Background: an optimization exercise with open tools, aiming at small area. Do not read the settings as production practice. Only simulation tests tie the RTL to the original design; equivalence was not proved. Not every run is shown, and edits may drop behaviour that the tests do not exercise. Power figures rest on the tool's default switching activity, not on a simulated workload.

File: design/flow/config.mk
export PLATFORM = sky130hd
export DESIGN_NAME = gemm
export DESIGN_NICKNAME = gemm
export VERILOG_FILES = /design/flow/design.v
export SDC_FILE = /design/flow/constraint.sdc
export NUM_CORES = 4
export LEC_CHECK = 0
export CAP_MARGIN = 10
export CORE_MARGIN = 2
export CORE_UTILIZATION = 40
export GPL_TIMING_DRIVEN = 0
export PLACE_DENSITY = 0.5
export SLEW_MARGIN = 10
export SYNTH_HIERARCHICAL = 1
File: design/flow/design.v
module gemm(A, B, C, D, Cout, clk);
    input [31:0] A;
    input [31:0] B;
    input [31:0] C;
    input [31:0] D;
    input clk;
    output reg [31:0] Cout;
    wire s1, s2;
    gemm_ha g2 (A[24], A[16], s1, s2);
    wire s3, s4;
    gemm_fa g4 (A[25], A[17], s2, s3, s4);
    wire s5, s6;
    gemm_fa g6 (A[26], A[18], s4, s5, s6);
    wire s7, s8;
    gemm_fa g8 (A[27], A[19], s6, s7, s8);
    wire s9, s10;
    gemm_fa g10 (A[28], A[20], s8, s9, s10);
    wire s11, s12;
    gemm_fa g12 (A[29], A[21], s10, s11, s12);
    wire x13;
    gemm_x2 g13 (A[30], A[22], x13);
    wire x14;
    gemm_x2 g14 (x13, s12, x14);
    wire v15;
    gemm_inv g15 (B[24], v15);
    wire v16;
    gemm_inv g16 (B[8], v16);
    wire q17;
    gemm_nr g17 (v15, B[8], q17);
    wire q18;
    gemm_nr g18 (B[24], v16, q18);
    wire q19;
    gemm_nr g19 (v15, v16, q19);
    wire p20;
    gemm_aoi g20 (q17, A[24], q18, A[16], q19, s1, p20);
    wire p21;
    gemm_aoi g21 (q17, A[25], q18, A[17], q19, s3, p21);
    wire p22;
    gemm_aoi g22 (q17, A[26], q18, A[18], q19, s5, p22);
    wire p23;
    gemm_aoi g23 (q17, A[27], q18, A[19], q19, s7, p23);
    wire p24;
    gemm_aoi g24 (q17, A[28], q18, A[20], q19, s9, p24);
    wire p25;
    gemm_aoi g25 (q17, A[29], q18, A[21], q19, s11, p25);
    wire p26;
    gemm_aoi g26 (q17, A[30], q18, A[22], q19, x14, p26);
    wire v27;
    gemm_inv g27 (B[25], v27);
    wire v28;
    gemm_inv g28 (B[9], v28);
    wire q29;
    gemm_nr g29 (v27, B[9], q29);
    wire q30;
    gemm_nr g30 (B[25], v28, q30);
    wire q31;
    gemm_nr g31 (v27, v28, q31);
    wire p32;
    gemm_aoi g32 (q29, A[24], q30, A[16], q31, s1, p32);
    wire p33;
    gemm_aoi g33 (q29, A[25], q30, A[17], q31, s3, p33);
    wire p34;
    gemm_aoi g34 (q29, A[26], q30, A[18], q31, s5, p34);
    wire p35;
    gemm_aoi g35 (q29, A[27], q30, A[19], q31, s7, p35);
    wire p36;
    gemm_aoi g36 (q29, A[28], q30, A[20], q31, s9, p36);
    wire p37;
    gemm_aoi g37 (q29, A[29], q30, A[21], q31, s11, p37);
    wire v38;
    gemm_inv g38 (B[26], v38);
    wire v39;
    gemm_inv g39 (B[10], v39);
    wire q40;
    gemm_nr g40 (v38, B[10], q40);
    wire q41;
    gemm_nr g41 (B[26], v39, q41);
    wire q42;
    gemm_nr g42 (v38, v39, q42);
    wire p43;
    gemm_aoi g43 (q40, A[24], q41, A[16], q42, s1, p43);
    wire p44;
    gemm_aoi g44 (q40, A[25], q41, A[17], q42, s3, p44);
    wire p45;
    gemm_aoi g45 (q40, A[26], q41, A[18], q42, s5, p45);
    wire p46;
    gemm_aoi g46 (q40, A[27], q41, A[19], q42, s7, p46);
    wire p47;
    gemm_aoi g47 (q40, A[28], q41, A[20], q42, s9, p47);
    wire v48;
    gemm_inv g48 (B[27], v48);
    wire v49;
    gemm_inv g49 (B[11], v49);
    wire q50;
    gemm_nr g50 (v48, B[11], q50);
    wire q51;
    gemm_nr g51 (B[27], v49, q51);
    wire q52;
    gemm_nr g52 (v48, v49, q52);
    wire p53;
    gemm_aoi g53 (q50, A[24], q51, A[16], q52, s1, p53);
    wire p54;
    gemm_aoi g54 (q50, A[25], q51, A[17], q52, s3, p54);
    wire p55;
    gemm_aoi g55 (q50, A[26], q51, A[18], q52, s5, p55);
    wire p56;
    gemm_aoi g56 (q50, A[27], q51, A[19], q52, s7, p56);
    wire v57;
    gemm_inv g57 (B[28], v57);
    wire v58;
    gemm_inv g58 (B[12], v58);
    wire q59;
    gemm_nr g59 (v57, B[12], q59);
    wire q60;
    gemm_nr g60 (B[28], v58, q60);
    wire q61;
    gemm_nr g61 (v57, v58, q61);
    wire p62;
    gemm_aoi g62 (q59, A[24], q60, A[16], q61, s1, p62);
    wire p63;
    gemm_aoi g63 (q59, A[25], q60, A[17], q61, s3, p63);
    wire p64;
    gemm_aoi g64 (q59, A[26], q60, A[18], q61, s5, p64);
    wire v65;
    gemm_inv g65 (B[29], v65);
    wire v66;
    gemm_inv g66 (B[13], v66);
    wire q67;
    gemm_nr g67 (v65, B[13], q67);
    wire q68;
    gemm_nr g68 (B[29], v66, q68);
    wire q69;
    gemm_nr g69 (v65, v66, q69);
    wire p70;
    gemm_aoi g70 (q67, A[24], q68, A[16], q69, s1, p70);
    wire p71;
    gemm_aoi g71 (q67, A[25], q68, A[17], q69, s3, p71);
    wire p72;
    gemm_nd g72 (A[24], B[30], p72);
    wire p73;
    gemm_nd g73 (A[16], B[14], p73);
    wire s74, s75;
    gemm_ha g75 (C[24], C[16], s74, s75);
    wire s76, s77;
    gemm_fa g77 (C[25], C[17], s75, s76, s77);
    wire s78, s79;
    gemm_fa g79 (C[26], C[18], s77, s78, s79);
    wire s80, s81;
    gemm_fa g81 (C[27], C[19], s79, s80, s81);
    wire s82, s83;
    gemm_fa g83 (C[28], C[20], s81, s82, s83);
    wire s84, s85;
    gemm_fa g85 (C[29], C[21], s83, s84, s85);
    wire s86, s87;
    gemm_fa g87 (C[30], C[22], s85, s86, s87);
    wire x88;
    gemm_x2 g88 (C[31], C[23], x88);
    wire x89;
    gemm_x2 g89 (x88, s87, x89);
    wire v90;
    gemm_inv g90 (D[24], v90);
    wire v91;
    gemm_inv g91 (D[8], v91);
    wire q92;
    gemm_nr g92 (v90, D[8], q92);
    wire q93;
    gemm_nr g93 (D[24], v91, q93);
    wire q94;
    gemm_nr g94 (v90, v91, q94);
    wire p95;
    gemm_aoi g95 (q92, C[24], q93, C[16], q94, s74, p95);
    wire p96;
    gemm_aoi g96 (q92, C[25], q93, C[17], q94, s76, p96);
    wire p97;
    gemm_aoi g97 (q92, C[26], q93, C[18], q94, s78, p97);
    wire p98;
    gemm_aoi g98 (q92, C[27], q93, C[19], q94, s80, p98);
    wire p99;
    gemm_aoi g99 (q92, C[28], q93, C[20], q94, s82, p99);
    wire p100;
    gemm_aoi g100 (q92, C[29], q93, C[21], q94, s84, p100);
    wire p101;
    gemm_aoi g101 (q92, C[30], q93, C[22], q94, s86, p101);
    wire p102;
    gemm_aoi g102 (q92, C[31], q93, C[23], q94, x89, p102);
    wire v103;
    gemm_inv g103 (D[25], v103);
    wire v104;
    gemm_inv g104 (D[9], v104);
    wire q105;
    gemm_nr g105 (v103, D[9], q105);
    wire q106;
    gemm_nr g106 (D[25], v104, q106);
    wire q107;
    gemm_nr g107 (v103, v104, q107);
    wire p108;
    gemm_aoi g108 (q105, C[24], q106, C[16], q107, s74, p108);
    wire p109;
    gemm_aoi g109 (q105, C[25], q106, C[17], q107, s76, p109);
    wire p110;
    gemm_aoi g110 (q105, C[26], q106, C[18], q107, s78, p110);
    wire p111;
    gemm_aoi g111 (q105, C[27], q106, C[19], q107, s80, p111);
    wire p112;
    gemm_aoi g112 (q105, C[28], q106, C[20], q107, s82, p112);
    wire p113;
    gemm_aoi g113 (q105, C[29], q106, C[21], q107, s84, p113);
    wire p114;
    gemm_aoi g114 (q105, C[30], q106, C[22], q107, s86, p114);
    wire v115;
    gemm_inv g115 (D[26], v115);
    wire v116;
    gemm_inv g116 (D[10], v116);
    wire q117;
    gemm_nr g117 (v115, D[10], q117);
    wire q118;
    gemm_nr g118 (D[26], v116, q118);
    wire q119;
    gemm_nr g119 (v115, v116, q119);
    wire p120;
    gemm_aoi g120 (q117, C[24], q118, C[16], q119, s74, p120);
    wire p121;
    gemm_aoi g121 (q117, C[25], q118, C[17], q119, s76, p121);
    wire p122;
    gemm_aoi g122 (q117, C[26], q118, C[18], q119, s78, p122);
    wire p123;
    gemm_aoi g123 (q117, C[27], q118, C[19], q119, s80, p123);
    wire p124;
    gemm_aoi g124 (q117, C[28], q118, C[20], q119, s82, p124);
    wire p125;
    gemm_aoi g125 (q117, C[29], q118, C[21], q119, s84, p125);
    wire v126;
    gemm_inv g126 (D[27], v126);
    wire v127;
    gemm_inv g127 (D[11], v127);
    wire q128;
    gemm_nr g128 (v126, D[11], q128);
    wire q129;
    gemm_nr g129 (D[27], v127, q129);
    wire q130;
    gemm_nr g130 (v126, v127, q130);
    wire p131;
    gemm_aoi g131 (q128, C[24], q129, C[16], q130, s74, p131);
    wire p132;
    gemm_aoi g132 (q128, C[25], q129, C[17], q130, s76, p132);
    wire p133;
    gemm_aoi g133 (q128, C[26], q129, C[18], q130, s78, p133);
    wire p134;
    gemm_aoi g134 (q128, C[27], q129, C[19], q130, s80, p134);
    wire p135;
    gemm_aoi g135 (q128, C[28], q129, C[20], q130, s82, p135);
    wire v136;
    gemm_inv g136 (D[28], v136);
    wire v137;
    gemm_inv g137 (D[12], v137);
    wire q138;
    gemm_nr g138 (v136, D[12], q138);
    wire q139;
    gemm_nr g139 (D[28], v137, q139);
    wire q140;
    gemm_nr g140 (v136, v137, q140);
    wire p141;
    gemm_aoi g141 (q138, C[24], q139, C[16], q140, s74, p141);
    wire p142;
    gemm_aoi g142 (q138, C[25], q139, C[17], q140, s76, p142);
    wire p143;
    gemm_aoi g143 (q138, C[26], q139, C[18], q140, s78, p143);
    wire p144;
    gemm_aoi g144 (q138, C[27], q139, C[19], q140, s80, p144);
    wire v145;
    gemm_inv g145 (D[29], v145);
    wire v146;
    gemm_inv g146 (D[13], v146);
    wire q147;
    gemm_nr g147 (v145, D[13], q147);
    wire q148;
    gemm_nr g148 (D[29], v146, q148);
    wire q149;
    gemm_nr g149 (v145, v146, q149);
    wire p150;
    gemm_aoi g150 (q147, C[24], q148, C[16], q149, s74, p150);
    wire p151;
    gemm_aoi g151 (q147, C[25], q148, C[17], q149, s76, p151);
    wire p152;
    gemm_aoi g152 (q147, C[26], q148, C[18], q149, s78, p152);
    wire v153;
    gemm_inv g153 (D[30], v153);
    wire v154;
    gemm_inv g154 (D[14], v154);
    wire q155;
    gemm_nr g155 (v153, D[14], q155);
    wire q156;
    gemm_nr g156 (D[30], v154, q156);
    wire q157;
    gemm_nr g157 (v153, v154, q157);
    wire p158;
    gemm_aoi g158 (q155, C[24], q156, C[16], q157, s74, p158);
    wire p159;
    gemm_aoi g159 (q155, C[25], q156, C[17], q157, s76, p159);
    wire p160;
    gemm_nd g160 (C[24], D[31], p160);
    wire p161;
    gemm_nd g161 (C[16], D[15], p161);
    wire s162, s163;
    gemm_fa g163 (p20, p108, p96, s162, s163);
    wire s164, s165;
    gemm_fa g165 (p32, p120, p21, s164, s165);
    wire s166, s167;
    gemm_fa g167 (p109, s163, p97, s166, s167);
    wire o168;
    gemm_or2 g168 (s164, s166, o168);
    wire x169;
    gemm_x2 g169 (s164, s166, x169);
    wire s170, s171;
    gemm_fa g171 (p43, p131, p33, s170, s171);
    wire s172, s173;
    gemm_fa g173 (p121, s165, p22, s172, s173);
    wire s174, s175;
    gemm_fa g175 (p110, s170, p98, s174, s175);
    wire s176, s177;
    gemm_fa g177 (s167, s172, o168, s176, s177);
    wire o178;
    gemm_or2 g178 (s174, s176, o178);
    wire x179;
    gemm_x2 g179 (s174, s176, x179);
    wire s180, s181;
    gemm_fa g181 (p53, p141, p44, s180, s181);
    wire s182, s183;
    gemm_fa g183 (p132, s171, p34, s182, s183);
    wire s184, s185;
    gemm_fa g185 (p122, s180, p23, s184, s185);
    wire s186, s187;
    gemm_fa g187 (p111, s173, s182, s186, s187);
    wire s188, s189;
    gemm_fa g189 (s175, p99, s184, s188, s189);
    wire s190, s191;
    gemm_fa g191 (s186, s177, s188, s190, s191);
    wire o192;
    gemm_or2 g192 (o178, s190, o192);
    wire x193;
    gemm_x2 g193 (o178, s190, x193);
    wire s194, s195;
    gemm_fa g195 (p62, p150, p54, s194, s195);
    wire s196, s197;
    gemm_fa g197 (p142, s181, p45, s196, s197);
    wire s198, s199;
    gemm_fa g199 (p133, s194, p35, s198, s199);
    wire s200, s201;
    gemm_fa g201 (p123, s183, s196, s200, s201);
    wire s202, s203;
    gemm_fa g203 (s185, p24, p112, s202, s203);
    wire s204, s205;
    gemm_fa g205 (s187, s198, s200, s204, s205);
    wire s206, s207;
    gemm_fa g207 (p100, s189, s202, s206, s207);
    wire s208, s209;
    gemm_fa g209 (s204, s191, s206, s208, s209);
    wire o210;
    gemm_or2 g210 (o192, s208, o210);
    wire x211;
    gemm_x2 g211 (o192, s208, x211);
    wire s212, s213;
    gemm_fa g213 (p70, p158, p63, s212, s213);
    wire s214, s215;
    gemm_fa g215 (p151, s195, p55, s214, s215);
    wire s216, s217;
    gemm_fa g217 (p143, s212, p46, s216, s217);
    wire s218, s219;
    gemm_fa g219 (p134, s197, s214, s218, s219);
    wire s220, s221;
    gemm_fa g221 (s199, p36, p124, s220, s221);
    wire s222, s223;
    gemm_fa g223 (s201, s216, s218, s222, s223);
    wire s224, s225;
    gemm_fa g225 (p25, p113, s203, s224, s225);
    wire s226, s227;
    gemm_fa g227 (s220, s205, s222, s226, s227);
    wire s228, s229;
    gemm_fa g229 (p101, s207, s224, s228, s229);
    wire s230, s231;
    gemm_fa g231 (s226, s209, s228, s230, s231);
    wire o232;
    gemm_or2 g232 (o210, s230, o232);
    wire x233;
    gemm_x2 g233 (o210, s230, x233);
    wire x234;
    gemm_x2 g234 (p72, p73, x234);
    wire x235;
    gemm_x2 g235 (p160, p161, x235);
    wire x236;
    gemm_x2 g236 (x234, x235, x236);
    wire x237;
    gemm_x2 g237 (x236, p71, x237);
    wire x238;
    gemm_x2 g238 (p159, x237, x238);
    wire x239;
    gemm_x2 g239 (s213, p64, x239);
    wire x240;
    gemm_x2 g240 (p152, x238, x240);
    wire x241;
    gemm_x2 g241 (x239, x240, x241);
    wire x242;
    gemm_x2 g242 (p56, p144, x242);
    wire x243;
    gemm_x2 g243 (s215, x241, x243);
    wire x244;
    gemm_x2 g244 (x242, x243, x244);
    wire x245;
    gemm_x2 g245 (s217, p47, x245);
    wire x246;
    gemm_x2 g246 (p135, s219, x246);
    wire x247;
    gemm_x2 g247 (x244, x245, x247);
    wire x248;
    gemm_x2 g248 (x246, p37, x248);
    wire x249;
    gemm_x2 g249 (p125, s221, x249);
    wire x250;
    gemm_x2 g250 (x247, s223, x250);
    wire x251;
    gemm_x2 g251 (p26, x248, x251);
    wire x252;
    gemm_x2 g252 (x249, x250, x252);
    wire x253;
    gemm_x2 g253 (p114, s225, x253);
    wire x254;
    gemm_x2 g254 (x251, x252, x254);
    wire x255;
    gemm_x2 g255 (s227, p102, x255);
    wire x256;
    gemm_x2 g256 (x253, x254, x256);
    wire x257;
    gemm_x2 g257 (x255, s229, x257);
    wire x258;
    gemm_x2 g258 (x256, x257, x258);
    wire x259;
    gemm_x2 g259 (x258, s231, x259);
    wire x260;
    gemm_x2 g260 (x259, o232, x260);
    wire v261;
    gemm_inv g261 (p95, v261);
    wire v262;
    gemm_inv g262 (s162, v262);
    wire v263;
    gemm_inv g263 (B[16], v263);
    wire v264;
    gemm_inv g264 (B[0], v264);
    wire q265;
    gemm_nr g265 (v263, B[0], q265);
    wire q266;
    gemm_nr g266 (B[16], v264, q266);
    wire q267;
    gemm_nr g267 (v263, v264, q267);
    wire p268;
    gemm_aoi g268 (q265, A[24], q266, A[16], q267, s1, p268);
    wire p269;
    gemm_aoi g269 (q265, A[25], q266, A[17], q267, s3, p269);
    wire p270;
    gemm_aoi g270 (q265, A[26], q266, A[18], q267, s5, p270);
    wire p271;
    gemm_aoi g271 (q265, A[27], q266, A[19], q267, s7, p271);
    wire p272;
    gemm_aoi g272 (q265, A[28], q266, A[20], q267, s9, p272);
    wire p273;
    gemm_aoi g273 (q265, A[29], q266, A[21], q267, s11, p273);
    wire p274;
    gemm_aoi g274 (q265, A[30], q266, A[22], q267, x14, p274);
    wire v275;
    gemm_inv g275 (B[17], v275);
    wire v276;
    gemm_inv g276 (B[1], v276);
    wire q277;
    gemm_nr g277 (v275, B[1], q277);
    wire q278;
    gemm_nr g278 (B[17], v276, q278);
    wire q279;
    gemm_nr g279 (v275, v276, q279);
    wire p280;
    gemm_aoi g280 (q277, A[24], q278, A[16], q279, s1, p280);
    wire p281;
    gemm_aoi g281 (q277, A[25], q278, A[17], q279, s3, p281);
    wire p282;
    gemm_aoi g282 (q277, A[26], q278, A[18], q279, s5, p282);
    wire p283;
    gemm_aoi g283 (q277, A[27], q278, A[19], q279, s7, p283);
    wire p284;
    gemm_aoi g284 (q277, A[28], q278, A[20], q279, s9, p284);
    wire p285;
    gemm_aoi g285 (q277, A[29], q278, A[21], q279, s11, p285);
    wire v286;
    gemm_inv g286 (B[18], v286);
    wire v287;
    gemm_inv g287 (B[2], v287);
    wire q288;
    gemm_nr g288 (v286, B[2], q288);
    wire q289;
    gemm_nr g289 (B[18], v287, q289);
    wire q290;
    gemm_nr g290 (v286, v287, q290);
    wire p291;
    gemm_aoi g291 (q288, A[24], q289, A[16], q290, s1, p291);
    wire p292;
    gemm_aoi g292 (q288, A[25], q289, A[17], q290, s3, p292);
    wire p293;
    gemm_aoi g293 (q288, A[26], q289, A[18], q290, s5, p293);
    wire p294;
    gemm_aoi g294 (q288, A[27], q289, A[19], q290, s7, p294);
    wire p295;
    gemm_aoi g295 (q288, A[28], q289, A[20], q290, s9, p295);
    wire v296;
    gemm_inv g296 (B[19], v296);
    wire v297;
    gemm_inv g297 (B[3], v297);
    wire q298;
    gemm_nr g298 (v296, B[3], q298);
    wire q299;
    gemm_nr g299 (B[19], v297, q299);
    wire q300;
    gemm_nr g300 (v296, v297, q300);
    wire p301;
    gemm_aoi g301 (q298, A[24], q299, A[16], q300, s1, p301);
    wire p302;
    gemm_aoi g302 (q298, A[25], q299, A[17], q300, s3, p302);
    wire p303;
    gemm_aoi g303 (q298, A[26], q299, A[18], q300, s5, p303);
    wire p304;
    gemm_aoi g304 (q298, A[27], q299, A[19], q300, s7, p304);
    wire v305;
    gemm_inv g305 (B[20], v305);
    wire v306;
    gemm_inv g306 (B[4], v306);
    wire q307;
    gemm_nr g307 (v305, B[4], q307);
    wire q308;
    gemm_nr g308 (B[20], v306, q308);
    wire q309;
    gemm_nr g309 (v305, v306, q309);
    wire p310;
    gemm_aoi g310 (q307, A[24], q308, A[16], q309, s1, p310);
    wire p311;
    gemm_aoi g311 (q307, A[25], q308, A[17], q309, s3, p311);
    wire p312;
    gemm_aoi g312 (q307, A[26], q308, A[18], q309, s5, p312);
    wire v313;
    gemm_inv g313 (B[21], v313);
    wire v314;
    gemm_inv g314 (B[5], v314);
    wire q315;
    gemm_nr g315 (v313, B[5], q315);
    wire q316;
    gemm_nr g316 (B[21], v314, q316);
    wire q317;
    gemm_nr g317 (v313, v314, q317);
    wire p318;
    gemm_aoi g318 (q315, A[24], q316, A[16], q317, s1, p318);
    wire p319;
    gemm_aoi g319 (q315, A[25], q316, A[17], q317, s3, p319);
    wire p320;
    gemm_nd g320 (A[24], B[22], p320);
    wire p321;
    gemm_nd g321 (A[16], B[6], p321);
    wire v322;
    gemm_inv g322 (D[16], v322);
    wire v323;
    gemm_inv g323 (D[0], v323);
    wire q324;
    gemm_nr g324 (v322, D[0], q324);
    wire q325;
    gemm_nr g325 (D[16], v323, q325);
    wire q326;
    gemm_nr g326 (v322, v323, q326);
    wire p327;
    gemm_aoi g327 (q324, C[24], q325, C[16], q326, s74, p327);
    wire p328;
    gemm_aoi g328 (q324, C[25], q325, C[17], q326, s76, p328);
    wire p329;
    gemm_aoi g329 (q324, C[26], q325, C[18], q326, s78, p329);
    wire p330;
    gemm_aoi g330 (q324, C[27], q325, C[19], q326, s80, p330);
    wire p331;
    gemm_aoi g331 (q324, C[28], q325, C[20], q326, s82, p331);
    wire p332;
    gemm_aoi g332 (q324, C[29], q325, C[21], q326, s84, p332);
    wire p333;
    gemm_aoi g333 (q324, C[30], q325, C[22], q326, s86, p333);
    wire p334;
    gemm_aoi g334 (q324, C[31], q325, C[23], q326, x89, p334);
    wire v335;
    gemm_inv g335 (D[17], v335);
    wire v336;
    gemm_inv g336 (D[1], v336);
    wire q337;
    gemm_nr g337 (v335, D[1], q337);
    wire q338;
    gemm_nr g338 (D[17], v336, q338);
    wire q339;
    gemm_nr g339 (v335, v336, q339);
    wire p340;
    gemm_aoi g340 (q337, C[24], q338, C[16], q339, s74, p340);
    wire p341;
    gemm_aoi g341 (q337, C[25], q338, C[17], q339, s76, p341);
    wire p342;
    gemm_aoi g342 (q337, C[26], q338, C[18], q339, s78, p342);
    wire p343;
    gemm_aoi g343 (q337, C[27], q338, C[19], q339, s80, p343);
    wire p344;
    gemm_aoi g344 (q337, C[28], q338, C[20], q339, s82, p344);
    wire p345;
    gemm_aoi g345 (q337, C[29], q338, C[21], q339, s84, p345);
    wire p346;
    gemm_aoi g346 (q337, C[30], q338, C[22], q339, s86, p346);
    wire v347;
    gemm_inv g347 (D[18], v347);
    wire v348;
    gemm_inv g348 (D[2], v348);
    wire q349;
    gemm_nr g349 (v347, D[2], q349);
    wire q350;
    gemm_nr g350 (D[18], v348, q350);
    wire q351;
    gemm_nr g351 (v347, v348, q351);
    wire p352;
    gemm_aoi g352 (q349, C[24], q350, C[16], q351, s74, p352);
    wire p353;
    gemm_aoi g353 (q349, C[25], q350, C[17], q351, s76, p353);
    wire p354;
    gemm_aoi g354 (q349, C[26], q350, C[18], q351, s78, p354);
    wire p355;
    gemm_aoi g355 (q349, C[27], q350, C[19], q351, s80, p355);
    wire p356;
    gemm_aoi g356 (q349, C[28], q350, C[20], q351, s82, p356);
    wire p357;
    gemm_aoi g357 (q349, C[29], q350, C[21], q351, s84, p357);
    wire v358;
    gemm_inv g358 (D[19], v358);
    wire v359;
    gemm_inv g359 (D[3], v359);
    wire q360;
    gemm_nr g360 (v358, D[3], q360);
    wire q361;
    gemm_nr g361 (D[19], v359, q361);
    wire q362;
    gemm_nr g362 (v358, v359, q362);
    wire p363;
    gemm_aoi g363 (q360, C[24], q361, C[16], q362, s74, p363);
    wire p364;
    gemm_aoi g364 (q360, C[25], q361, C[17], q362, s76, p364);
    wire p365;
    gemm_aoi g365 (q360, C[26], q361, C[18], q362, s78, p365);
    wire p366;
    gemm_aoi g366 (q360, C[27], q361, C[19], q362, s80, p366);
    wire p367;
    gemm_aoi g367 (q360, C[28], q361, C[20], q362, s82, p367);
    wire v368;
    gemm_inv g368 (D[20], v368);
    wire v369;
    gemm_inv g369 (D[4], v369);
    wire q370;
    gemm_nr g370 (v368, D[4], q370);
    wire q371;
    gemm_nr g371 (D[20], v369, q371);
    wire q372;
    gemm_nr g372 (v368, v369, q372);
    wire p373;
    gemm_aoi g373 (q370, C[24], q371, C[16], q372, s74, p373);
    wire p374;
    gemm_aoi g374 (q370, C[25], q371, C[17], q372, s76, p374);
    wire p375;
    gemm_aoi g375 (q370, C[26], q371, C[18], q372, s78, p375);
    wire p376;
    gemm_aoi g376 (q370, C[27], q371, C[19], q372, s80, p376);
    wire v377;
    gemm_inv g377 (D[21], v377);
    wire v378;
    gemm_inv g378 (D[5], v378);
    wire q379;
    gemm_nr g379 (v377, D[5], q379);
    wire q380;
    gemm_nr g380 (D[21], v378, q380);
    wire q381;
    gemm_nr g381 (v377, v378, q381);
    wire p382;
    gemm_aoi g382 (q379, C[24], q380, C[16], q381, s74, p382);
    wire p383;
    gemm_aoi g383 (q379, C[25], q380, C[17], q381, s76, p383);
    wire p384;
    gemm_aoi g384 (q379, C[26], q380, C[18], q381, s78, p384);
    wire v385;
    gemm_inv g385 (D[22], v385);
    wire v386;
    gemm_inv g386 (D[6], v386);
    wire q387;
    gemm_nr g387 (v385, D[6], q387);
    wire q388;
    gemm_nr g388 (D[22], v386, q388);
    wire q389;
    gemm_nr g389 (v385, v386, q389);
    wire p390;
    gemm_aoi g390 (q387, C[24], q388, C[16], q389, s74, p390);
    wire p391;
    gemm_aoi g391 (q387, C[25], q388, C[17], q389, s76, p391);
    wire p392;
    gemm_nd g392 (C[24], D[23], p392);
    wire p393;
    gemm_nd g393 (C[16], D[7], p393);
    wire s394, s395;
    gemm_fa g395 (p268, p340, p328, s394, s395);
    wire s396, s397;
    gemm_fa g397 (p280, p352, p269, s396, s397);
    wire s398, s399;
    gemm_fa g399 (p341, s395, p329, s398, s399);
    wire o400;
    gemm_or2 g400 (s396, s398, o400);
    wire x401;
    gemm_x2 g401 (s396, s398, x401);
    wire s402, s403;
    gemm_fa g403 (p291, p363, p281, s402, s403);
    wire s404, s405;
    gemm_fa g405 (p353, s397, p270, s404, s405);
    wire s406, s407;
    gemm_fa g407 (p342, s402, p330, s406, s407);
    wire s408, s409;
    gemm_fa g409 (s399, s404, o400, s408, s409);
    wire o410;
    gemm_or2 g410 (s406, s408, o410);
    wire x411;
    gemm_x2 g411 (s406, s408, x411);
    wire s412, s413;
    gemm_fa g413 (p301, p373, p292, s412, s413);
    wire s414, s415;
    gemm_fa g415 (p364, s403, p282, s414, s415);
    wire s416, s417;
    gemm_fa g417 (p354, s412, p271, s416, s417);
    wire s418, s419;
    gemm_fa g419 (p343, s405, s414, s418, s419);
    wire s420, s421;
    gemm_fa g421 (s407, p331, s416, s420, s421);
    wire s422, s423;
    gemm_fa g423 (s418, s409, s420, s422, s423);
    wire o424;
    gemm_or2 g424 (o410, s422, o424);
    wire x425;
    gemm_x2 g425 (o410, s422, x425);
    wire s426, s427;
    gemm_fa g427 (p310, p382, p302, s426, s427);
    wire s428, s429;
    gemm_fa g429 (p374, s413, p293, s428, s429);
    wire s430, s431;
    gemm_fa g431 (p365, s426, p283, s430, s431);
    wire s432, s433;
    gemm_fa g433 (p355, s415, s428, s432, s433);
    wire s434, s435;
    gemm_fa g435 (s417, p272, p344, s434, s435);
    wire s436, s437;
    gemm_fa g437 (s419, s430, s432, s436, s437);
    wire s438, s439;
    gemm_fa g439 (p332, s421, s434, s438, s439);
    wire s440, s441;
    gemm_fa g441 (s436, s423, s438, s440, s441);
    wire o442;
    gemm_or2 g442 (o424, s440, o442);
    wire x443;
    gemm_x2 g443 (o424, s440, x443);
    wire s444, s445;
    gemm_fa g445 (p318, p390, p311, s444, s445);
    wire s446, s447;
    gemm_fa g447 (p383, s427, p303, s446, s447);
    wire s448, s449;
    gemm_fa g449 (p375, s444, p294, s448, s449);
    wire s450, s451;
    gemm_fa g451 (p366, s429, s446, s450, s451);
    wire s452, s453;
    gemm_fa g453 (s431, p284, p356, s452, s453);
    wire s454, s455;
    gemm_fa g455 (s433, s448, s450, s454, s455);
    wire s456, s457;
    gemm_fa g457 (p273, p345, s435, s456, s457);
    wire s458, s459;
    gemm_fa g459 (s452, s437, s454, s458, s459);
    wire s460, s461;
    gemm_fa g461 (p333, s439, s456, s460, s461);
    wire s462, s463;
    gemm_fa g463 (s458, s441, s460, s462, s463);
    wire o464;
    gemm_or2 g464 (o442, s462, o464);
    wire x465;
    gemm_x2 g465 (o442, s462, x465);
    wire x466;
    gemm_x2 g466 (p320, p321, x466);
    wire x467;
    gemm_x2 g467 (p392, p393, x467);
    wire x468;
    gemm_x2 g468 (x466, x467, x468);
    wire x469;
    gemm_x2 g469 (x468, p319, x469);
    wire x470;
    gemm_x2 g470 (p391, x469, x470);
    wire x471;
    gemm_x2 g471 (s445, p312, x471);
    wire x472;
    gemm_x2 g472 (p384, x470, x472);
    wire x473;
    gemm_x2 g473 (x471, x472, x473);
    wire x474;
    gemm_x2 g474 (p304, p376, x474);
    wire x475;
    gemm_x2 g475 (s447, x473, x475);
    wire x476;
    gemm_x2 g476 (x474, x475, x476);
    wire x477;
    gemm_x2 g477 (s449, p295, x477);
    wire x478;
    gemm_x2 g478 (p367, s451, x478);
    wire x479;
    gemm_x2 g479 (x476, x477, x479);
    wire x480;
    gemm_x2 g480 (x478, p285, x480);
    wire x481;
    gemm_x2 g481 (p357, s453, x481);
    wire x482;
    gemm_x2 g482 (x479, s455, x482);
    wire x483;
    gemm_x2 g483 (p274, x480, x483);
    wire x484;
    gemm_x2 g484 (x481, x482, x484);
    wire x485;
    gemm_x2 g485 (p346, s457, x485);
    wire x486;
    gemm_x2 g486 (x483, x484, x486);
    wire x487;
    gemm_x2 g487 (s459, p334, x487);
    wire x488;
    gemm_x2 g488 (x485, x486, x488);
    wire x489;
    gemm_x2 g489 (x487, s461, x489);
    wire x490;
    gemm_x2 g490 (x488, x489, x490);
    wire x491;
    gemm_x2 g491 (x490, s463, x491);
    wire x492;
    gemm_x2 g492 (x491, o464, x492);
    wire v493;
    gemm_inv g493 (p327, v493);
    wire v494;
    gemm_inv g494 (s394, v494);
    wire s495, s496;
    gemm_ha g496 (A[8], A[0], s495, s496);
    wire s497, s498;
    gemm_fa g498 (A[9], A[1], s496, s497, s498);
    wire s499, s500;
    gemm_fa g500 (A[10], A[2], s498, s499, s500);
    wire s501, s502;
    gemm_fa g502 (A[11], A[3], s500, s501, s502);
    wire s503, s504;
    gemm_fa g504 (A[12], A[4], s502, s503, s504);
    wire s505, s506;
    gemm_fa g506 (A[13], A[5], s504, s505, s506);
    wire x507;
    gemm_x2 g507 (A[14], A[6], x507);
    wire x508;
    gemm_x2 g508 (x507, s506, x508);
    wire p509;
    gemm_aoi g509 (q17, A[8], q18, A[0], q19, s495, p509);
    wire p510;
    gemm_aoi g510 (q17, A[9], q18, A[1], q19, s497, p510);
    wire p511;
    gemm_aoi g511 (q17, A[10], q18, A[2], q19, s499, p511);
    wire p512;
    gemm_aoi g512 (q17, A[11], q18, A[3], q19, s501, p512);
    wire p513;
    gemm_aoi g513 (q17, A[12], q18, A[4], q19, s503, p513);
    wire p514;
    gemm_aoi g514 (q17, A[13], q18, A[5], q19, s505, p514);
    wire p515;
    gemm_aoi g515 (q17, A[14], q18, A[6], q19, x508, p515);
    wire p516;
    gemm_aoi g516 (q29, A[8], q30, A[0], q31, s495, p516);
    wire p517;
    gemm_aoi g517 (q29, A[9], q30, A[1], q31, s497, p517);
    wire p518;
    gemm_aoi g518 (q29, A[10], q30, A[2], q31, s499, p518);
    wire p519;
    gemm_aoi g519 (q29, A[11], q30, A[3], q31, s501, p519);
    wire p520;
    gemm_aoi g520 (q29, A[12], q30, A[4], q31, s503, p520);
    wire p521;
    gemm_aoi g521 (q29, A[13], q30, A[5], q31, s505, p521);
    wire p522;
    gemm_aoi g522 (q40, A[8], q41, A[0], q42, s495, p522);
    wire p523;
    gemm_aoi g523 (q40, A[9], q41, A[1], q42, s497, p523);
    wire p524;
    gemm_aoi g524 (q40, A[10], q41, A[2], q42, s499, p524);
    wire p525;
    gemm_aoi g525 (q40, A[11], q41, A[3], q42, s501, p525);
    wire p526;
    gemm_aoi g526 (q40, A[12], q41, A[4], q42, s503, p526);
    wire p527;
    gemm_aoi g527 (q50, A[8], q51, A[0], q52, s495, p527);
    wire p528;
    gemm_aoi g528 (q50, A[9], q51, A[1], q52, s497, p528);
    wire p529;
    gemm_aoi g529 (q50, A[10], q51, A[2], q52, s499, p529);
    wire p530;
    gemm_aoi g530 (q50, A[11], q51, A[3], q52, s501, p530);
    wire p531;
    gemm_aoi g531 (q59, A[8], q60, A[0], q61, s495, p531);
    wire p532;
    gemm_aoi g532 (q59, A[9], q60, A[1], q61, s497, p532);
    wire p533;
    gemm_aoi g533 (q59, A[10], q60, A[2], q61, s499, p533);
    wire p534;
    gemm_aoi g534 (q67, A[8], q68, A[0], q69, s495, p534);
    wire p535;
    gemm_aoi g535 (q67, A[9], q68, A[1], q69, s497, p535);
    wire p536;
    gemm_nd g536 (A[8], B[30], p536);
    wire p537;
    gemm_nd g537 (A[0], B[14], p537);
    wire s538, s539;
    gemm_ha g539 (C[8], C[0], s538, s539);
    wire s540, s541;
    gemm_fa g541 (C[9], C[1], s539, s540, s541);
    wire s542, s543;
    gemm_fa g543 (C[10], C[2], s541, s542, s543);
    wire s544, s545;
    gemm_fa g545 (C[11], C[3], s543, s544, s545);
    wire s546, s547;
    gemm_fa g547 (C[12], C[4], s545, s546, s547);
    wire s548, s549;
    gemm_fa g549 (C[13], C[5], s547, s548, s549);
    wire s550, s551;
    gemm_fa g551 (C[14], C[6], s549, s550, s551);
    wire x552;
    gemm_x2 g552 (C[15], C[7], x552);
    wire x553;
    gemm_x2 g553 (x552, s551, x553);
    wire p554;
    gemm_aoi g554 (q92, C[8], q93, C[0], q94, s538, p554);
    wire p555;
    gemm_aoi g555 (q92, C[9], q93, C[1], q94, s540, p555);
    wire p556;
    gemm_aoi g556 (q92, C[10], q93, C[2], q94, s542, p556);
    wire p557;
    gemm_aoi g557 (q92, C[11], q93, C[3], q94, s544, p557);
    wire p558;
    gemm_aoi g558 (q92, C[12], q93, C[4], q94, s546, p558);
    wire p559;
    gemm_aoi g559 (q92, C[13], q93, C[5], q94, s548, p559);
    wire p560;
    gemm_aoi g560 (q92, C[14], q93, C[6], q94, s550, p560);
    wire p561;
    gemm_aoi g561 (q92, C[15], q93, C[7], q94, x553, p561);
    wire p562;
    gemm_aoi g562 (q105, C[8], q106, C[0], q107, s538, p562);
    wire p563;
    gemm_aoi g563 (q105, C[9], q106, C[1], q107, s540, p563);
    wire p564;
    gemm_aoi g564 (q105, C[10], q106, C[2], q107, s542, p564);
    wire p565;
    gemm_aoi g565 (q105, C[11], q106, C[3], q107, s544, p565);
    wire p566;
    gemm_aoi g566 (q105, C[12], q106, C[4], q107, s546, p566);
    wire p567;
    gemm_aoi g567 (q105, C[13], q106, C[5], q107, s548, p567);
    wire p568;
    gemm_aoi g568 (q105, C[14], q106, C[6], q107, s550, p568);
    wire p569;
    gemm_aoi g569 (q117, C[8], q118, C[0], q119, s538, p569);
    wire p570;
    gemm_aoi g570 (q117, C[9], q118, C[1], q119, s540, p570);
    wire p571;
    gemm_aoi g571 (q117, C[10], q118, C[2], q119, s542, p571);
    wire p572;
    gemm_aoi g572 (q117, C[11], q118, C[3], q119, s544, p572);
    wire p573;
    gemm_aoi g573 (q117, C[12], q118, C[4], q119, s546, p573);
    wire p574;
    gemm_aoi g574 (q117, C[13], q118, C[5], q119, s548, p574);
    wire p575;
    gemm_aoi g575 (q128, C[8], q129, C[0], q130, s538, p575);
    wire p576;
    gemm_aoi g576 (q128, C[9], q129, C[1], q130, s540, p576);
    wire p577;
    gemm_aoi g577 (q128, C[10], q129, C[2], q130, s542, p577);
    wire p578;
    gemm_aoi g578 (q128, C[11], q129, C[3], q130, s544, p578);
    wire p579;
    gemm_aoi g579 (q128, C[12], q129, C[4], q130, s546, p579);
    wire p580;
    gemm_aoi g580 (q138, C[8], q139, C[0], q140, s538, p580);
    wire p581;
    gemm_aoi g581 (q138, C[9], q139, C[1], q140, s540, p581);
    wire p582;
    gemm_aoi g582 (q138, C[10], q139, C[2], q140, s542, p582);
    wire p583;
    gemm_aoi g583 (q138, C[11], q139, C[3], q140, s544, p583);
    wire p584;
    gemm_aoi g584 (q147, C[8], q148, C[0], q149, s538, p584);
    wire p585;
    gemm_aoi g585 (q147, C[9], q148, C[1], q149, s540, p585);
    wire p586;
    gemm_aoi g586 (q147, C[10], q148, C[2], q149, s542, p586);
    wire p587;
    gemm_aoi g587 (q155, C[8], q156, C[0], q157, s538, p587);
    wire p588;
    gemm_aoi g588 (q155, C[9], q156, C[1], q157, s540, p588);
    wire p589;
    gemm_nd g589 (C[8], D[31], p589);
    wire p590;
    gemm_nd g590 (C[0], D[15], p590);
    wire s591, s592;
    gemm_fa g592 (p509, p562, p555, s591, s592);
    wire s593, s594;
    gemm_fa g594 (p516, p569, p510, s593, s594);
    wire s595, s596;
    gemm_fa g596 (p563, s592, p556, s595, s596);
    wire o597;
    gemm_or2 g597 (s593, s595, o597);
    wire x598;
    gemm_x2 g598 (s593, s595, x598);
    wire s599, s600;
    gemm_fa g600 (p522, p575, p517, s599, s600);
    wire s601, s602;
    gemm_fa g602 (p570, s594, p511, s601, s602);
    wire s603, s604;
    gemm_fa g604 (p564, s599, p557, s603, s604);
    wire s605, s606;
    gemm_fa g606 (s596, s601, o597, s605, s606);
    wire o607;
    gemm_or2 g607 (s603, s605, o607);
    wire x608;
    gemm_x2 g608 (s603, s605, x608);
    wire s609, s610;
    gemm_fa g610 (p527, p580, p523, s609, s610);
    wire s611, s612;
    gemm_fa g612 (p576, s600, p518, s611, s612);
    wire s613, s614;
    gemm_fa g614 (p571, s609, p512, s613, s614);
    wire s615, s616;
    gemm_fa g616 (p565, s602, s611, s615, s616);
    wire s617, s618;
    gemm_fa g618 (s604, p558, s613, s617, s618);
    wire s619, s620;
    gemm_fa g620 (s615, s606, s617, s619, s620);
    wire o621;
    gemm_or2 g621 (o607, s619, o621);
    wire x622;
    gemm_x2 g622 (o607, s619, x622);
    wire s623, s624;
    gemm_fa g624 (p531, p584, p528, s623, s624);
    wire s625, s626;
    gemm_fa g626 (p581, s610, p524, s625, s626);
    wire s627, s628;
    gemm_fa g628 (p577, s623, p519, s627, s628);
    wire s629, s630;
    gemm_fa g630 (p572, s612, s625, s629, s630);
    wire s631, s632;
    gemm_fa g632 (s614, p513, p566, s631, s632);
    wire s633, s634;
    gemm_fa g634 (s616, s627, s629, s633, s634);
    wire s635, s636;
    gemm_fa g636 (p559, s618, s631, s635, s636);
    wire s637, s638;
    gemm_fa g638 (s633, s620, s635, s637, s638);
    wire o639;
    gemm_or2 g639 (o621, s637, o639);
    wire x640;
    gemm_x2 g640 (o621, s637, x640);
    wire s641, s642;
    gemm_fa g642 (p534, p587, p532, s641, s642);
    wire s643, s644;
    gemm_fa g644 (p585, s624, p529, s643, s644);
    wire s645, s646;
    gemm_fa g646 (p582, s641, p525, s645, s646);
    wire s647, s648;
    gemm_fa g648 (p578, s626, s643, s647, s648);
    wire s649, s650;
    gemm_fa g650 (s628, p520, p573, s649, s650);
    wire s651, s652;
    gemm_fa g652 (s630, s645, s647, s651, s652);
    wire s653, s654;
    gemm_fa g654 (p514, p567, s632, s653, s654);
    wire s655, s656;
    gemm_fa g656 (s649, s634, s651, s655, s656);
    wire s657, s658;
    gemm_fa g658 (p560, s636, s653, s657, s658);
    wire s659, s660;
    gemm_fa g660 (s655, s638, s657, s659, s660);
    wire o661;
    gemm_or2 g661 (o639, s659, o661);
    wire x662;
    gemm_x2 g662 (o639, s659, x662);
    wire x663;
    gemm_x2 g663 (p536, p537, x663);
    wire x664;
    gemm_x2 g664 (p589, p590, x664);
    wire x665;
    gemm_x2 g665 (x663, x664, x665);
    wire x666;
    gemm_x2 g666 (x665, p535, x666);
    wire x667;
    gemm_x2 g667 (p588, x666, x667);
    wire x668;
    gemm_x2 g668 (s642, p533, x668);
    wire x669;
    gemm_x2 g669 (p586, x667, x669);
    wire x670;
    gemm_x2 g670 (x668, x669, x670);
    wire x671;
    gemm_x2 g671 (p530, p583, x671);
    wire x672;
    gemm_x2 g672 (s644, x670, x672);
    wire x673;
    gemm_x2 g673 (x671, x672, x673);
    wire x674;
    gemm_x2 g674 (s646, p526, x674);
    wire x675;
    gemm_x2 g675 (p579, s648, x675);
    wire x676;
    gemm_x2 g676 (x673, x674, x676);
    wire x677;
    gemm_x2 g677 (x675, p521, x677);
    wire x678;
    gemm_x2 g678 (p574, s650, x678);
    wire x679;
    gemm_x2 g679 (x676, s652, x679);
    wire x680;
    gemm_x2 g680 (p515, x677, x680);
    wire x681;
    gemm_x2 g681 (x678, x679, x681);
    wire x682;
    gemm_x2 g682 (p568, s654, x682);
    wire x683;
    gemm_x2 g683 (x680, x681, x683);
    wire x684;
    gemm_x2 g684 (s656, p561, x684);
    wire x685;
    gemm_x2 g685 (x682, x683, x685);
    wire x686;
    gemm_x2 g686 (x684, s658, x686);
    wire x687;
    gemm_x2 g687 (x685, x686, x687);
    wire x688;
    gemm_x2 g688 (x687, s660, x688);
    wire x689;
    gemm_x2 g689 (x688, o661, x689);
    wire v690;
    gemm_inv g690 (p554, v690);
    wire v691;
    gemm_inv g691 (s591, v691);
    wire p692;
    gemm_aoi g692 (q265, A[8], q266, A[0], q267, s495, p692);
    wire p693;
    gemm_aoi g693 (q265, A[9], q266, A[1], q267, s497, p693);
    wire p694;
    gemm_aoi g694 (q265, A[10], q266, A[2], q267, s499, p694);
    wire p695;
    gemm_aoi g695 (q265, A[11], q266, A[3], q267, s501, p695);
    wire p696;
    gemm_aoi g696 (q265, A[12], q266, A[4], q267, s503, p696);
    wire p697;
    gemm_aoi g697 (q265, A[13], q266, A[5], q267, s505, p697);
    wire p698;
    gemm_aoi g698 (q265, A[14], q266, A[6], q267, x508, p698);
    wire p699;
    gemm_aoi g699 (q277, A[8], q278, A[0], q279, s495, p699);
    wire p700;
    gemm_aoi g700 (q277, A[9], q278, A[1], q279, s497, p700);
    wire p701;
    gemm_aoi g701 (q277, A[10], q278, A[2], q279, s499, p701);
    wire p702;
    gemm_aoi g702 (q277, A[11], q278, A[3], q279, s501, p702);
    wire p703;
    gemm_aoi g703 (q277, A[12], q278, A[4], q279, s503, p703);
    wire p704;
    gemm_aoi g704 (q277, A[13], q278, A[5], q279, s505, p704);
    wire p705;
    gemm_aoi g705 (q288, A[8], q289, A[0], q290, s495, p705);
    wire p706;
    gemm_aoi g706 (q288, A[9], q289, A[1], q290, s497, p706);
    wire p707;
    gemm_aoi g707 (q288, A[10], q289, A[2], q290, s499, p707);
    wire p708;
    gemm_aoi g708 (q288, A[11], q289, A[3], q290, s501, p708);
    wire p709;
    gemm_aoi g709 (q288, A[12], q289, A[4], q290, s503, p709);
    wire p710;
    gemm_aoi g710 (q298, A[8], q299, A[0], q300, s495, p710);
    wire p711;
    gemm_aoi g711 (q298, A[9], q299, A[1], q300, s497, p711);
    wire p712;
    gemm_aoi g712 (q298, A[10], q299, A[2], q300, s499, p712);
    wire p713;
    gemm_aoi g713 (q298, A[11], q299, A[3], q300, s501, p713);
    wire p714;
    gemm_aoi g714 (q307, A[8], q308, A[0], q309, s495, p714);
    wire p715;
    gemm_aoi g715 (q307, A[9], q308, A[1], q309, s497, p715);
    wire p716;
    gemm_aoi g716 (q307, A[10], q308, A[2], q309, s499, p716);
    wire p717;
    gemm_aoi g717 (q315, A[8], q316, A[0], q317, s495, p717);
    wire p718;
    gemm_aoi g718 (q315, A[9], q316, A[1], q317, s497, p718);
    wire p719;
    gemm_nd g719 (A[8], B[22], p719);
    wire p720;
    gemm_nd g720 (A[0], B[6], p720);
    wire p721;
    gemm_aoi g721 (q324, C[8], q325, C[0], q326, s538, p721);
    wire p722;
    gemm_aoi g722 (q324, C[9], q325, C[1], q326, s540, p722);
    wire p723;
    gemm_aoi g723 (q324, C[10], q325, C[2], q326, s542, p723);
    wire p724;
    gemm_aoi g724 (q324, C[11], q325, C[3], q326, s544, p724);
    wire p725;
    gemm_aoi g725 (q324, C[12], q325, C[4], q326, s546, p725);
    wire p726;
    gemm_aoi g726 (q324, C[13], q325, C[5], q326, s548, p726);
    wire p727;
    gemm_aoi g727 (q324, C[14], q325, C[6], q326, s550, p727);
    wire p728;
    gemm_aoi g728 (q324, C[15], q325, C[7], q326, x553, p728);
    wire p729;
    gemm_aoi g729 (q337, C[8], q338, C[0], q339, s538, p729);
    wire p730;
    gemm_aoi g730 (q337, C[9], q338, C[1], q339, s540, p730);
    wire p731;
    gemm_aoi g731 (q337, C[10], q338, C[2], q339, s542, p731);
    wire p732;
    gemm_aoi g732 (q337, C[11], q338, C[3], q339, s544, p732);
    wire p733;
    gemm_aoi g733 (q337, C[12], q338, C[4], q339, s546, p733);
    wire p734;
    gemm_aoi g734 (q337, C[13], q338, C[5], q339, s548, p734);
    wire p735;
    gemm_aoi g735 (q337, C[14], q338, C[6], q339, s550, p735);
    wire p736;
    gemm_aoi g736 (q349, C[8], q350, C[0], q351, s538, p736);
    wire p737;
    gemm_aoi g737 (q349, C[9], q350, C[1], q351, s540, p737);
    wire p738;
    gemm_aoi g738 (q349, C[10], q350, C[2], q351, s542, p738);
    wire p739;
    gemm_aoi g739 (q349, C[11], q350, C[3], q351, s544, p739);
    wire p740;
    gemm_aoi g740 (q349, C[12], q350, C[4], q351, s546, p740);
    wire p741;
    gemm_aoi g741 (q349, C[13], q350, C[5], q351, s548, p741);
    wire p742;
    gemm_aoi g742 (q360, C[8], q361, C[0], q362, s538, p742);
    wire p743;
    gemm_aoi g743 (q360, C[9], q361, C[1], q362, s540, p743);
    wire p744;
    gemm_aoi g744 (q360, C[10], q361, C[2], q362, s542, p744);
    wire p745;
    gemm_aoi g745 (q360, C[11], q361, C[3], q362, s544, p745);
    wire p746;
    gemm_aoi g746 (q360, C[12], q361, C[4], q362, s546, p746);
    wire p747;
    gemm_aoi g747 (q370, C[8], q371, C[0], q372, s538, p747);
    wire p748;
    gemm_aoi g748 (q370, C[9], q371, C[1], q372, s540, p748);
    wire p749;
    gemm_aoi g749 (q370, C[10], q371, C[2], q372, s542, p749);
    wire p750;
    gemm_aoi g750 (q370, C[11], q371, C[3], q372, s544, p750);
    wire p751;
    gemm_aoi g751 (q379, C[8], q380, C[0], q381, s538, p751);
    wire p752;
    gemm_aoi g752 (q379, C[9], q380, C[1], q381, s540, p752);
    wire p753;
    gemm_aoi g753 (q379, C[10], q380, C[2], q381, s542, p753);
    wire p754;
    gemm_aoi g754 (q387, C[8], q388, C[0], q389, s538, p754);
    wire p755;
    gemm_aoi g755 (q387, C[9], q388, C[1], q389, s540, p755);
    wire p756;
    gemm_nd g756 (C[8], D[23], p756);
    wire p757;
    gemm_nd g757 (C[0], D[7], p757);
    wire s758, s759;
    gemm_fa g759 (p692, p729, p722, s758, s759);
    wire s760, s761;
    gemm_fa g761 (p699, p736, p693, s760, s761);
    wire s762, s763;
    gemm_fa g763 (p730, s759, p723, s762, s763);
    wire o764;
    gemm_or2 g764 (s760, s762, o764);
    wire x765;
    gemm_x2 g765 (s760, s762, x765);
    wire s766, s767;
    gemm_fa g767 (p705, p742, p700, s766, s767);
    wire s768, s769;
    gemm_fa g769 (p737, s761, p694, s768, s769);
    wire s770, s771;
    gemm_fa g771 (p731, s766, p724, s770, s771);
    wire s772, s773;
    gemm_fa g773 (s763, s768, o764, s772, s773);
    wire o774;
    gemm_or2 g774 (s770, s772, o774);
    wire x775;
    gemm_x2 g775 (s770, s772, x775);
    wire s776, s777;
    gemm_fa g777 (p710, p747, p706, s776, s777);
    wire s778, s779;
    gemm_fa g779 (p743, s767, p701, s778, s779);
    wire s780, s781;
    gemm_fa g781 (p738, s776, p695, s780, s781);
    wire s782, s783;
    gemm_fa g783 (p732, s769, s778, s782, s783);
    wire s784, s785;
    gemm_fa g785 (s771, p725, s780, s784, s785);
    wire s786, s787;
    gemm_fa g787 (s782, s773, s784, s786, s787);
    wire o788;
    gemm_or2 g788 (o774, s786, o788);
    wire x789;
    gemm_x2 g789 (o774, s786, x789);
    wire s790, s791;
    gemm_fa g791 (p714, p751, p711, s790, s791);
    wire s792, s793;
    gemm_fa g793 (p748, s777, p707, s792, s793);
    wire s794, s795;
    gemm_fa g795 (p744, s790, p702, s794, s795);
    wire s796, s797;
    gemm_fa g797 (p739, s779, s792, s796, s797);
    wire s798, s799;
    gemm_fa g799 (s781, p696, p733, s798, s799);
    wire s800, s801;
    gemm_fa g801 (s783, s794, s796, s800, s801);
    wire s802, s803;
    gemm_fa g803 (p726, s785, s798, s802, s803);
    wire s804, s805;
    gemm_fa g805 (s800, s787, s802, s804, s805);
    wire o806;
    gemm_or2 g806 (o788, s804, o806);
    wire x807;
    gemm_x2 g807 (o788, s804, x807);
    wire s808, s809;
    gemm_fa g809 (p717, p754, p715, s808, s809);
    wire s810, s811;
    gemm_fa g811 (p752, s791, p712, s810, s811);
    wire s812, s813;
    gemm_fa g813 (p749, s808, p708, s812, s813);
    wire s814, s815;
    gemm_fa g815 (p745, s793, s810, s814, s815);
    wire s816, s817;
    gemm_fa g817 (s795, p703, p740, s816, s817);
    wire s818, s819;
    gemm_fa g819 (s797, s812, s814, s818, s819);
    wire s820, s821;
    gemm_fa g821 (p697, p734, s799, s820, s821);
    wire s822, s823;
    gemm_fa g823 (s816, s801, s818, s822, s823);
    wire s824, s825;
    gemm_fa g825 (p727, s803, s820, s824, s825);
    wire s826, s827;
    gemm_fa g827 (s822, s805, s824, s826, s827);
    wire o828;
    gemm_or2 g828 (o806, s826, o828);
    wire x829;
    gemm_x2 g829 (o806, s826, x829);
    wire x830;
    gemm_x2 g830 (p719, p720, x830);
    wire x831;
    gemm_x2 g831 (p756, p757, x831);
    wire x832;
    gemm_x2 g832 (x830, x831, x832);
    wire x833;
    gemm_x2 g833 (x832, p718, x833);
    wire x834;
    gemm_x2 g834 (p755, x833, x834);
    wire x835;
    gemm_x2 g835 (s809, p716, x835);
    wire x836;
    gemm_x2 g836 (p753, x834, x836);
    wire x837;
    gemm_x2 g837 (x835, x836, x837);
    wire x838;
    gemm_x2 g838 (p713, p750, x838);
    wire x839;
    gemm_x2 g839 (s811, x837, x839);
    wire x840;
    gemm_x2 g840 (x838, x839, x840);
    wire x841;
    gemm_x2 g841 (s813, p709, x841);
    wire x842;
    gemm_x2 g842 (p746, s815, x842);
    wire x843;
    gemm_x2 g843 (x840, x841, x843);
    wire x844;
    gemm_x2 g844 (x842, p704, x844);
    wire x845;
    gemm_x2 g845 (p741, s817, x845);
    wire x846;
    gemm_x2 g846 (x843, s819, x846);
    wire x847;
    gemm_x2 g847 (p698, x844, x847);
    wire x848;
    gemm_x2 g848 (x845, x846, x848);
    wire x849;
    gemm_x2 g849 (p735, s821, x849);
    wire x850;
    gemm_x2 g850 (x847, x848, x850);
    wire x851;
    gemm_x2 g851 (s823, p728, x851);
    wire x852;
    gemm_x2 g852 (x849, x850, x852);
    wire x853;
    gemm_x2 g853 (x851, s825, x853);
    wire x854;
    gemm_x2 g854 (x852, x853, x854);
    wire x855;
    gemm_x2 g855 (x854, s827, x855);
    wire x856;
    gemm_x2 g856 (x855, o828, x856);
    wire v857;
    gemm_inv g857 (p721, v857);
    wire v858;
    gemm_inv g858 (s758, v858);
    always @(posedge clk)
        Cout <= {x260, x233, x211, x193, x179, x169, v262, v261, x492, x465, x443, x425, x411, x401, v494, v493, x689, x662, x640, x622, x608, x598, v691, v690, x856, x829, x807, x789, x775, x765, v858, v857};
endmodule
module gemm_aoi(a1, a2, b1, b2, c1, c2, y);
    input a1, a2, b1, b2, c1, c2;
    output y;
    assign y = ~((a1 & a2) | (b1 & b2) | (c1 & c2));
endmodule
module gemm_fa(a, b, ci, s, co);
    input a, b, ci;
    output s, co;
    assign s = a ^ b ^ ci;
    assign co = (a & b) | (a & ci) | (b & ci);
endmodule
module gemm_ha(a, b, s, co);
    input a, b;
    output s, co;
    assign s = a ^ b;
    assign co = a & b;
endmodule
module gemm_inv(a, y);
    input a;
    output y;
    assign y = ~a;
endmodule
module gemm_nd(a, b, y);
    input a, b;
    output y;
    assign y = ~(a & b);
endmodule
module gemm_nr(a, b, y);
    input a, b;
    output y;
    assign y = ~(a | b);
endmodule
module gemm_or2(a, b, y);
    input a, b;
    output y;
    assign y = a | b;
endmodule
module gemm_x2(a, b, y);
    input a, b;
    output y;
    assign y = a ^ b;
endmodule
File: design/flow/constraint.sdc
create_clock -name core_clock -period 10.0 [get_ports {clk}]
set_input_delay 2.0000 -clock core_clock [delete_from_list [all_inputs] [get_ports {clk}]]
set_output_delay 2.0000 -clock core_clock [all_outputs]
set_load 0.01 [all_outputs]
File: design/flow/standard.sh
#!/bin/bash
# synth_recipe.tcl (not shown) runs the flow's synth.tcl, then flattens the netlist and writes it again
# the make line also repeats each setting of config.mk as NAME=value (left out here)
make -C /OpenROAD-flow-scripts/flow DESIGN_CONFIG=/design/flow/config.mk WORK_HOME=/design/flow/orfs CLKGATE_MAP_FILE= SYNTH_SCRIPT=/design/flow/synth_recipe.tcl "${@:-finish}"
File: design/flow/flow/run.sh
#!/bin/bash
# The standard layout (standard.sh) with two changes:
#  - the port buffers that global placement inserts use the smallest buffer cell;
#  - clock tree synthesis uses clkbuf_4 buffers and no dummy loads (32 flip-flops need no more).
# ORFS writes each step's full log under orfs/logs/; make's own output goes to standard.log.
set -euo pipefail
bash standard.sh \
  "BUFFER_PORTS_ARGS=-buffer_cell sky130_fd_sc_hd__buf_1" \
  "CTS_ARGS=-sink_clustering_enable -repair_clock_nets -dont_use_dummy_load -buf_list sky130_fd_sc_hd__clkbuf_4 -root_buf sky130_fd_sc_hd__clkbuf_4" \
  finish > standard.log 2>&1
run_1/final_clocks.png
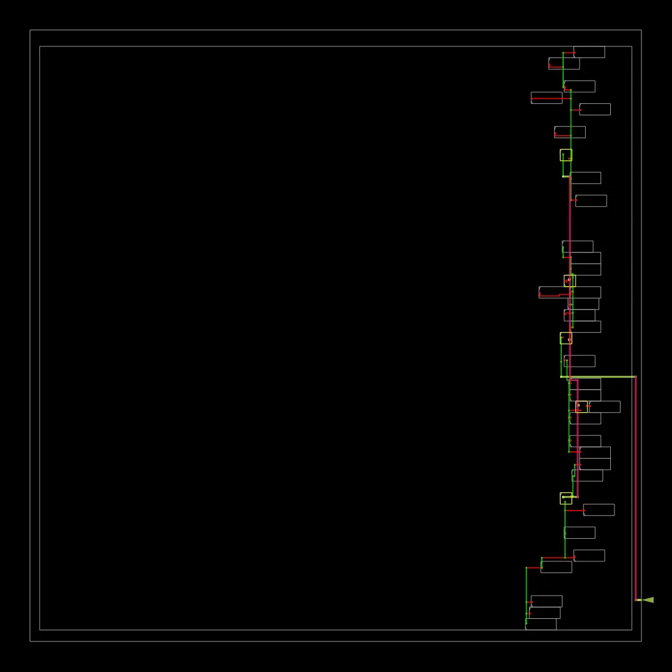
cts bufs inserted: 5
number of clock buffer instances in the layout: 5
clock network power consumption: 0.0000590 W

run_1/met3.png
The bar under the picture is 50 um long.
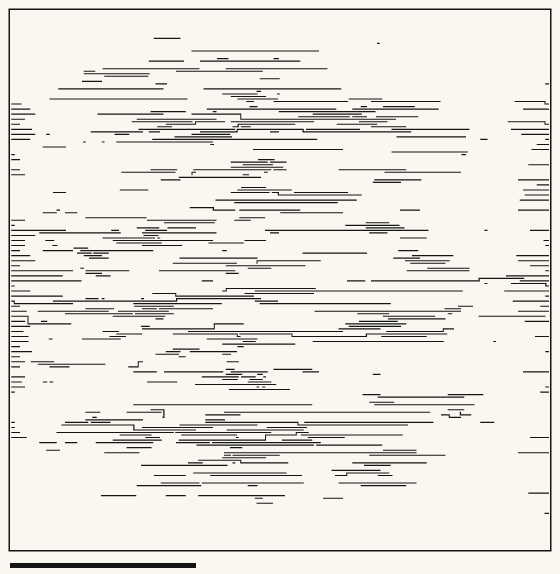
The layer holds 14% of the routed length. The longest straight run is 55.7 um. The wires run mostly horizontal. The layer carries 4,660 um of wire.
Via Count: 8,458
met3 global-route usage: 0.05831
wire length reported by the detailed router: 34,370 um

==> flow_metrics.py, run 1 <==
metrics = {
    "placement": {
        "dp_hpwl_um": 25330,
        "numPortBuffers": 152,
        "dp_cells": 1157,
        "place_congestion": 0.9723,
    },
    "global_route": {
        "grt-ovfl-total": 0,
    },
    "timing": {
        "maxSlewHeadroom": 0.1535,
        "report.final.hold_viol_count": 0,
        "final_min_period_over_clock_period": 0.7417,
        "slew_violations": 0,
        "setup-violations-final": 0,
        "rsz0062_at_grt": "no",
        "finalSetupTns_ps": 0,
    },
    "synthesis": {
        "postSynthRegisterBits": 32,
        "synthesis_warnings": 7,
        "syn-instance-count": 740,
        "avgSynthCellArea_sq_um": 10.80,
        "synthesis.nets": 1019,
        "synth-seq-area-share": 0.08018,
        "netlist_area_pre_place_sq_mm": 0.007990,
        "synthDistinctLibCells": 9,
    },
    "power": {
        "ir_worst_vdd_mv": 0.1396,
        "leakagePower_nw": 2.990,
    },
    "worst_setup_path": {
        "crit_path_max_incr_delay_ps": 1070,
        "critPathTopFamily": "adder cells",
        "critPathArrivalTime_ps": 7630,
        "endpoint_kind": "register",
        "critPathSlowestCell": "fa_1",
        "crit_chain": "buf_1, ha_1, fa_1, a222oi_1, fa_1, fa_1, or2_1, fa_1, fa_1, fa_1, fa_1, or2_1, xor2_1",
        "timing.critical_path.buf_inv": 1,
        "timing.setup.critical_path_class": "primary input to register",
    },
    "status": {
        "outcome": "no timing/DRC/antenna violations",
    },
    "drt": {
        "dr.first_iter.drc_count": 2321,
        "drt-vias-per-instance": 7.266,
        "antenna_left": 0,
        "detail_route.first_pass.iterations": 15,
    },
    "min_path": {
        "timing.hold.worst.class": "primary input to register",
    },
    "clock_tree": {
        "post_cts_buffers": 0,
        "cts_tree": "done",
        "cts_max_level": 2,
        "cts.repair.resized": 0,
        "root_buffer_master": "clkbuf_4",
        "clock_path_buffers": 2,
    },
    "floorplan": {
        "chipWidth_um": 145.3,
        "die_area_sq_mm": 0.02112,
        "design.core.area_sq_mm": 0.01953,
        "std_cell_rows": 51,
        "boundaryPins": 161,
        "floorplan.initialDensity": 0.4092,
    },
    "flow_run": {
        "max-cap-violations": 0,
    },
    "final_layout": {
        "max_flop_register": "Cout",
        "largest_reg_flops": 32,
    },
}
run_1/metal_stack.png
Only two layers are drawn.
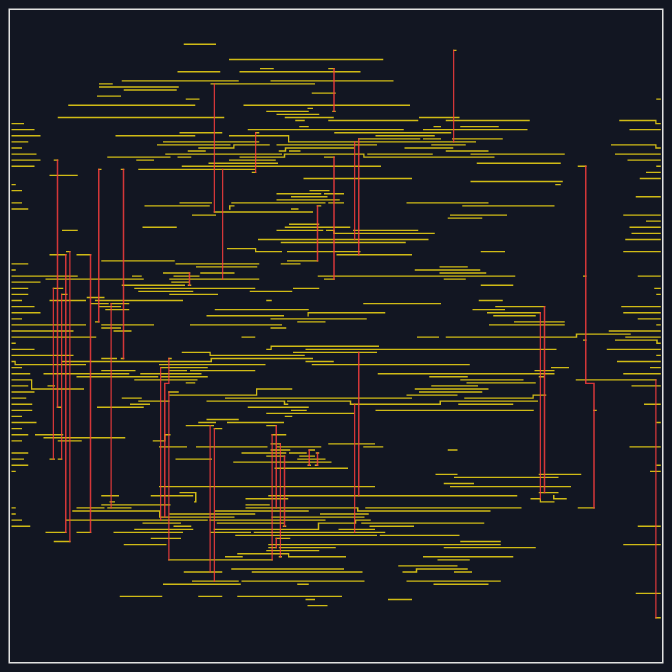
Key: met4 = red [wire length 1,170 um]; met3 = yellow [wire length 4,660 um]
GR Util All Layers: 0.3145
routed len/inst: 29.53 um

## run 1: cells by family after synthesis
kind of cell | share of synthesized area
adder cells (fa/ha/maj) | 0.3721
flip-flops | 0.08017
buffers and inverters | 0.02819
XOR/XNOR | 0.1491
AO/OA/AOI/OAI | 0.3107
AND/OR/NAND/NOR | 0.05982
## run 1: Yosys cell counts
master,instances,area share
a222oi_1,248,0.31
fa_1,146,0.37
xor2_1,136,0.15
nor2_1,78,0.037
inv_1,60,0.028
dfxtp_1,32,0.080
or2_1,20,0.016
nand2_1,16,0.0075
ha_1,4,0.0063
## run 1: per-module statistics from Yosys, one instance, submodules excluded
| module | area [sq um] | times used | cells | flip-flops and latches |
|---|---|---|---|---|
| gemm | 640.6 | 1 | 32 | 32 |
| gemm_fa | 20.02 | 146 | 1 | 0 |
| gemm_ha | 12.51 | 4 | 1 | 0 |
| gemm_aoi | 10.01 | 248 | 1 | 0 |
| gemm_x2 | 8.758 | 136 | 1 | 0 |
| gemm_or2 | 6.256 | 20 | 1 | 0 |
| gemm_inv | 3.754 | 60 | 1 | 0 |
| gemm_nd | 3.754 | 16 | 1 | 0 |
| gemm_nr | 3.754 | 78 | 1 | 0 |
## run 1: metal layers
layer / track usage / wire length [um]
met1: 0.4374 / 13140
met2: 0.4953 / 15410
met3: 0.05831 / 4658
met4: 0.1093 / 1165
met5: 0 / 0
## run 1: placed cells by master (no fill, tap or decap)
cell,n
fa_1,146
or2_1,20
nor2_2,3
buf_4,1
diode_2,1
dfxtp_1,32
ha_1,4
xor2_1,136
inv_1,60
clkbuf_4,5
a222oi_1,248
nand2_1,16
nor2_1,75
buf_1,152
## run 1: metrics by stage
step                worst slack [ps]    util  instance area (sq um)  hold WS, ps
finish                          2583  0.4582                   8947         2362
CTS                             2773  0.4573                   8930         2458
floorplan                       3433       -                   7990         2115
global placement                2478  0.4554                   8892         2387
detailed placement              2421  0.4554                   8892         2386
global route                    2497  0.4582                   8947         2418
## run 1: where the power goes
part / internal [W] / switching [W] / total [W]
Sequential: 0.000223 / 0.0000126 / 0.000236
Clock: 0.0000234 / 0.0000356 / 0.0000590
Combinational: 0.000917 / 0.00116 / 0.00208
Total: 0.00116 / 0.00121 / 0.00237
## run 1: area by class of cell
class / instances / area [sq um] / share of cell area
Multi-Input combinational cell: 648 / 7132 / 0.7971
Clock buffer: 5 / 37.54 / 0.004195
Tap cell: 265 / 331.6 / 0.03706
Inverter: 60 / 225.2 / 0.02517
Antenna cell: 1 / 2.502 / 0.0002797
Sequential cell: 32 / 640.6 / 0.07160
Timing Repair Buffer: 153 / 578.1 / 0.06461
## run 1: worst paths after layout
path	startpoint	endpoint	slack (ps)	cells past startpoint
worst min-delay path	D[16]	Cout[16]	2360	4
worst max-delay path	C[24]	Cout[23]	2580	13
run_1/clock_map.png
The bar under the picture is 50 um long.
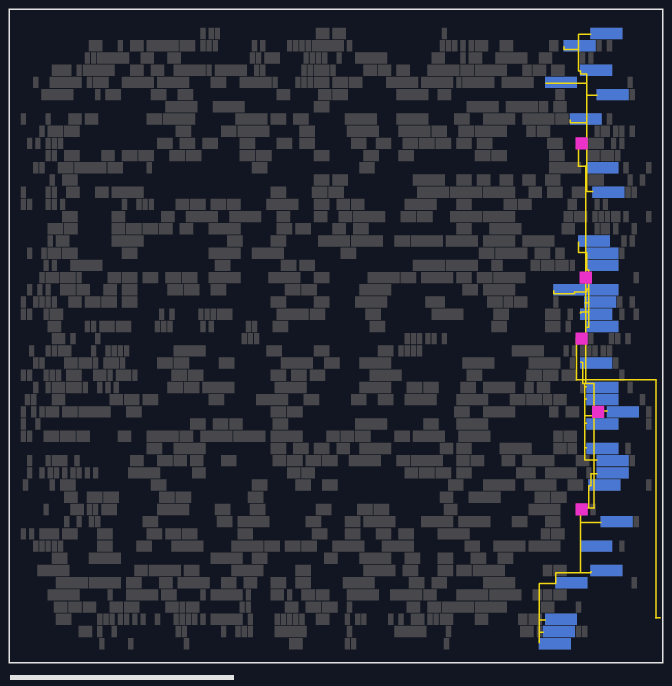

==> run 2, diff against run 1 <==
==> design/flow/config.mk (replaced) <==
export PLATFORM = sky130hd
export DESIGN_NAME = gemm
export DESIGN_NICKNAME = gemm
export VERILOG_FILES = /design/flow/design.v
export SDC_FILE = /design/flow/constraint.sdc
export NUM_CORES = 4
export LEC_CHECK = 0
export CAP_MARGIN = 20
export CORE_MARGIN = 2
export CORE_UTILIZATION = 40
export GPL_TIMING_DRIVEN = 0
export PLACE_DENSITY = 0.5
export SLEW_MARGIN = 20
export SYNTH_HIERARCHICAL = 1
run_2/clock_map.png
The bar under the picture is 50 um long.
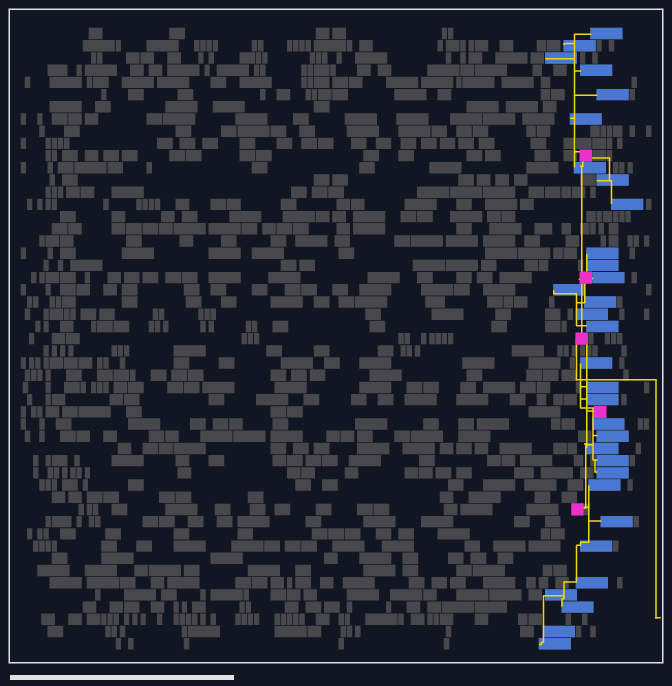
Key: clock wires = yellow [length 355 um]; flip-flops = blue [count 32]; cells driving clock nets = magenta [count 5]
There are 6 routed clock nets.

run_2/met3.png
The bar under the picture is 50 um long.
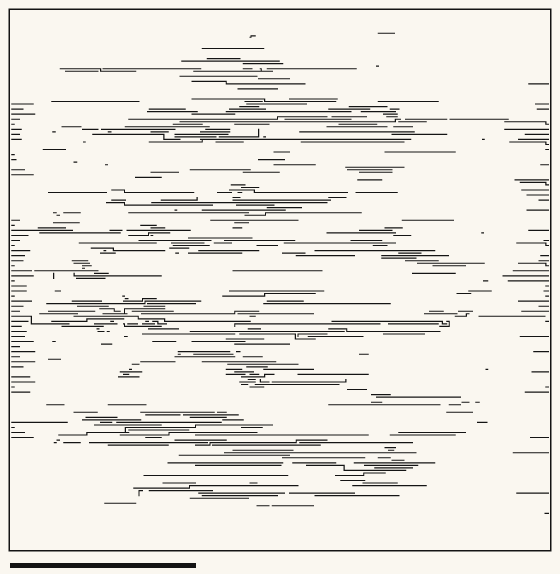
The wires run mostly horizontal. The longest straight run is 58.0 um. The layer holds 13% of the routed length.
met3 global-route usage: 0.06270
Via Count: 8,454
wire length reported by the detailed router: 34,580 um

run_2/metal_stack.png
Only two layers are drawn.
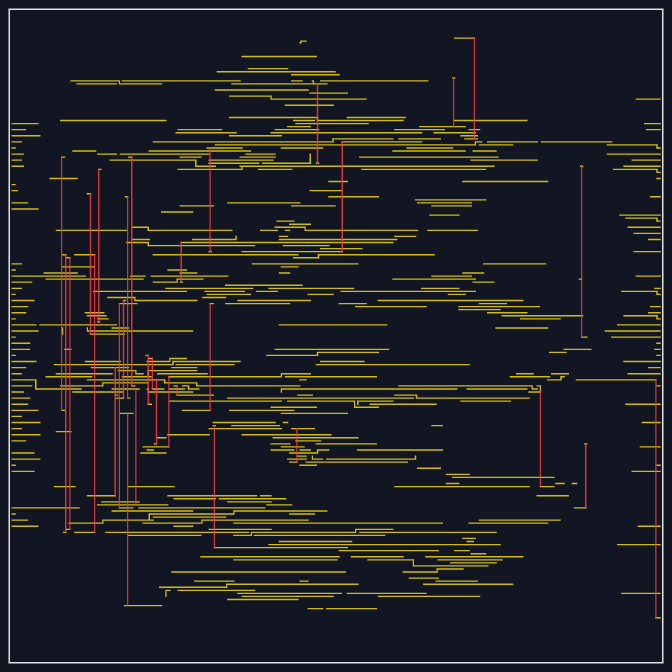
Key: met3 = yellow [wire length 4,620 um]; met4 = red [wire length 909 um]
GR Util All Layers: 0.3141
routed len/inst: 29.68 um

==> run 2 against run 1 <==
Compared with the run above: synthesized cell count unchanged; final area grew 0.24%; clock-buffer cell count unchanged; area after synthesis is the same; flip-flop and latch count is the same; fmax shrank 0.21%; clock power shrank 0.8%; first-iteration DRC count down 4.0%; critical path depth did not move; global-route usage barely moved; highest routed layer unchanged; still clean on timing, DRC and antenna.
==> flow_metrics.py, run 2 <==
metrics = {
    "status": {
        "outcome": "no timing/DRC/antenna violations",
    },
    "clock_tree": {
        "clock_path_buffers": 2,
        "cts.repair.resized": 0,
        "root_buffer_master": "clkbuf_4",
    },
    "final_layout": {
        "layout.cells.most_common_list": "a222oi_1, buf_1, fa_1, xor2_1, nor2_1",
        "seqCellArea_sq_um": 640.6,
        "multi_input_comb_area_sq_mm": 0.007142,
        "finalInstanceArea_sq_mm": 0.008969,
    },
    "floorplan": {
        "std_cell_rows": 51,
        "design.core.area_sq_mm": 0.01953,
        "boundaryPins": 161,
    },
    "placement": {
        "dp_hpwl_um": 25370,
        "pre_cts_ws_ps": 2433,
        "placedInstanceArea_sq_mm": 0.008924,
        "dp_cells": 1159,
    },
    "worst_setup_path": {
        "endpoint_kind": "register",
        "critPathArrivalTime_ps": 7630,
        "critPathSlowestCell": "fa_1",
    },
    "timing": {
        "slew_violations": 0,
        "rsz0062_at_grt": "no",
        "report.final.hold_viol_count": 0,
    },
    "drt": {
        "drt-vias-per-instance": 7.257,
        "antenna_left": 0,
    },
    "synthesis": {
        "synth_top_area_share": 0.3658,
        "synthDistinctLibCells": 9,
        "synth_top_flop_cell": "dfxtp_1",
        "synth.top_cells.by_area": "fa_1, a222oi_1, xor2_1, dfxtp_1, nor2_1",
        "synthesis_warnings": 7,
    },
    "power": {
        "power_switching_w": 0.001216,
        "ir_worst_vdd_mv": 0.1386,
        "sequentialPowerShare": 0.099,
        "power_report.internal_total_w": 0.001167,
        "leakagePower_nw": 2.996,
        "power.clock.fraction": 0.025,
    },
    "min_path": {
        "timing.hold.worst.class": "primary input to register",
    },
}
## run 2: cell types whose count changed in the layout (fill, tap and decap cells not counted)
cell    before  now
nor2_2       3    7
buf_6        0    1
nor2_1      75   71
## run 2: power groups by stage
stage | Combinational (W) | Sequential (W) | Clock, W
after detailed placement | 0.00208 | 0.000240 | 0
after floorplan | 0.00152 | 0.000272 | 0
final | 0.00209 | 0.000236 | 0.0000585
after CTS | 0.00208 | 0.000236 | 0.0000617
after global routing | 0.00232 | 0.000242 | 0.0000647
after global placement | 0.00203 | 0.000238 | 0
## run 2: cell families after synthesis
kind of cell,after synthesis,synth area share
AOI/OAI and AO/OA,248,0.3107
adders and majority gates,150,0.3721
xor gates and xnor gates,136,0.1491
and+or+nand+nor,114,0.05982
buffers and inverters,60,0.02819
DFF,32,0.08017
## run 2: layout make-up
type | count | share of cell area
multi-input cells | 648 | 0.7963
clock buffers | 5 | 0.004185
diodes | 1 | 0.0002790
repair buffers | 154 | 0.06571
flip-flops and latches | 32 | 0.07143
inverters | 60 | 0.02511
well taps | 265 | 0.03697
## run 2: modules after synthesis (local to each module, per instance), a selection
module    copies in the design  cell area, sq um  flops+latches  cells inside
gemm_nr                     78             3.754              0             1
gemm_or2                    20             6.256              0             1
gemm_inv                    60             3.754              0             1
gemm_aoi                   248             10.01              0             1
gemm_fa                    146             20.02              0             1
gemm_nd                     16             3.754              0             1
## run 2: metrics by stage
| stage | hold WS (ps) | utilization |
|---|---|---|
| 2_1_floorplan | 2115 | - |
| 3_3_place_gp | 2387 | 0.4554 |
| 3_5_place_dp | 2385 | 0.4570 |
| 4_1_cts | 2343 | 0.4589 |
| 5_1_grt | 2423 | 0.4593 |
| 6_report | 2358 | 0.4593 |
## run 2: tightest hold or removal path, stage by stage
cell and delay, ps:
buf_1 110, nor2_2 160, a222oi_1 280, inv_1 60
## run 2: final timing paths
check / endpoint / from / cells past startpoint
max: Cout[23] / C[24] / 13
min: Cout[24] / D[24] / 4
## run 2: per-layer routing
metal / global-route usage / share of wire / up-vias
met5: 0 / 0 / -
met4: 0.1059 / 0.026 / 0
met3: 0.06270 / 0.13 / 64
met2: 0.4915 / 0.45 / 775
met1: 0.4378 / 0.39 / 4125
li1: - / - / 3490
run_2/port_nets.png
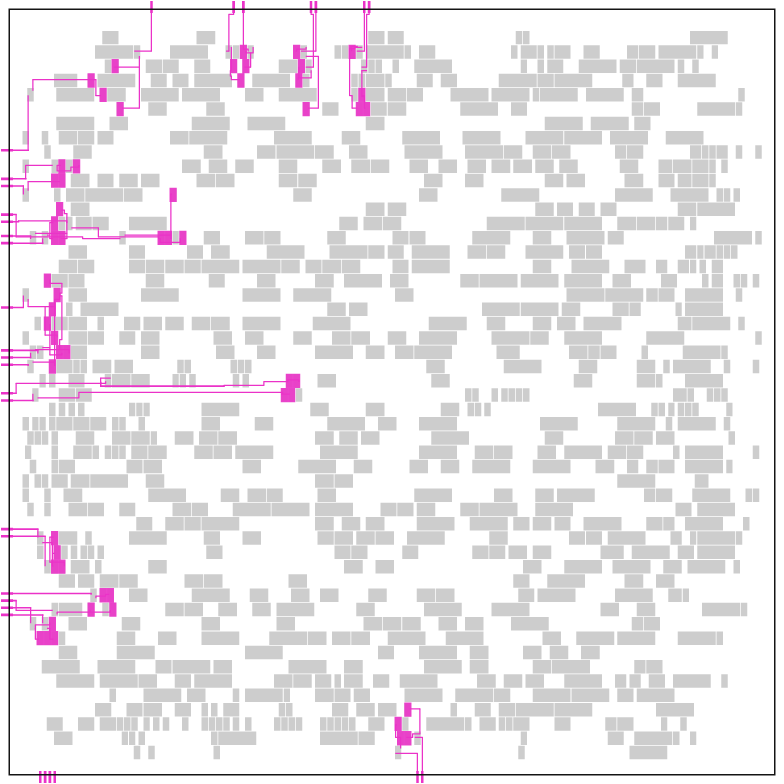

==> run 3, diff against run 2 <==
--- a/design/flow/design.v
+++ b/design/flow/design.v
@@ -380,7 +380,7 @@
     wire s230, s231;
     gemm_fa g231 (s226, s209, s228, s230, s231);
     wire o232;
-    gemm_or2 g232 (o210, s230, o232);
+    gemm_nr g232 (o210, s230, o232);
     wire x233;
     gemm_x2 g233 (o210, s230, x233);
     wire x234;
@@ -436,7 +436,7 @@
     wire x259;
     gemm_x2 g259 (x258, s231, x259);
     wire x260;
-    gemm_x2 g260 (x259, o232, x260);
+    gemm_xn2 g260 (o232, x259, x260);
     wire v261;
     gemm_inv g261 (p95, v261);
     wire v262;
@@ -782,7 +782,7 @@
     wire s462, s463;
     gemm_fa g463 (s458, s441, s460, s462, s463);
     wire o464;
-    gemm_or2 g464 (o442, s462, o464);
+    gemm_nr g464 (o442, s462, o464);
     wire x465;
     gemm_x2 g465 (o442, s462, x465);
     wire x466;
@@ -838,7 +838,7 @@
     wire x491;
     gemm_x2 g491 (x490, s463, x491);
     wire x492;
-    gemm_x2 g492 (x491, o464, x492);
+    gemm_xn2 g492 (o464, x491, x492);
     wire v493;
     gemm_inv g493 (p327, v493);
     wire v494;
@@ -1088,7 +1088,7 @@
     wire s659, s660;
     gemm_fa g660 (s655, s638, s657, s659, s660);
     wire o661;
-    gemm_or2 g661 (o639, s659, o661);
+    gemm_nr g661 (o639, s659, o661);
     wire x662;
     gemm_x2 g662 (o639, s659, x662);
     wire x663;
@@ -1144,7 +1144,7 @@
     wire x688;
     gemm_x2 g688 (x687, s660, x688);
     wire x689;
-    gemm_x2 g689 (x688, o661, x689);
+    gemm_xn2 g689 (o661, x688, x689);
     wire v690;
     gemm_inv g690 (p554, v690);
     wire v691;
@@ -1360,7 +1360,7 @@
     wire s826, s827;
     gemm_fa g827 (s822, s805, s824, s826, s827);
     wire o828;
-    gemm_or2 g828 (o806, s826, o828);
+    gemm_nr g828 (o806, s826, o828);
     wire x829;
     gemm_x2 g829 (o806, s826, x829);
     wire x830;
@@ -1416,7 +1416,7 @@
     wire x855;
     gemm_x2 g855 (x854, s827, x855);
     wire x856;
-    gemm_x2 g856 (x855, o828, x856);
+    gemm_xn2 g856 (o828, x855, x856);
     wire v857;
     gemm_inv g857 (p721, v857);
     wire v858;
@@ -1466,3 +1466,8 @@
     output y;
     assign y = a ^ b;
 endmodule
+module gemm_xn2(a, b, y);
+    input a, b;
+    output y;
+    assign y = ~(a ^ b);
+endmodule
run_3/port_nets.png
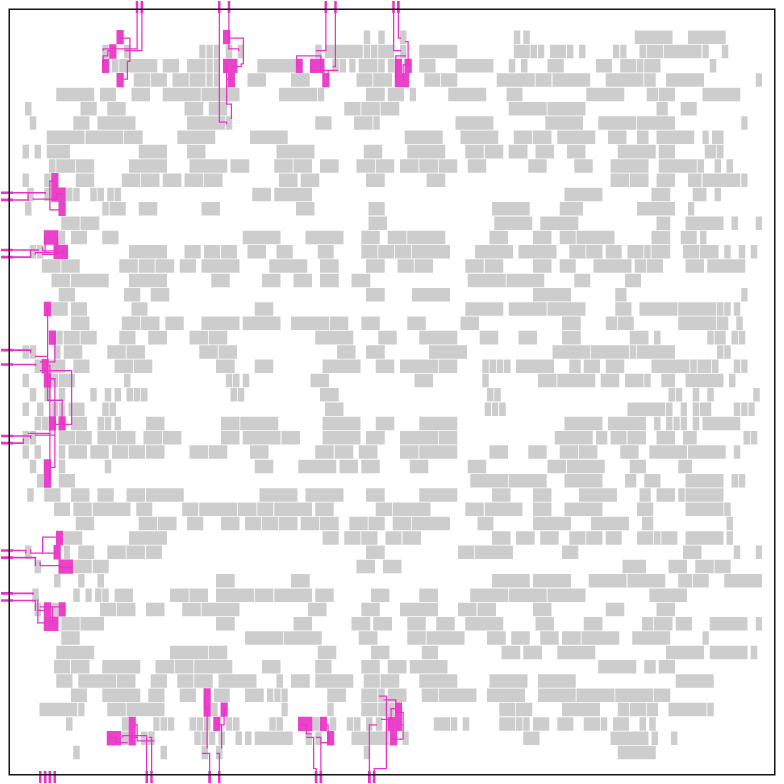
Key: B = magenta [bits 32, direction input, edge 12 bottom, 12 left, 8 top, end cells 56, buffers 28, wire 519 um]

run_3/clock_map.png
The bar under the picture is 50 um long.
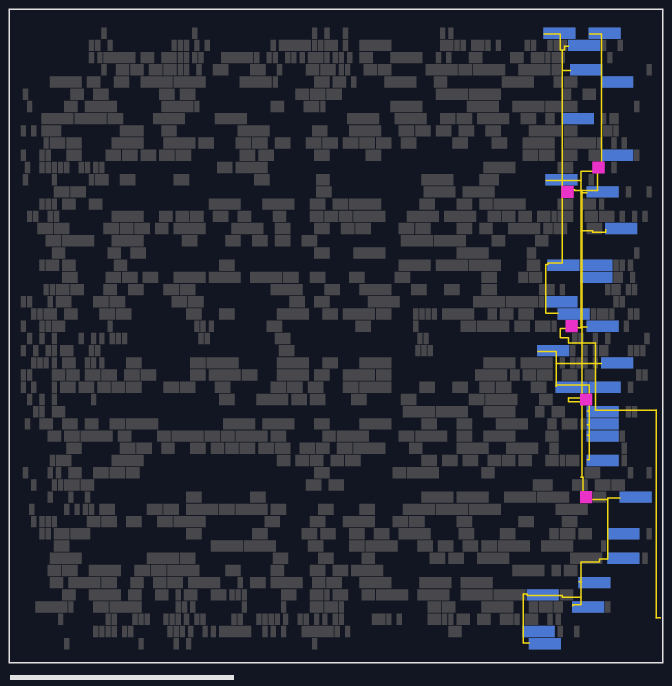
Key: flip-flops = blue [count 32]; cells driving clock nets = magenta [count 5]; clock wires = yellow [length 457 um]
Position of the flops: a column on the right. There are 6 routed clock nets.

run_3/met3.png
The bar under the picture is 50 um long.
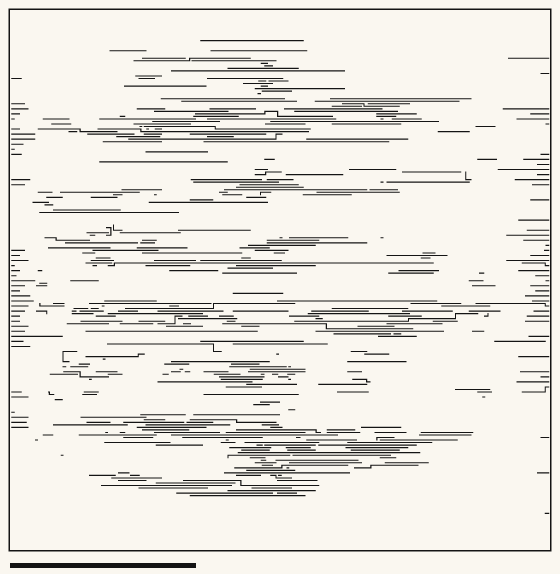
The layer carries 4,890 um of wire. The layer holds 14% of the routed length. The longest straight run is 85.8 um. The wires run mostly horizontal.
Via Count: 8,586
met3 global-route usage: 0.08019
wire length reported by the detailed router: 34,910 um

==> run 3 against run 2 <==
Compared with the run above: clock-buffer cell count stayed put; clock power is about 10% higher; core utilization hardly changed; worst setup slack better by 220 ps; critical path depth stayed put; critical path type unchanged; critical endpoint unchanged; still clean on timing, DRC and antenna; cell count is 0.17% higher; fmax is 3.0% higher; sequential share of layout area hardly changed; via count is 1.6% higher; routed wire length is 0.97% higher; first-iteration DRC count is 3.1% higher; sequential power hardly changed.
==> flow_metrics.py, run 3 <==
metrics = {
    "status": {
        "outcome": "no timing/DRC/antenna violations",
    },
    "floorplan": {
        "design.core.area_sq_mm": 0.01953,
        "die_area_sq_mm": 0.02110,
        "std_cell_rows": 51,
        "boundaryPins": 161,
        "chipWidth_um": 145.2,
    },
    "synthesis": {
        "synthesis_warnings": 7,
        "synth_top_area_cell": "fa_1",
        "synthDistinctLibCells": 10,
        "synth.top_cells.by_count": "a222oi_1, fa_1, xor2_1, nor2_1, inv_1",
        "synth_top_flop_cell": "dfxtp_1",
        "synth.top_cells.by_area": "fa_1, a222oi_1, xor2_1, dfxtp_1, nor2_1",
        "postSynthRegisterBits": 32,
        "synth_top_area_share": 0.3663,
        "synth.most_common_cell": "a222oi_1",
        "avgSynthCellArea_sq_um": 10.78,
        "synth_enable_flop_cells": 0,
        "synthesis.nets": 1019,
        "syn-instance-count": 740,
        "synth-seq-area-share": 0.08028,
    },
    "worst_setup_path": {
        "timing.setup.critical_path_class": "primary input to register",
        "critPathArrivalTime_ps": 7460,
        "endpoint_kind": "register",
        "cp_max_fo": 17,
    },
    "clock_tree": {
        "clock_path_buffers": 2,
        "post_cts_buffers": 0,
        "cts_tree": "done",
        "numCtsBuffers": 5,
        "cts_max_level": 2,
        "root_buffer_master": "clkbuf_4",
        "cts.repair.resized": 0,
    },
    "placement": {
        "numPortBuffers": 152,
        "dp_hpwl_um": 25160,
    },
    "final_layout": {
        "layout.cells.most_common_list": "a222oi_1, buf_1, fa_1, xor2_1, nor2_1",
        "final_common_cell": "a222oi_1",
        "largest_reg_flops": 32,
        "postLayoutCoreUtil": 0.4595,
    },
    "drt": {
        "antenna_left": 0,
        "wire_per_inst_um": 29.92,
        "detail_route.first_pass.iterations": 13,
        "drt-vias-per-instance": 7.357,
        "dr.first_iter.drc_count": 2298,
    },
    "min_path": {
        "hold_path_depth": 4,
    },
    "timing": {
        "report.final.hold_viol_count": 0,
        "maxSlewHeadroom": 0.2139,
        "rsz0062_at_grt": "no",
        "setup-violations-final": 0,
        "final_min_period_over_clock_period": 0.7213,
        "slew_violations": 0,
        "finalSetupTns_ps": 0,
        "holdWs_ps": 2313,
    },
    "global_route": {
        "grt_max_degree": 18,
        "gr-usage-all-layers": 0.3153,
        "grt-ovfl-total": 0,
    },
    "power": {
        "ir_worst_vdd_mv": 0.1654,
        "leakagePower_nw": 3.010,
        "overall_power_after_layout_w": 0.002428,
    },
    "flow_run": {
        "max-cap-violations": 0,
    },
}
run 3: cell count changes in the layout (fill, tap and decap cells not counted):
cell,delta
nor2_1,+6
or2_1,-4
xnor2_1,+4
xor2_1,-4
buf_4,+2
nor2_2,-2
buf_6,-1
buf_8,+1
run 3: Yosys stat by module, one instance, submodules excluded, excerpt:
module,times used,cells inside,flip-flops and latches
gemm_or2,16,1,0
gemm_xn2,4,1,0
gemm_fa,146,1,0
gemm_nd,16,1,0
gemm_aoi,248,1,0
gemm,1,32,32
run 3: layout make-up:
type,count,area [sq um]
timing repair buffer,156,608.1
sequential,32,640.6
inverter,60,225.2
clock buffer,5,37.54
fill,1933,10550
tap,265,331.6
multi-input combinational,648,7127
antenna,1,2.502
run 3: cell families (layout without fill, tap and decap cells):
family / Yosys count / in the layout / share of synthesized area
simple gates: 114 / 114 / 0.05864
other cells: 0 / 1 / 0
flops: 32 / 32 / 0.08028
xor+xnor: 136 / 136 / 0.1493
fa+ha+maj: 150 / 150 / 0.3725
compound gates: 248 / 248 / 0.3111
buf+inv: 60 / 221 / 0.02822
run 3: metal layers:
metal  global-route usage  share of wire  up-vias
met4               0.1044          0.034        0
met2               0.5024           0.45      811
met1               0.4199           0.38     4188
li1                     -              -     3499
met3              0.08019           0.14       88
met5                    0              0        -
run 3: worst max-delay path: stages:
cell	delay, ps
buf_1	460
ha_1	430
fa_1	1080
a222oi_1	220
fa_1	460
fa_1	490
or2_1	260
fa_1	390
fa_1	430
fa_1	430
fa_1	500
nor2_1	150
xnor2_1	150
run 3: path summary, 6_finish.rpt:
kind,start,to,slack [ps]
min,D[16],Cout[16],2310
max,C[24],Cout[23],2790
run 3: metrics by stage:
| step | setup slack, ps | instance area [sq um] | cells |
|---|---|---|---|
| final | 2787 | 8972 | 1167 |
| after detailed placement | 2618 | 8902 | 1159 |
| after CTS | 2963 | 8940 | 1164 |
| after global placement | 2666 | 8882 | 1157 |
| after global routing | 2622 | 8972 | 1167 |
| after floorplan | 3625 | 7980 | 740 |
run 3: report_power, final:
part | total [W] | internal (W) | switching, W
Sequential | 0.000236 | 0.000223 | 0.0000128
Combinational | 0.00213 | 0.000955 | 0.00117
Clock | 0.0000644 | 0.0000234 | 0.0000409
run_3/metal_stack.png
Only two layers are drawn.
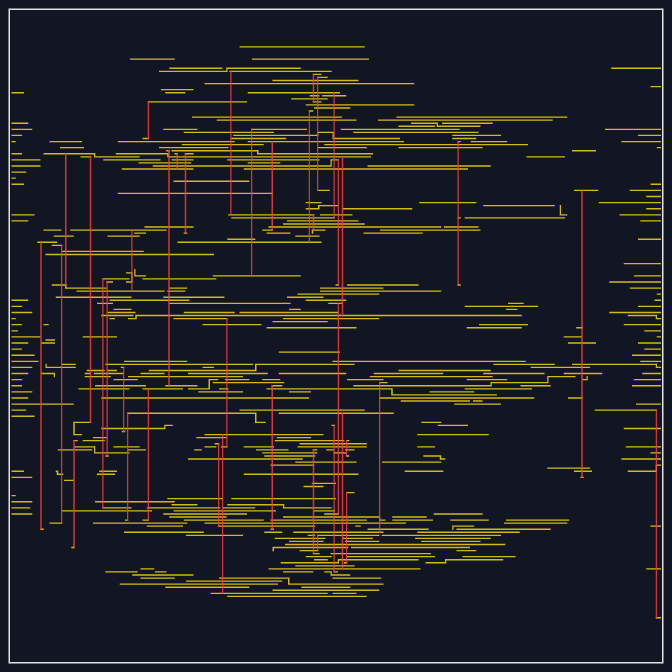

==> run 4, diff against run 3 <==
==> design/flow/config.mk (replaced) <==
export PLATFORM = sky130hd
export DESIGN_NAME = gemm
export DESIGN_NICKNAME = gemm
export VERILOG_FILES = /design/flow/design.v
export SDC_FILE = /design/flow/constraint.sdc
export NUM_CORES = 4
export LEC_CHECK = 0
export CAP_MARGIN = 10
export CORE_MARGIN = 2
export CORE_UTILIZATION = 40
export GPL_TIMING_DRIVEN = 0
export PLACE_DENSITY = 0.5
export SLEW_MARGIN = 10
export SYNTH_HIERARCHICAL = 1
run_4/metal_stack.png
Only two layers are drawn.
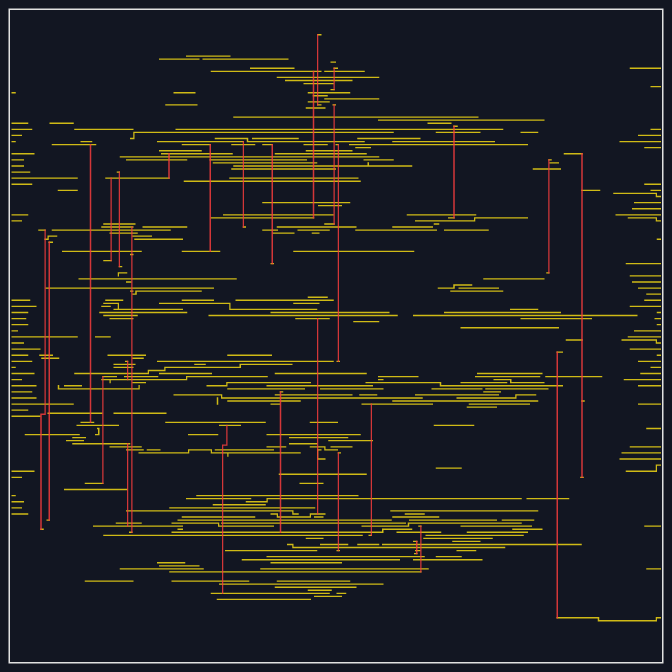
Key: met4 = red [wire length 902 um]; met3 = yellow [wire length 4,300 um]
wire length reported by the detailed router: 34,630 um
Via Count: 8,356
routed len/inst: 29.78 um
GR Util All Layers: 0.3144

run_4/port_nets.png
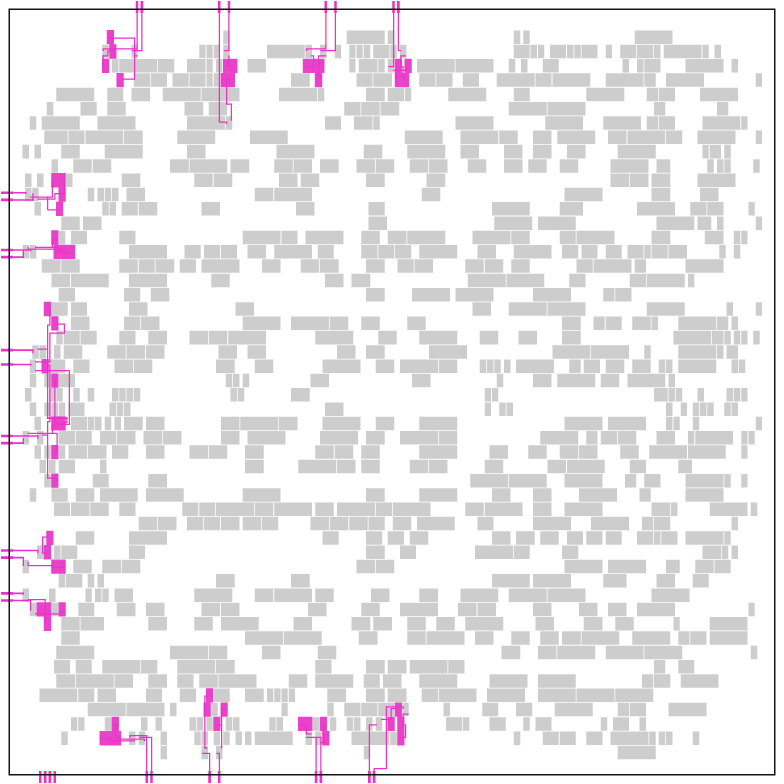
Key: B = magenta [bits 32, direction input, edge 12 bottom, 12 left, 8 top, end cells 56, buffers 28, wire 500 um]

run_4/final_clocks.png
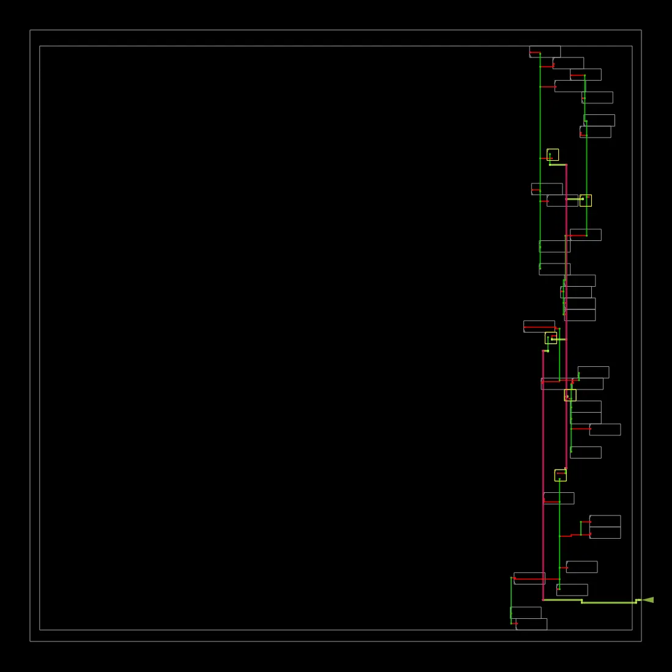
sequential cell count: 32
clock net sink count: 32
clock network power consumption: 0.0000633 W

==> run 4 against run 3 <==
Compared with the run above: total power down 0.15%; core utilization down 0.19 points; hold slack got worse by 1.2 ps; synthesized cell count is the same; sequential power hardly changed; combinational power barely moved; critical path type unchanged.
==> flow_metrics.py, run 4 <==
metrics = {
    "timing": {
        "rsz0062_at_grt": "no",
    },
    "placement": {
        "pre_cts_ws_ps": 2612,
        "numPortBuffers": 152,
        "dp_cells": 1157,
    },
    "worst_setup_path": {
        "cp_max_fo": 17,
        "critPathSlowestCell": "fa_1",
        "crit_path_max_incr_delay_ps": 1070,
        "critPathArrivalTime_ps": 7410,
    },
    "floorplan": {
        "design.core.area_sq_mm": 0.01953,
        "std_cell_rows": 51,
    },
    "clock_tree": {
        "cts.repair.resized": 0,
        "clock_path_buffers": 2,
    },
    "synthesis": {
        "synth_top_flop_cell": "dfxtp_1",
        "netlist_area_pre_place_sq_mm": 0.007980,
        "postSynthRegisterBits": 32,
        "syn-instance-count": 740,
        "synth.top_cells.by_area": "fa_1, a222oi_1, xor2_1, dfxtp_1, nor2_1",
        "synth_enable_flop_cells": 0,
        "async_reset_ff_frac": 0,
        "synth.most_common_cell": "a222oi_1",
    },
    "global_route": {
        "grt_max_degree": 18,
    },
    "drt": {
        "dr_wl_met2_um": 15740,
        "antenna_left": 0,
    },
    "status": {
        "outcome": "no timing/DRC/antenna violations",
    },
    "power": {
        "power.combinational.fraction": 0.876,
        "switching_share": 0.5042,
    },
    "min_path": {
        "timing.hold.worst.class": "primary input to register",
    },
    "final_layout": {
        "final_common_cell": "a222oi_1",
    },
}
-- run 4: changes by cell type in the layout (fill, tap and decap cells not counted), sizes merged --
| cell | previous run | this run |
|---|---|---|
| buf | 156 | 152 |
-- run 4: stage by stage --
stage                     total power, W  cell area [sq um]  hold slack (ps)
after global routing            0.002665               8935             2344
after floorplan                 0.001836               7980             2115
after CTS                       0.002408               8920             2425
after global placement          0.002313               8882             2388
final                           0.002425               8935             2312
after detailed placement        0.002344               8882             2386
-- run 4: layout make-up --
cell class	instances	area (sq um)
diodes	1	2.502
clock buffers	5	37.54
fillers	1926	10590
inverters	60	225.2
multi-input cells	648	7127
flip-flops and latches	32	640.6
well taps	265	331.6
repair buffers	152	570.5
-- run 4: power by group through the flow --
stage                     Combinational [W]   Clock, W  Sequential [W]
after global placement              0.00207          0        0.000239
after CTS                           0.00210  0.0000655        0.000239
after floorplan                     0.00156          0        0.000272
after detailed placement            0.00210          0        0.000242
final                               0.00212  0.0000633        0.000238
after global routing                0.00235  0.0000711        0.000244
-- run 4: path summary, 6_finish.rpt --
path | slack [ps] | cells past startpoint | start | end
worst min-delay path | 2310 | 4 | D[16] | Cout[0]
worst max-delay path | 2810 | 13 | C[24] | Cout[23]
-- run 4: cells by family after synthesis --
kind of cell,count (synthesis),share of synthesized area
buffers and inverters,60,0.02822
AO/OA/AOI/OAI,248,0.3111
flip-flops,32,0.08028
AND/OR/NAND/NOR,114,0.05864
XOR/XNOR,136,0.1493
adder cells (fa/ha/maj),150,0.3725
-- run 4: Yosys stat by module, one instance, submodules excluded, excerpt --
module    area, sq um  flip-flops and latches  cells inside  copies in the design
gemm_x2         8.758                       0             1                   132
gemm_nd         3.754                       0             1                    16
gemm_inv        3.754                       0             1                    60
gemm_ha         12.51                       0             1                     4
gemm_xn2        8.758                       0             1                     4
gemm_fa         20.02                       0             1                   146
gemm_nr         3.754                       0             1                    82
gemm_aoi        10.01                       0             1                   248
gemm_or2        6.256                       0             1                    16
-- run 4: per-layer routing --
layer / vias up / track usage
met3: 66 / 0.06698
met5: - / 0
li1: 3490 / -
met2: 701 / 0.5024
met1: 4099 / 0.4291
met4: 0 / 0.09559
run_4/clock_map.png
The bar under the picture is 50 um long.
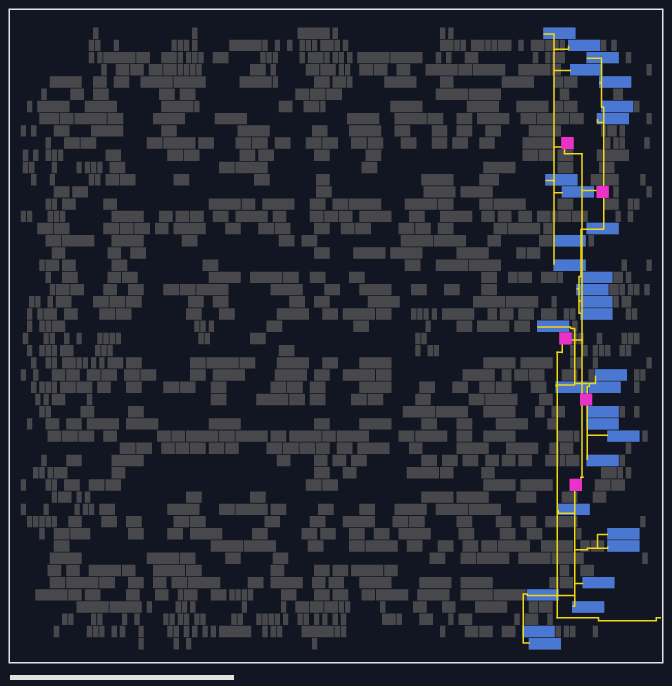

==> run 5, diff against run 4 <==
==> design/flow/run.sh (new file) <==
#!/bin/bash
# synth_recipe.tcl (not shown) runs the flow's synth.tcl, then flattens the netlist and writes it again
# the make line also repeats each setting of config.mk as NAME=value (left out here)
make -C /OpenROAD-flow-scripts/flow DESIGN_CONFIG=/design/flow/config.mk WORK_HOME=/design/flow/orfs CLKGATE_MAP_FILE= SYNTH_SCRIPT=/design/flow/synth_recipe.tcl finish
--- a/design/flow/config.mk
+++ b/design/flow/config.mk
@@ -8,6 +8,7 @@
 export CAP_MARGIN = 10
 export CORE_MARGIN = 2
 export CORE_UTILIZATION = 40
+export CTS_BUF_LIST = sky130_fd_sc_hd__clkbuf_4
 export GPL_TIMING_DRIVEN = 0
 export PLACE_DENSITY = 0.5
 export SLEW_MARGIN = 10
removed: design/flow/flow/run.sh
removed: design/flow/standard.sh
run_5/clock_map.png
The bar under the picture is 50 um long.
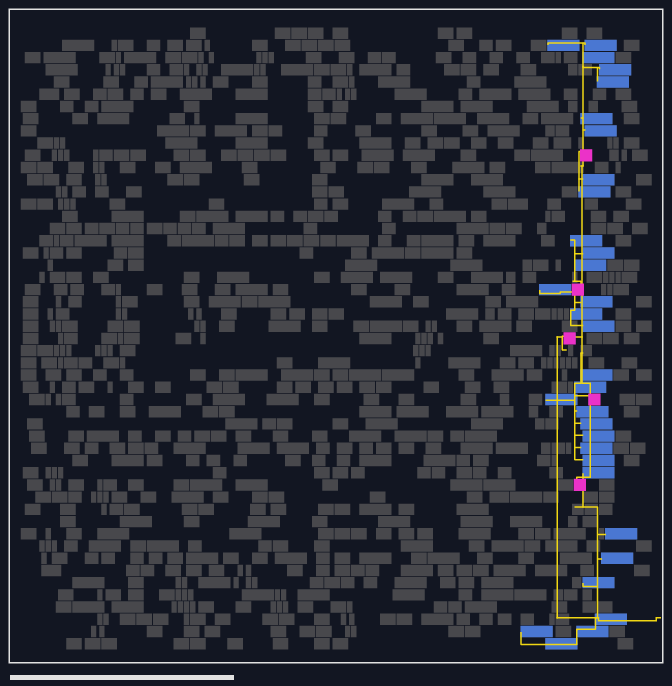
Key: clock wires = yellow [length 376 um]; flip-flops = blue [count 32]; cells driving clock nets = magenta [count 5]
There are 6 routed clock nets. Position of the flops: a column on the right.
relative contribution of the clock network to total power: 0.028
clock network power consumption: 0.0000701 W

run_5/port_nets.png
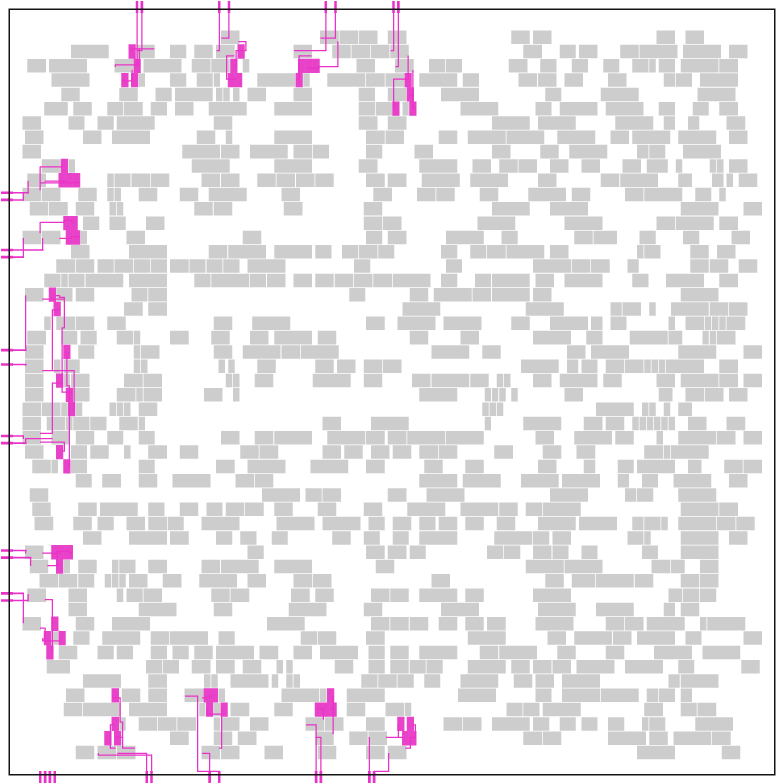
Key: B = magenta [bits 32, direction input, edge 12 bottom, 12 left, 8 top, end cells 56, buffers 28, wire 514 um]

run_5/metal_stack.png
Only two layers are drawn.
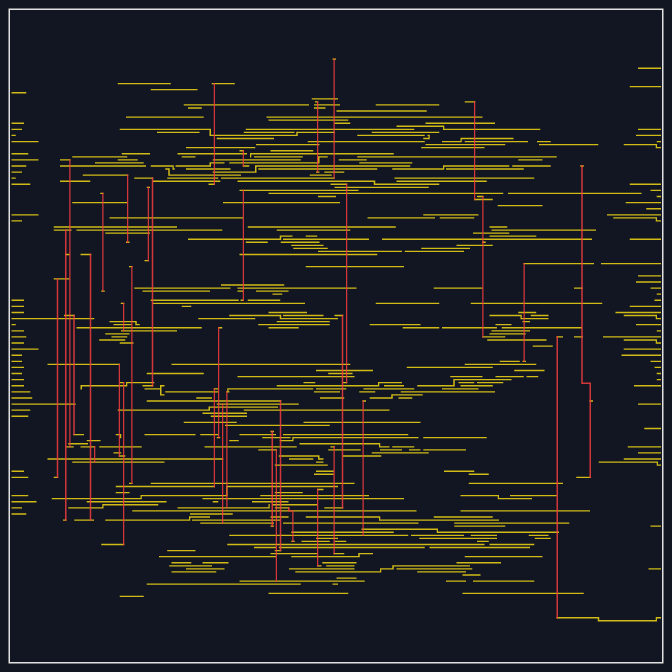
Key: met3 = yellow [wire length 4,840 um]; met4 = red [wire length 1,120 um]

==> run 5 against run 4 <==
Compared with the run above: largest power group unchanged; still clean on timing, DRC and antenna; sequential power hardly changed; worst setup slack got worse by 580 ps; synthesized cell count unchanged; critical path type unchanged.
==> flow_metrics.py, run 5 <==
metrics = {
    "floorplan": {
        "boundaryPins": 161,
        "design.core.area_sq_mm": 0.01953,
        "die_area_sq_mm": 0.02110,
    },
    "worst_setup_path": {
        "crit_path_max_incr_delay_ps": 1040,
        "endpoint_kind": "register",
        "critPathSlowestCell": "fa_1",
        "crit_chain": "clkdlybuf4s50_1, ha_1, fa_1, a222oi_1, fa_1, fa_1, or2_1, fa_1, fa_1, fa_1, fa_1, nor2_1, xnor2_1",
        "timing.setup.critical_path_class": "primary input to register",
        "critical-path-top-cell-by-count": "fa_1",
    },
    "power": {
        "sequentialPowerShare": 0.093,
        "leakagePower_nw": 3.418,
        "power_switching_w": 0.001227,
    },
    "placement": {
        "placedInstanceArea_sq_mm": 0.009833,
    },
    "synthesis": {
        "synth.top_cells.by_count": "a222oi_1, fa_1, xor2_1, nor2_1, inv_1",
        "yosys.area_share.adder": 0.3725,
        "synth_compound_gate_area_share": 0.3111,
        "synth_top_area_cell": "fa_1",
        "synth_top_area_share": 0.3663,
        "avgSynthCellArea_sq_um": 10.78,
        "syn-instance-count": 740,
        "synth-seq-area-share": 0.08028,
        "netlist_area_pre_place_sq_mm": 0.007980,
        "synthXorXnorAreaFrac": 0.1493,
        "synth_top_flop_cell": "dfxtp_1",
        "synth.top_cells.by_area": "fa_1, a222oi_1, xor2_1, dfxtp_1, nor2_1",
    },
    "clock_tree": {
        "clock_path_buffers": 2,
        "cts.repair.resized": 0,
        "cts_tree": "done",
    },
    "timing": {
        "final_min_period_over_clock_period": 0.7766,
        "report.final.hold_viol_count": 0,
        "rsz0062_at_grt": "no",
        "setup-violations-final": 0,
    },
    "status": {
        "outcome": "no timing/DRC/antenna violations",
    },
    "final_layout": {
        "total_of_fill_cells_in_the_finished_design": 1838,
        "final_common_cell": "a222oi_1",
        "largest_reg_flops": 32,
    },
    "min_path": {
        "timing.hold.worst.class": "primary input to register",
    },
    "drt": {
        "dr_wl_met3_um": 4836,
        "wire_per_inst_um": 29.88,
        "drt-vias-per-instance": 7.325,
        "detail_route.first_pass.iterations": 15,
        "antenna_left": 0,
        "dr.first_iter.drc_count": 2207,
        "wl_um": 34880,
    },
    "global_route": {
        "gr-usage-all-layers": 0.3186,
    },
}
-- run 5: changes by cell type in the layout (fill, tap and decap cells not counted), sizes merged --
| cell | change |
|---|---|
| clkdlybuf4s50 | +152 |
| buf | -151 |
| clkinv | +1 |
| clkbuf | +2 |
-- run 5: logic make-up (layout without fill, tap and decap cells) --
kind of cell / after synthesis / in the layout
AND/OR/NAND/NOR: 114 / 114
XOR/XNOR: 136 / 136
adder cells (fa/ha/maj): 150 / 150
AO/OA/AOI/OAI: 248 / 248
other: 0 / 1
buffers and inverters: 60 / 221
flip-flops: 32 / 32
-- run 5: through the flow --
stage / cells / hold slack, ps / setup WS, ps
2_1_floorplan: 740 / 2115 / 3625
3_3_place_gp: 1157 / 2738 / 2149
3_5_place_dp: 1157 / 2737 / 2101
4_1_cts: 1165 / 2831 / 2438
5_1_grt: 1167 / 2900 / 2162
6_report: 1167 / 2831 / 2234
-- run 5: layer usage --
metal / global-route usage / up-vias
met5: 0 / -
met1: 0.4260 / 4172
met4: 0.1309 / 0
met2: 0.5107 / 807
met3: 0.05849 / 82
li1: - / 3487
-- run 5: layout make-up --
cell class              instances  area [sq um]  area share
repair buffers                153          1533      0.1547
inverters                      60         225.2     0.02274
well taps                     265         331.6     0.03347
clock buffers                   7         52.55    0.005305
diodes                          1         2.502   0.0002526
flip-flops and latches         32         640.6     0.06467
clock inverters                 1         3.754   0.0003789
multi-input cells             648          7117      0.7185
-- run 5: Yosys stat by module (local to each module, per instance), excerpt --
module	cells inside	cell area, sq um	flops+latches	copies in the design
gemm	32	640.6	32	1
gemm_aoi	1	10.01	0	248
gemm_fa	1	20.02	0	146
gemm_ha	1	12.51	0	4
gemm_nd	1	3.754	0	16
gemm_nr	1	3.754	0	82
gemm_x2	1	8.758	0	132
gemm_xn2	1	8.758	0	4
-- run 5: worst max-delay path, delay by kind of cell --
| kind | cells | cell delay [ps] |
|---|---|---|
| adder cells (fa/ha/maj) | 8 | 4340 |
| buffers and inverters | 1 | 940 |
| AND/OR/NAND/NOR | 2 | 330 |
| AO/OA/AOI/OAI | 1 | 230 |
| XOR/XNOR | 1 | 120 |
-- run 5: power by group through the flow --
stage / clock network, W / logic, W / registers, W
2_1_floorplan: 0 / 0.00156 / 0.000272
6_report: 0.0000701 / 0.00223 / 0.000237
5_1_grt: 0.0000765 / 0.00245 / 0.000243
4_1_cts: 0.0000733 / 0.00222 / 0.000238
3_5_place_dp: 0 / 0.00222 / 0.000241
3_3_place_gp: 0 / 0.00218 / 0.000240
-- run 5: path summary, 6_finish.rpt --
check	to	slack (ps)	start	cells after the start
worst max-delay path	Cout[15]	2230	C[8]	13
worst min-delay path	Cout[0]	2830	D[0]	5

==> port drivers added, routing unchanged <==
Ports are ideal in the flow. The routed layouts listed here were re-timed in OpenROAD. Step 1 assumes that a clkbuf_16 drives the clock port and a buf_2 every other input. Step 2 adds t to the input delays and takes it off the output delays; t is the mean of the earliest and latest rising clock arrival at the registers after step 1. Input paths then give back, and output paths get back, about the clock's delay inside the block. a / b / c = ideal ports / drivers / drivers and shift; a / b = the first two.
run	t, ns	setup WS [ns]	worst slew at a driven data input, ns	pins driven straight from the clock port
run 1	0.346	2.583 / 2.593 / 2.247	0.04	1
run 2	0.344	2.568 / 2.578 / 2.234	0.04	1
run 3	0.364	2.787 / 2.796 / 2.432	0.04	1
run 4	0.360	2.812 / 2.821 / 2.461	0.04	1
run 5	0.350	2.234 / 2.243 / 1.892	0.05	1
After both steps every run listed still meets setup and hold. For run 3, which loses most, drivers alone change the setup slack by +0.009 ns; drivers and shift together by -0.355 ns.
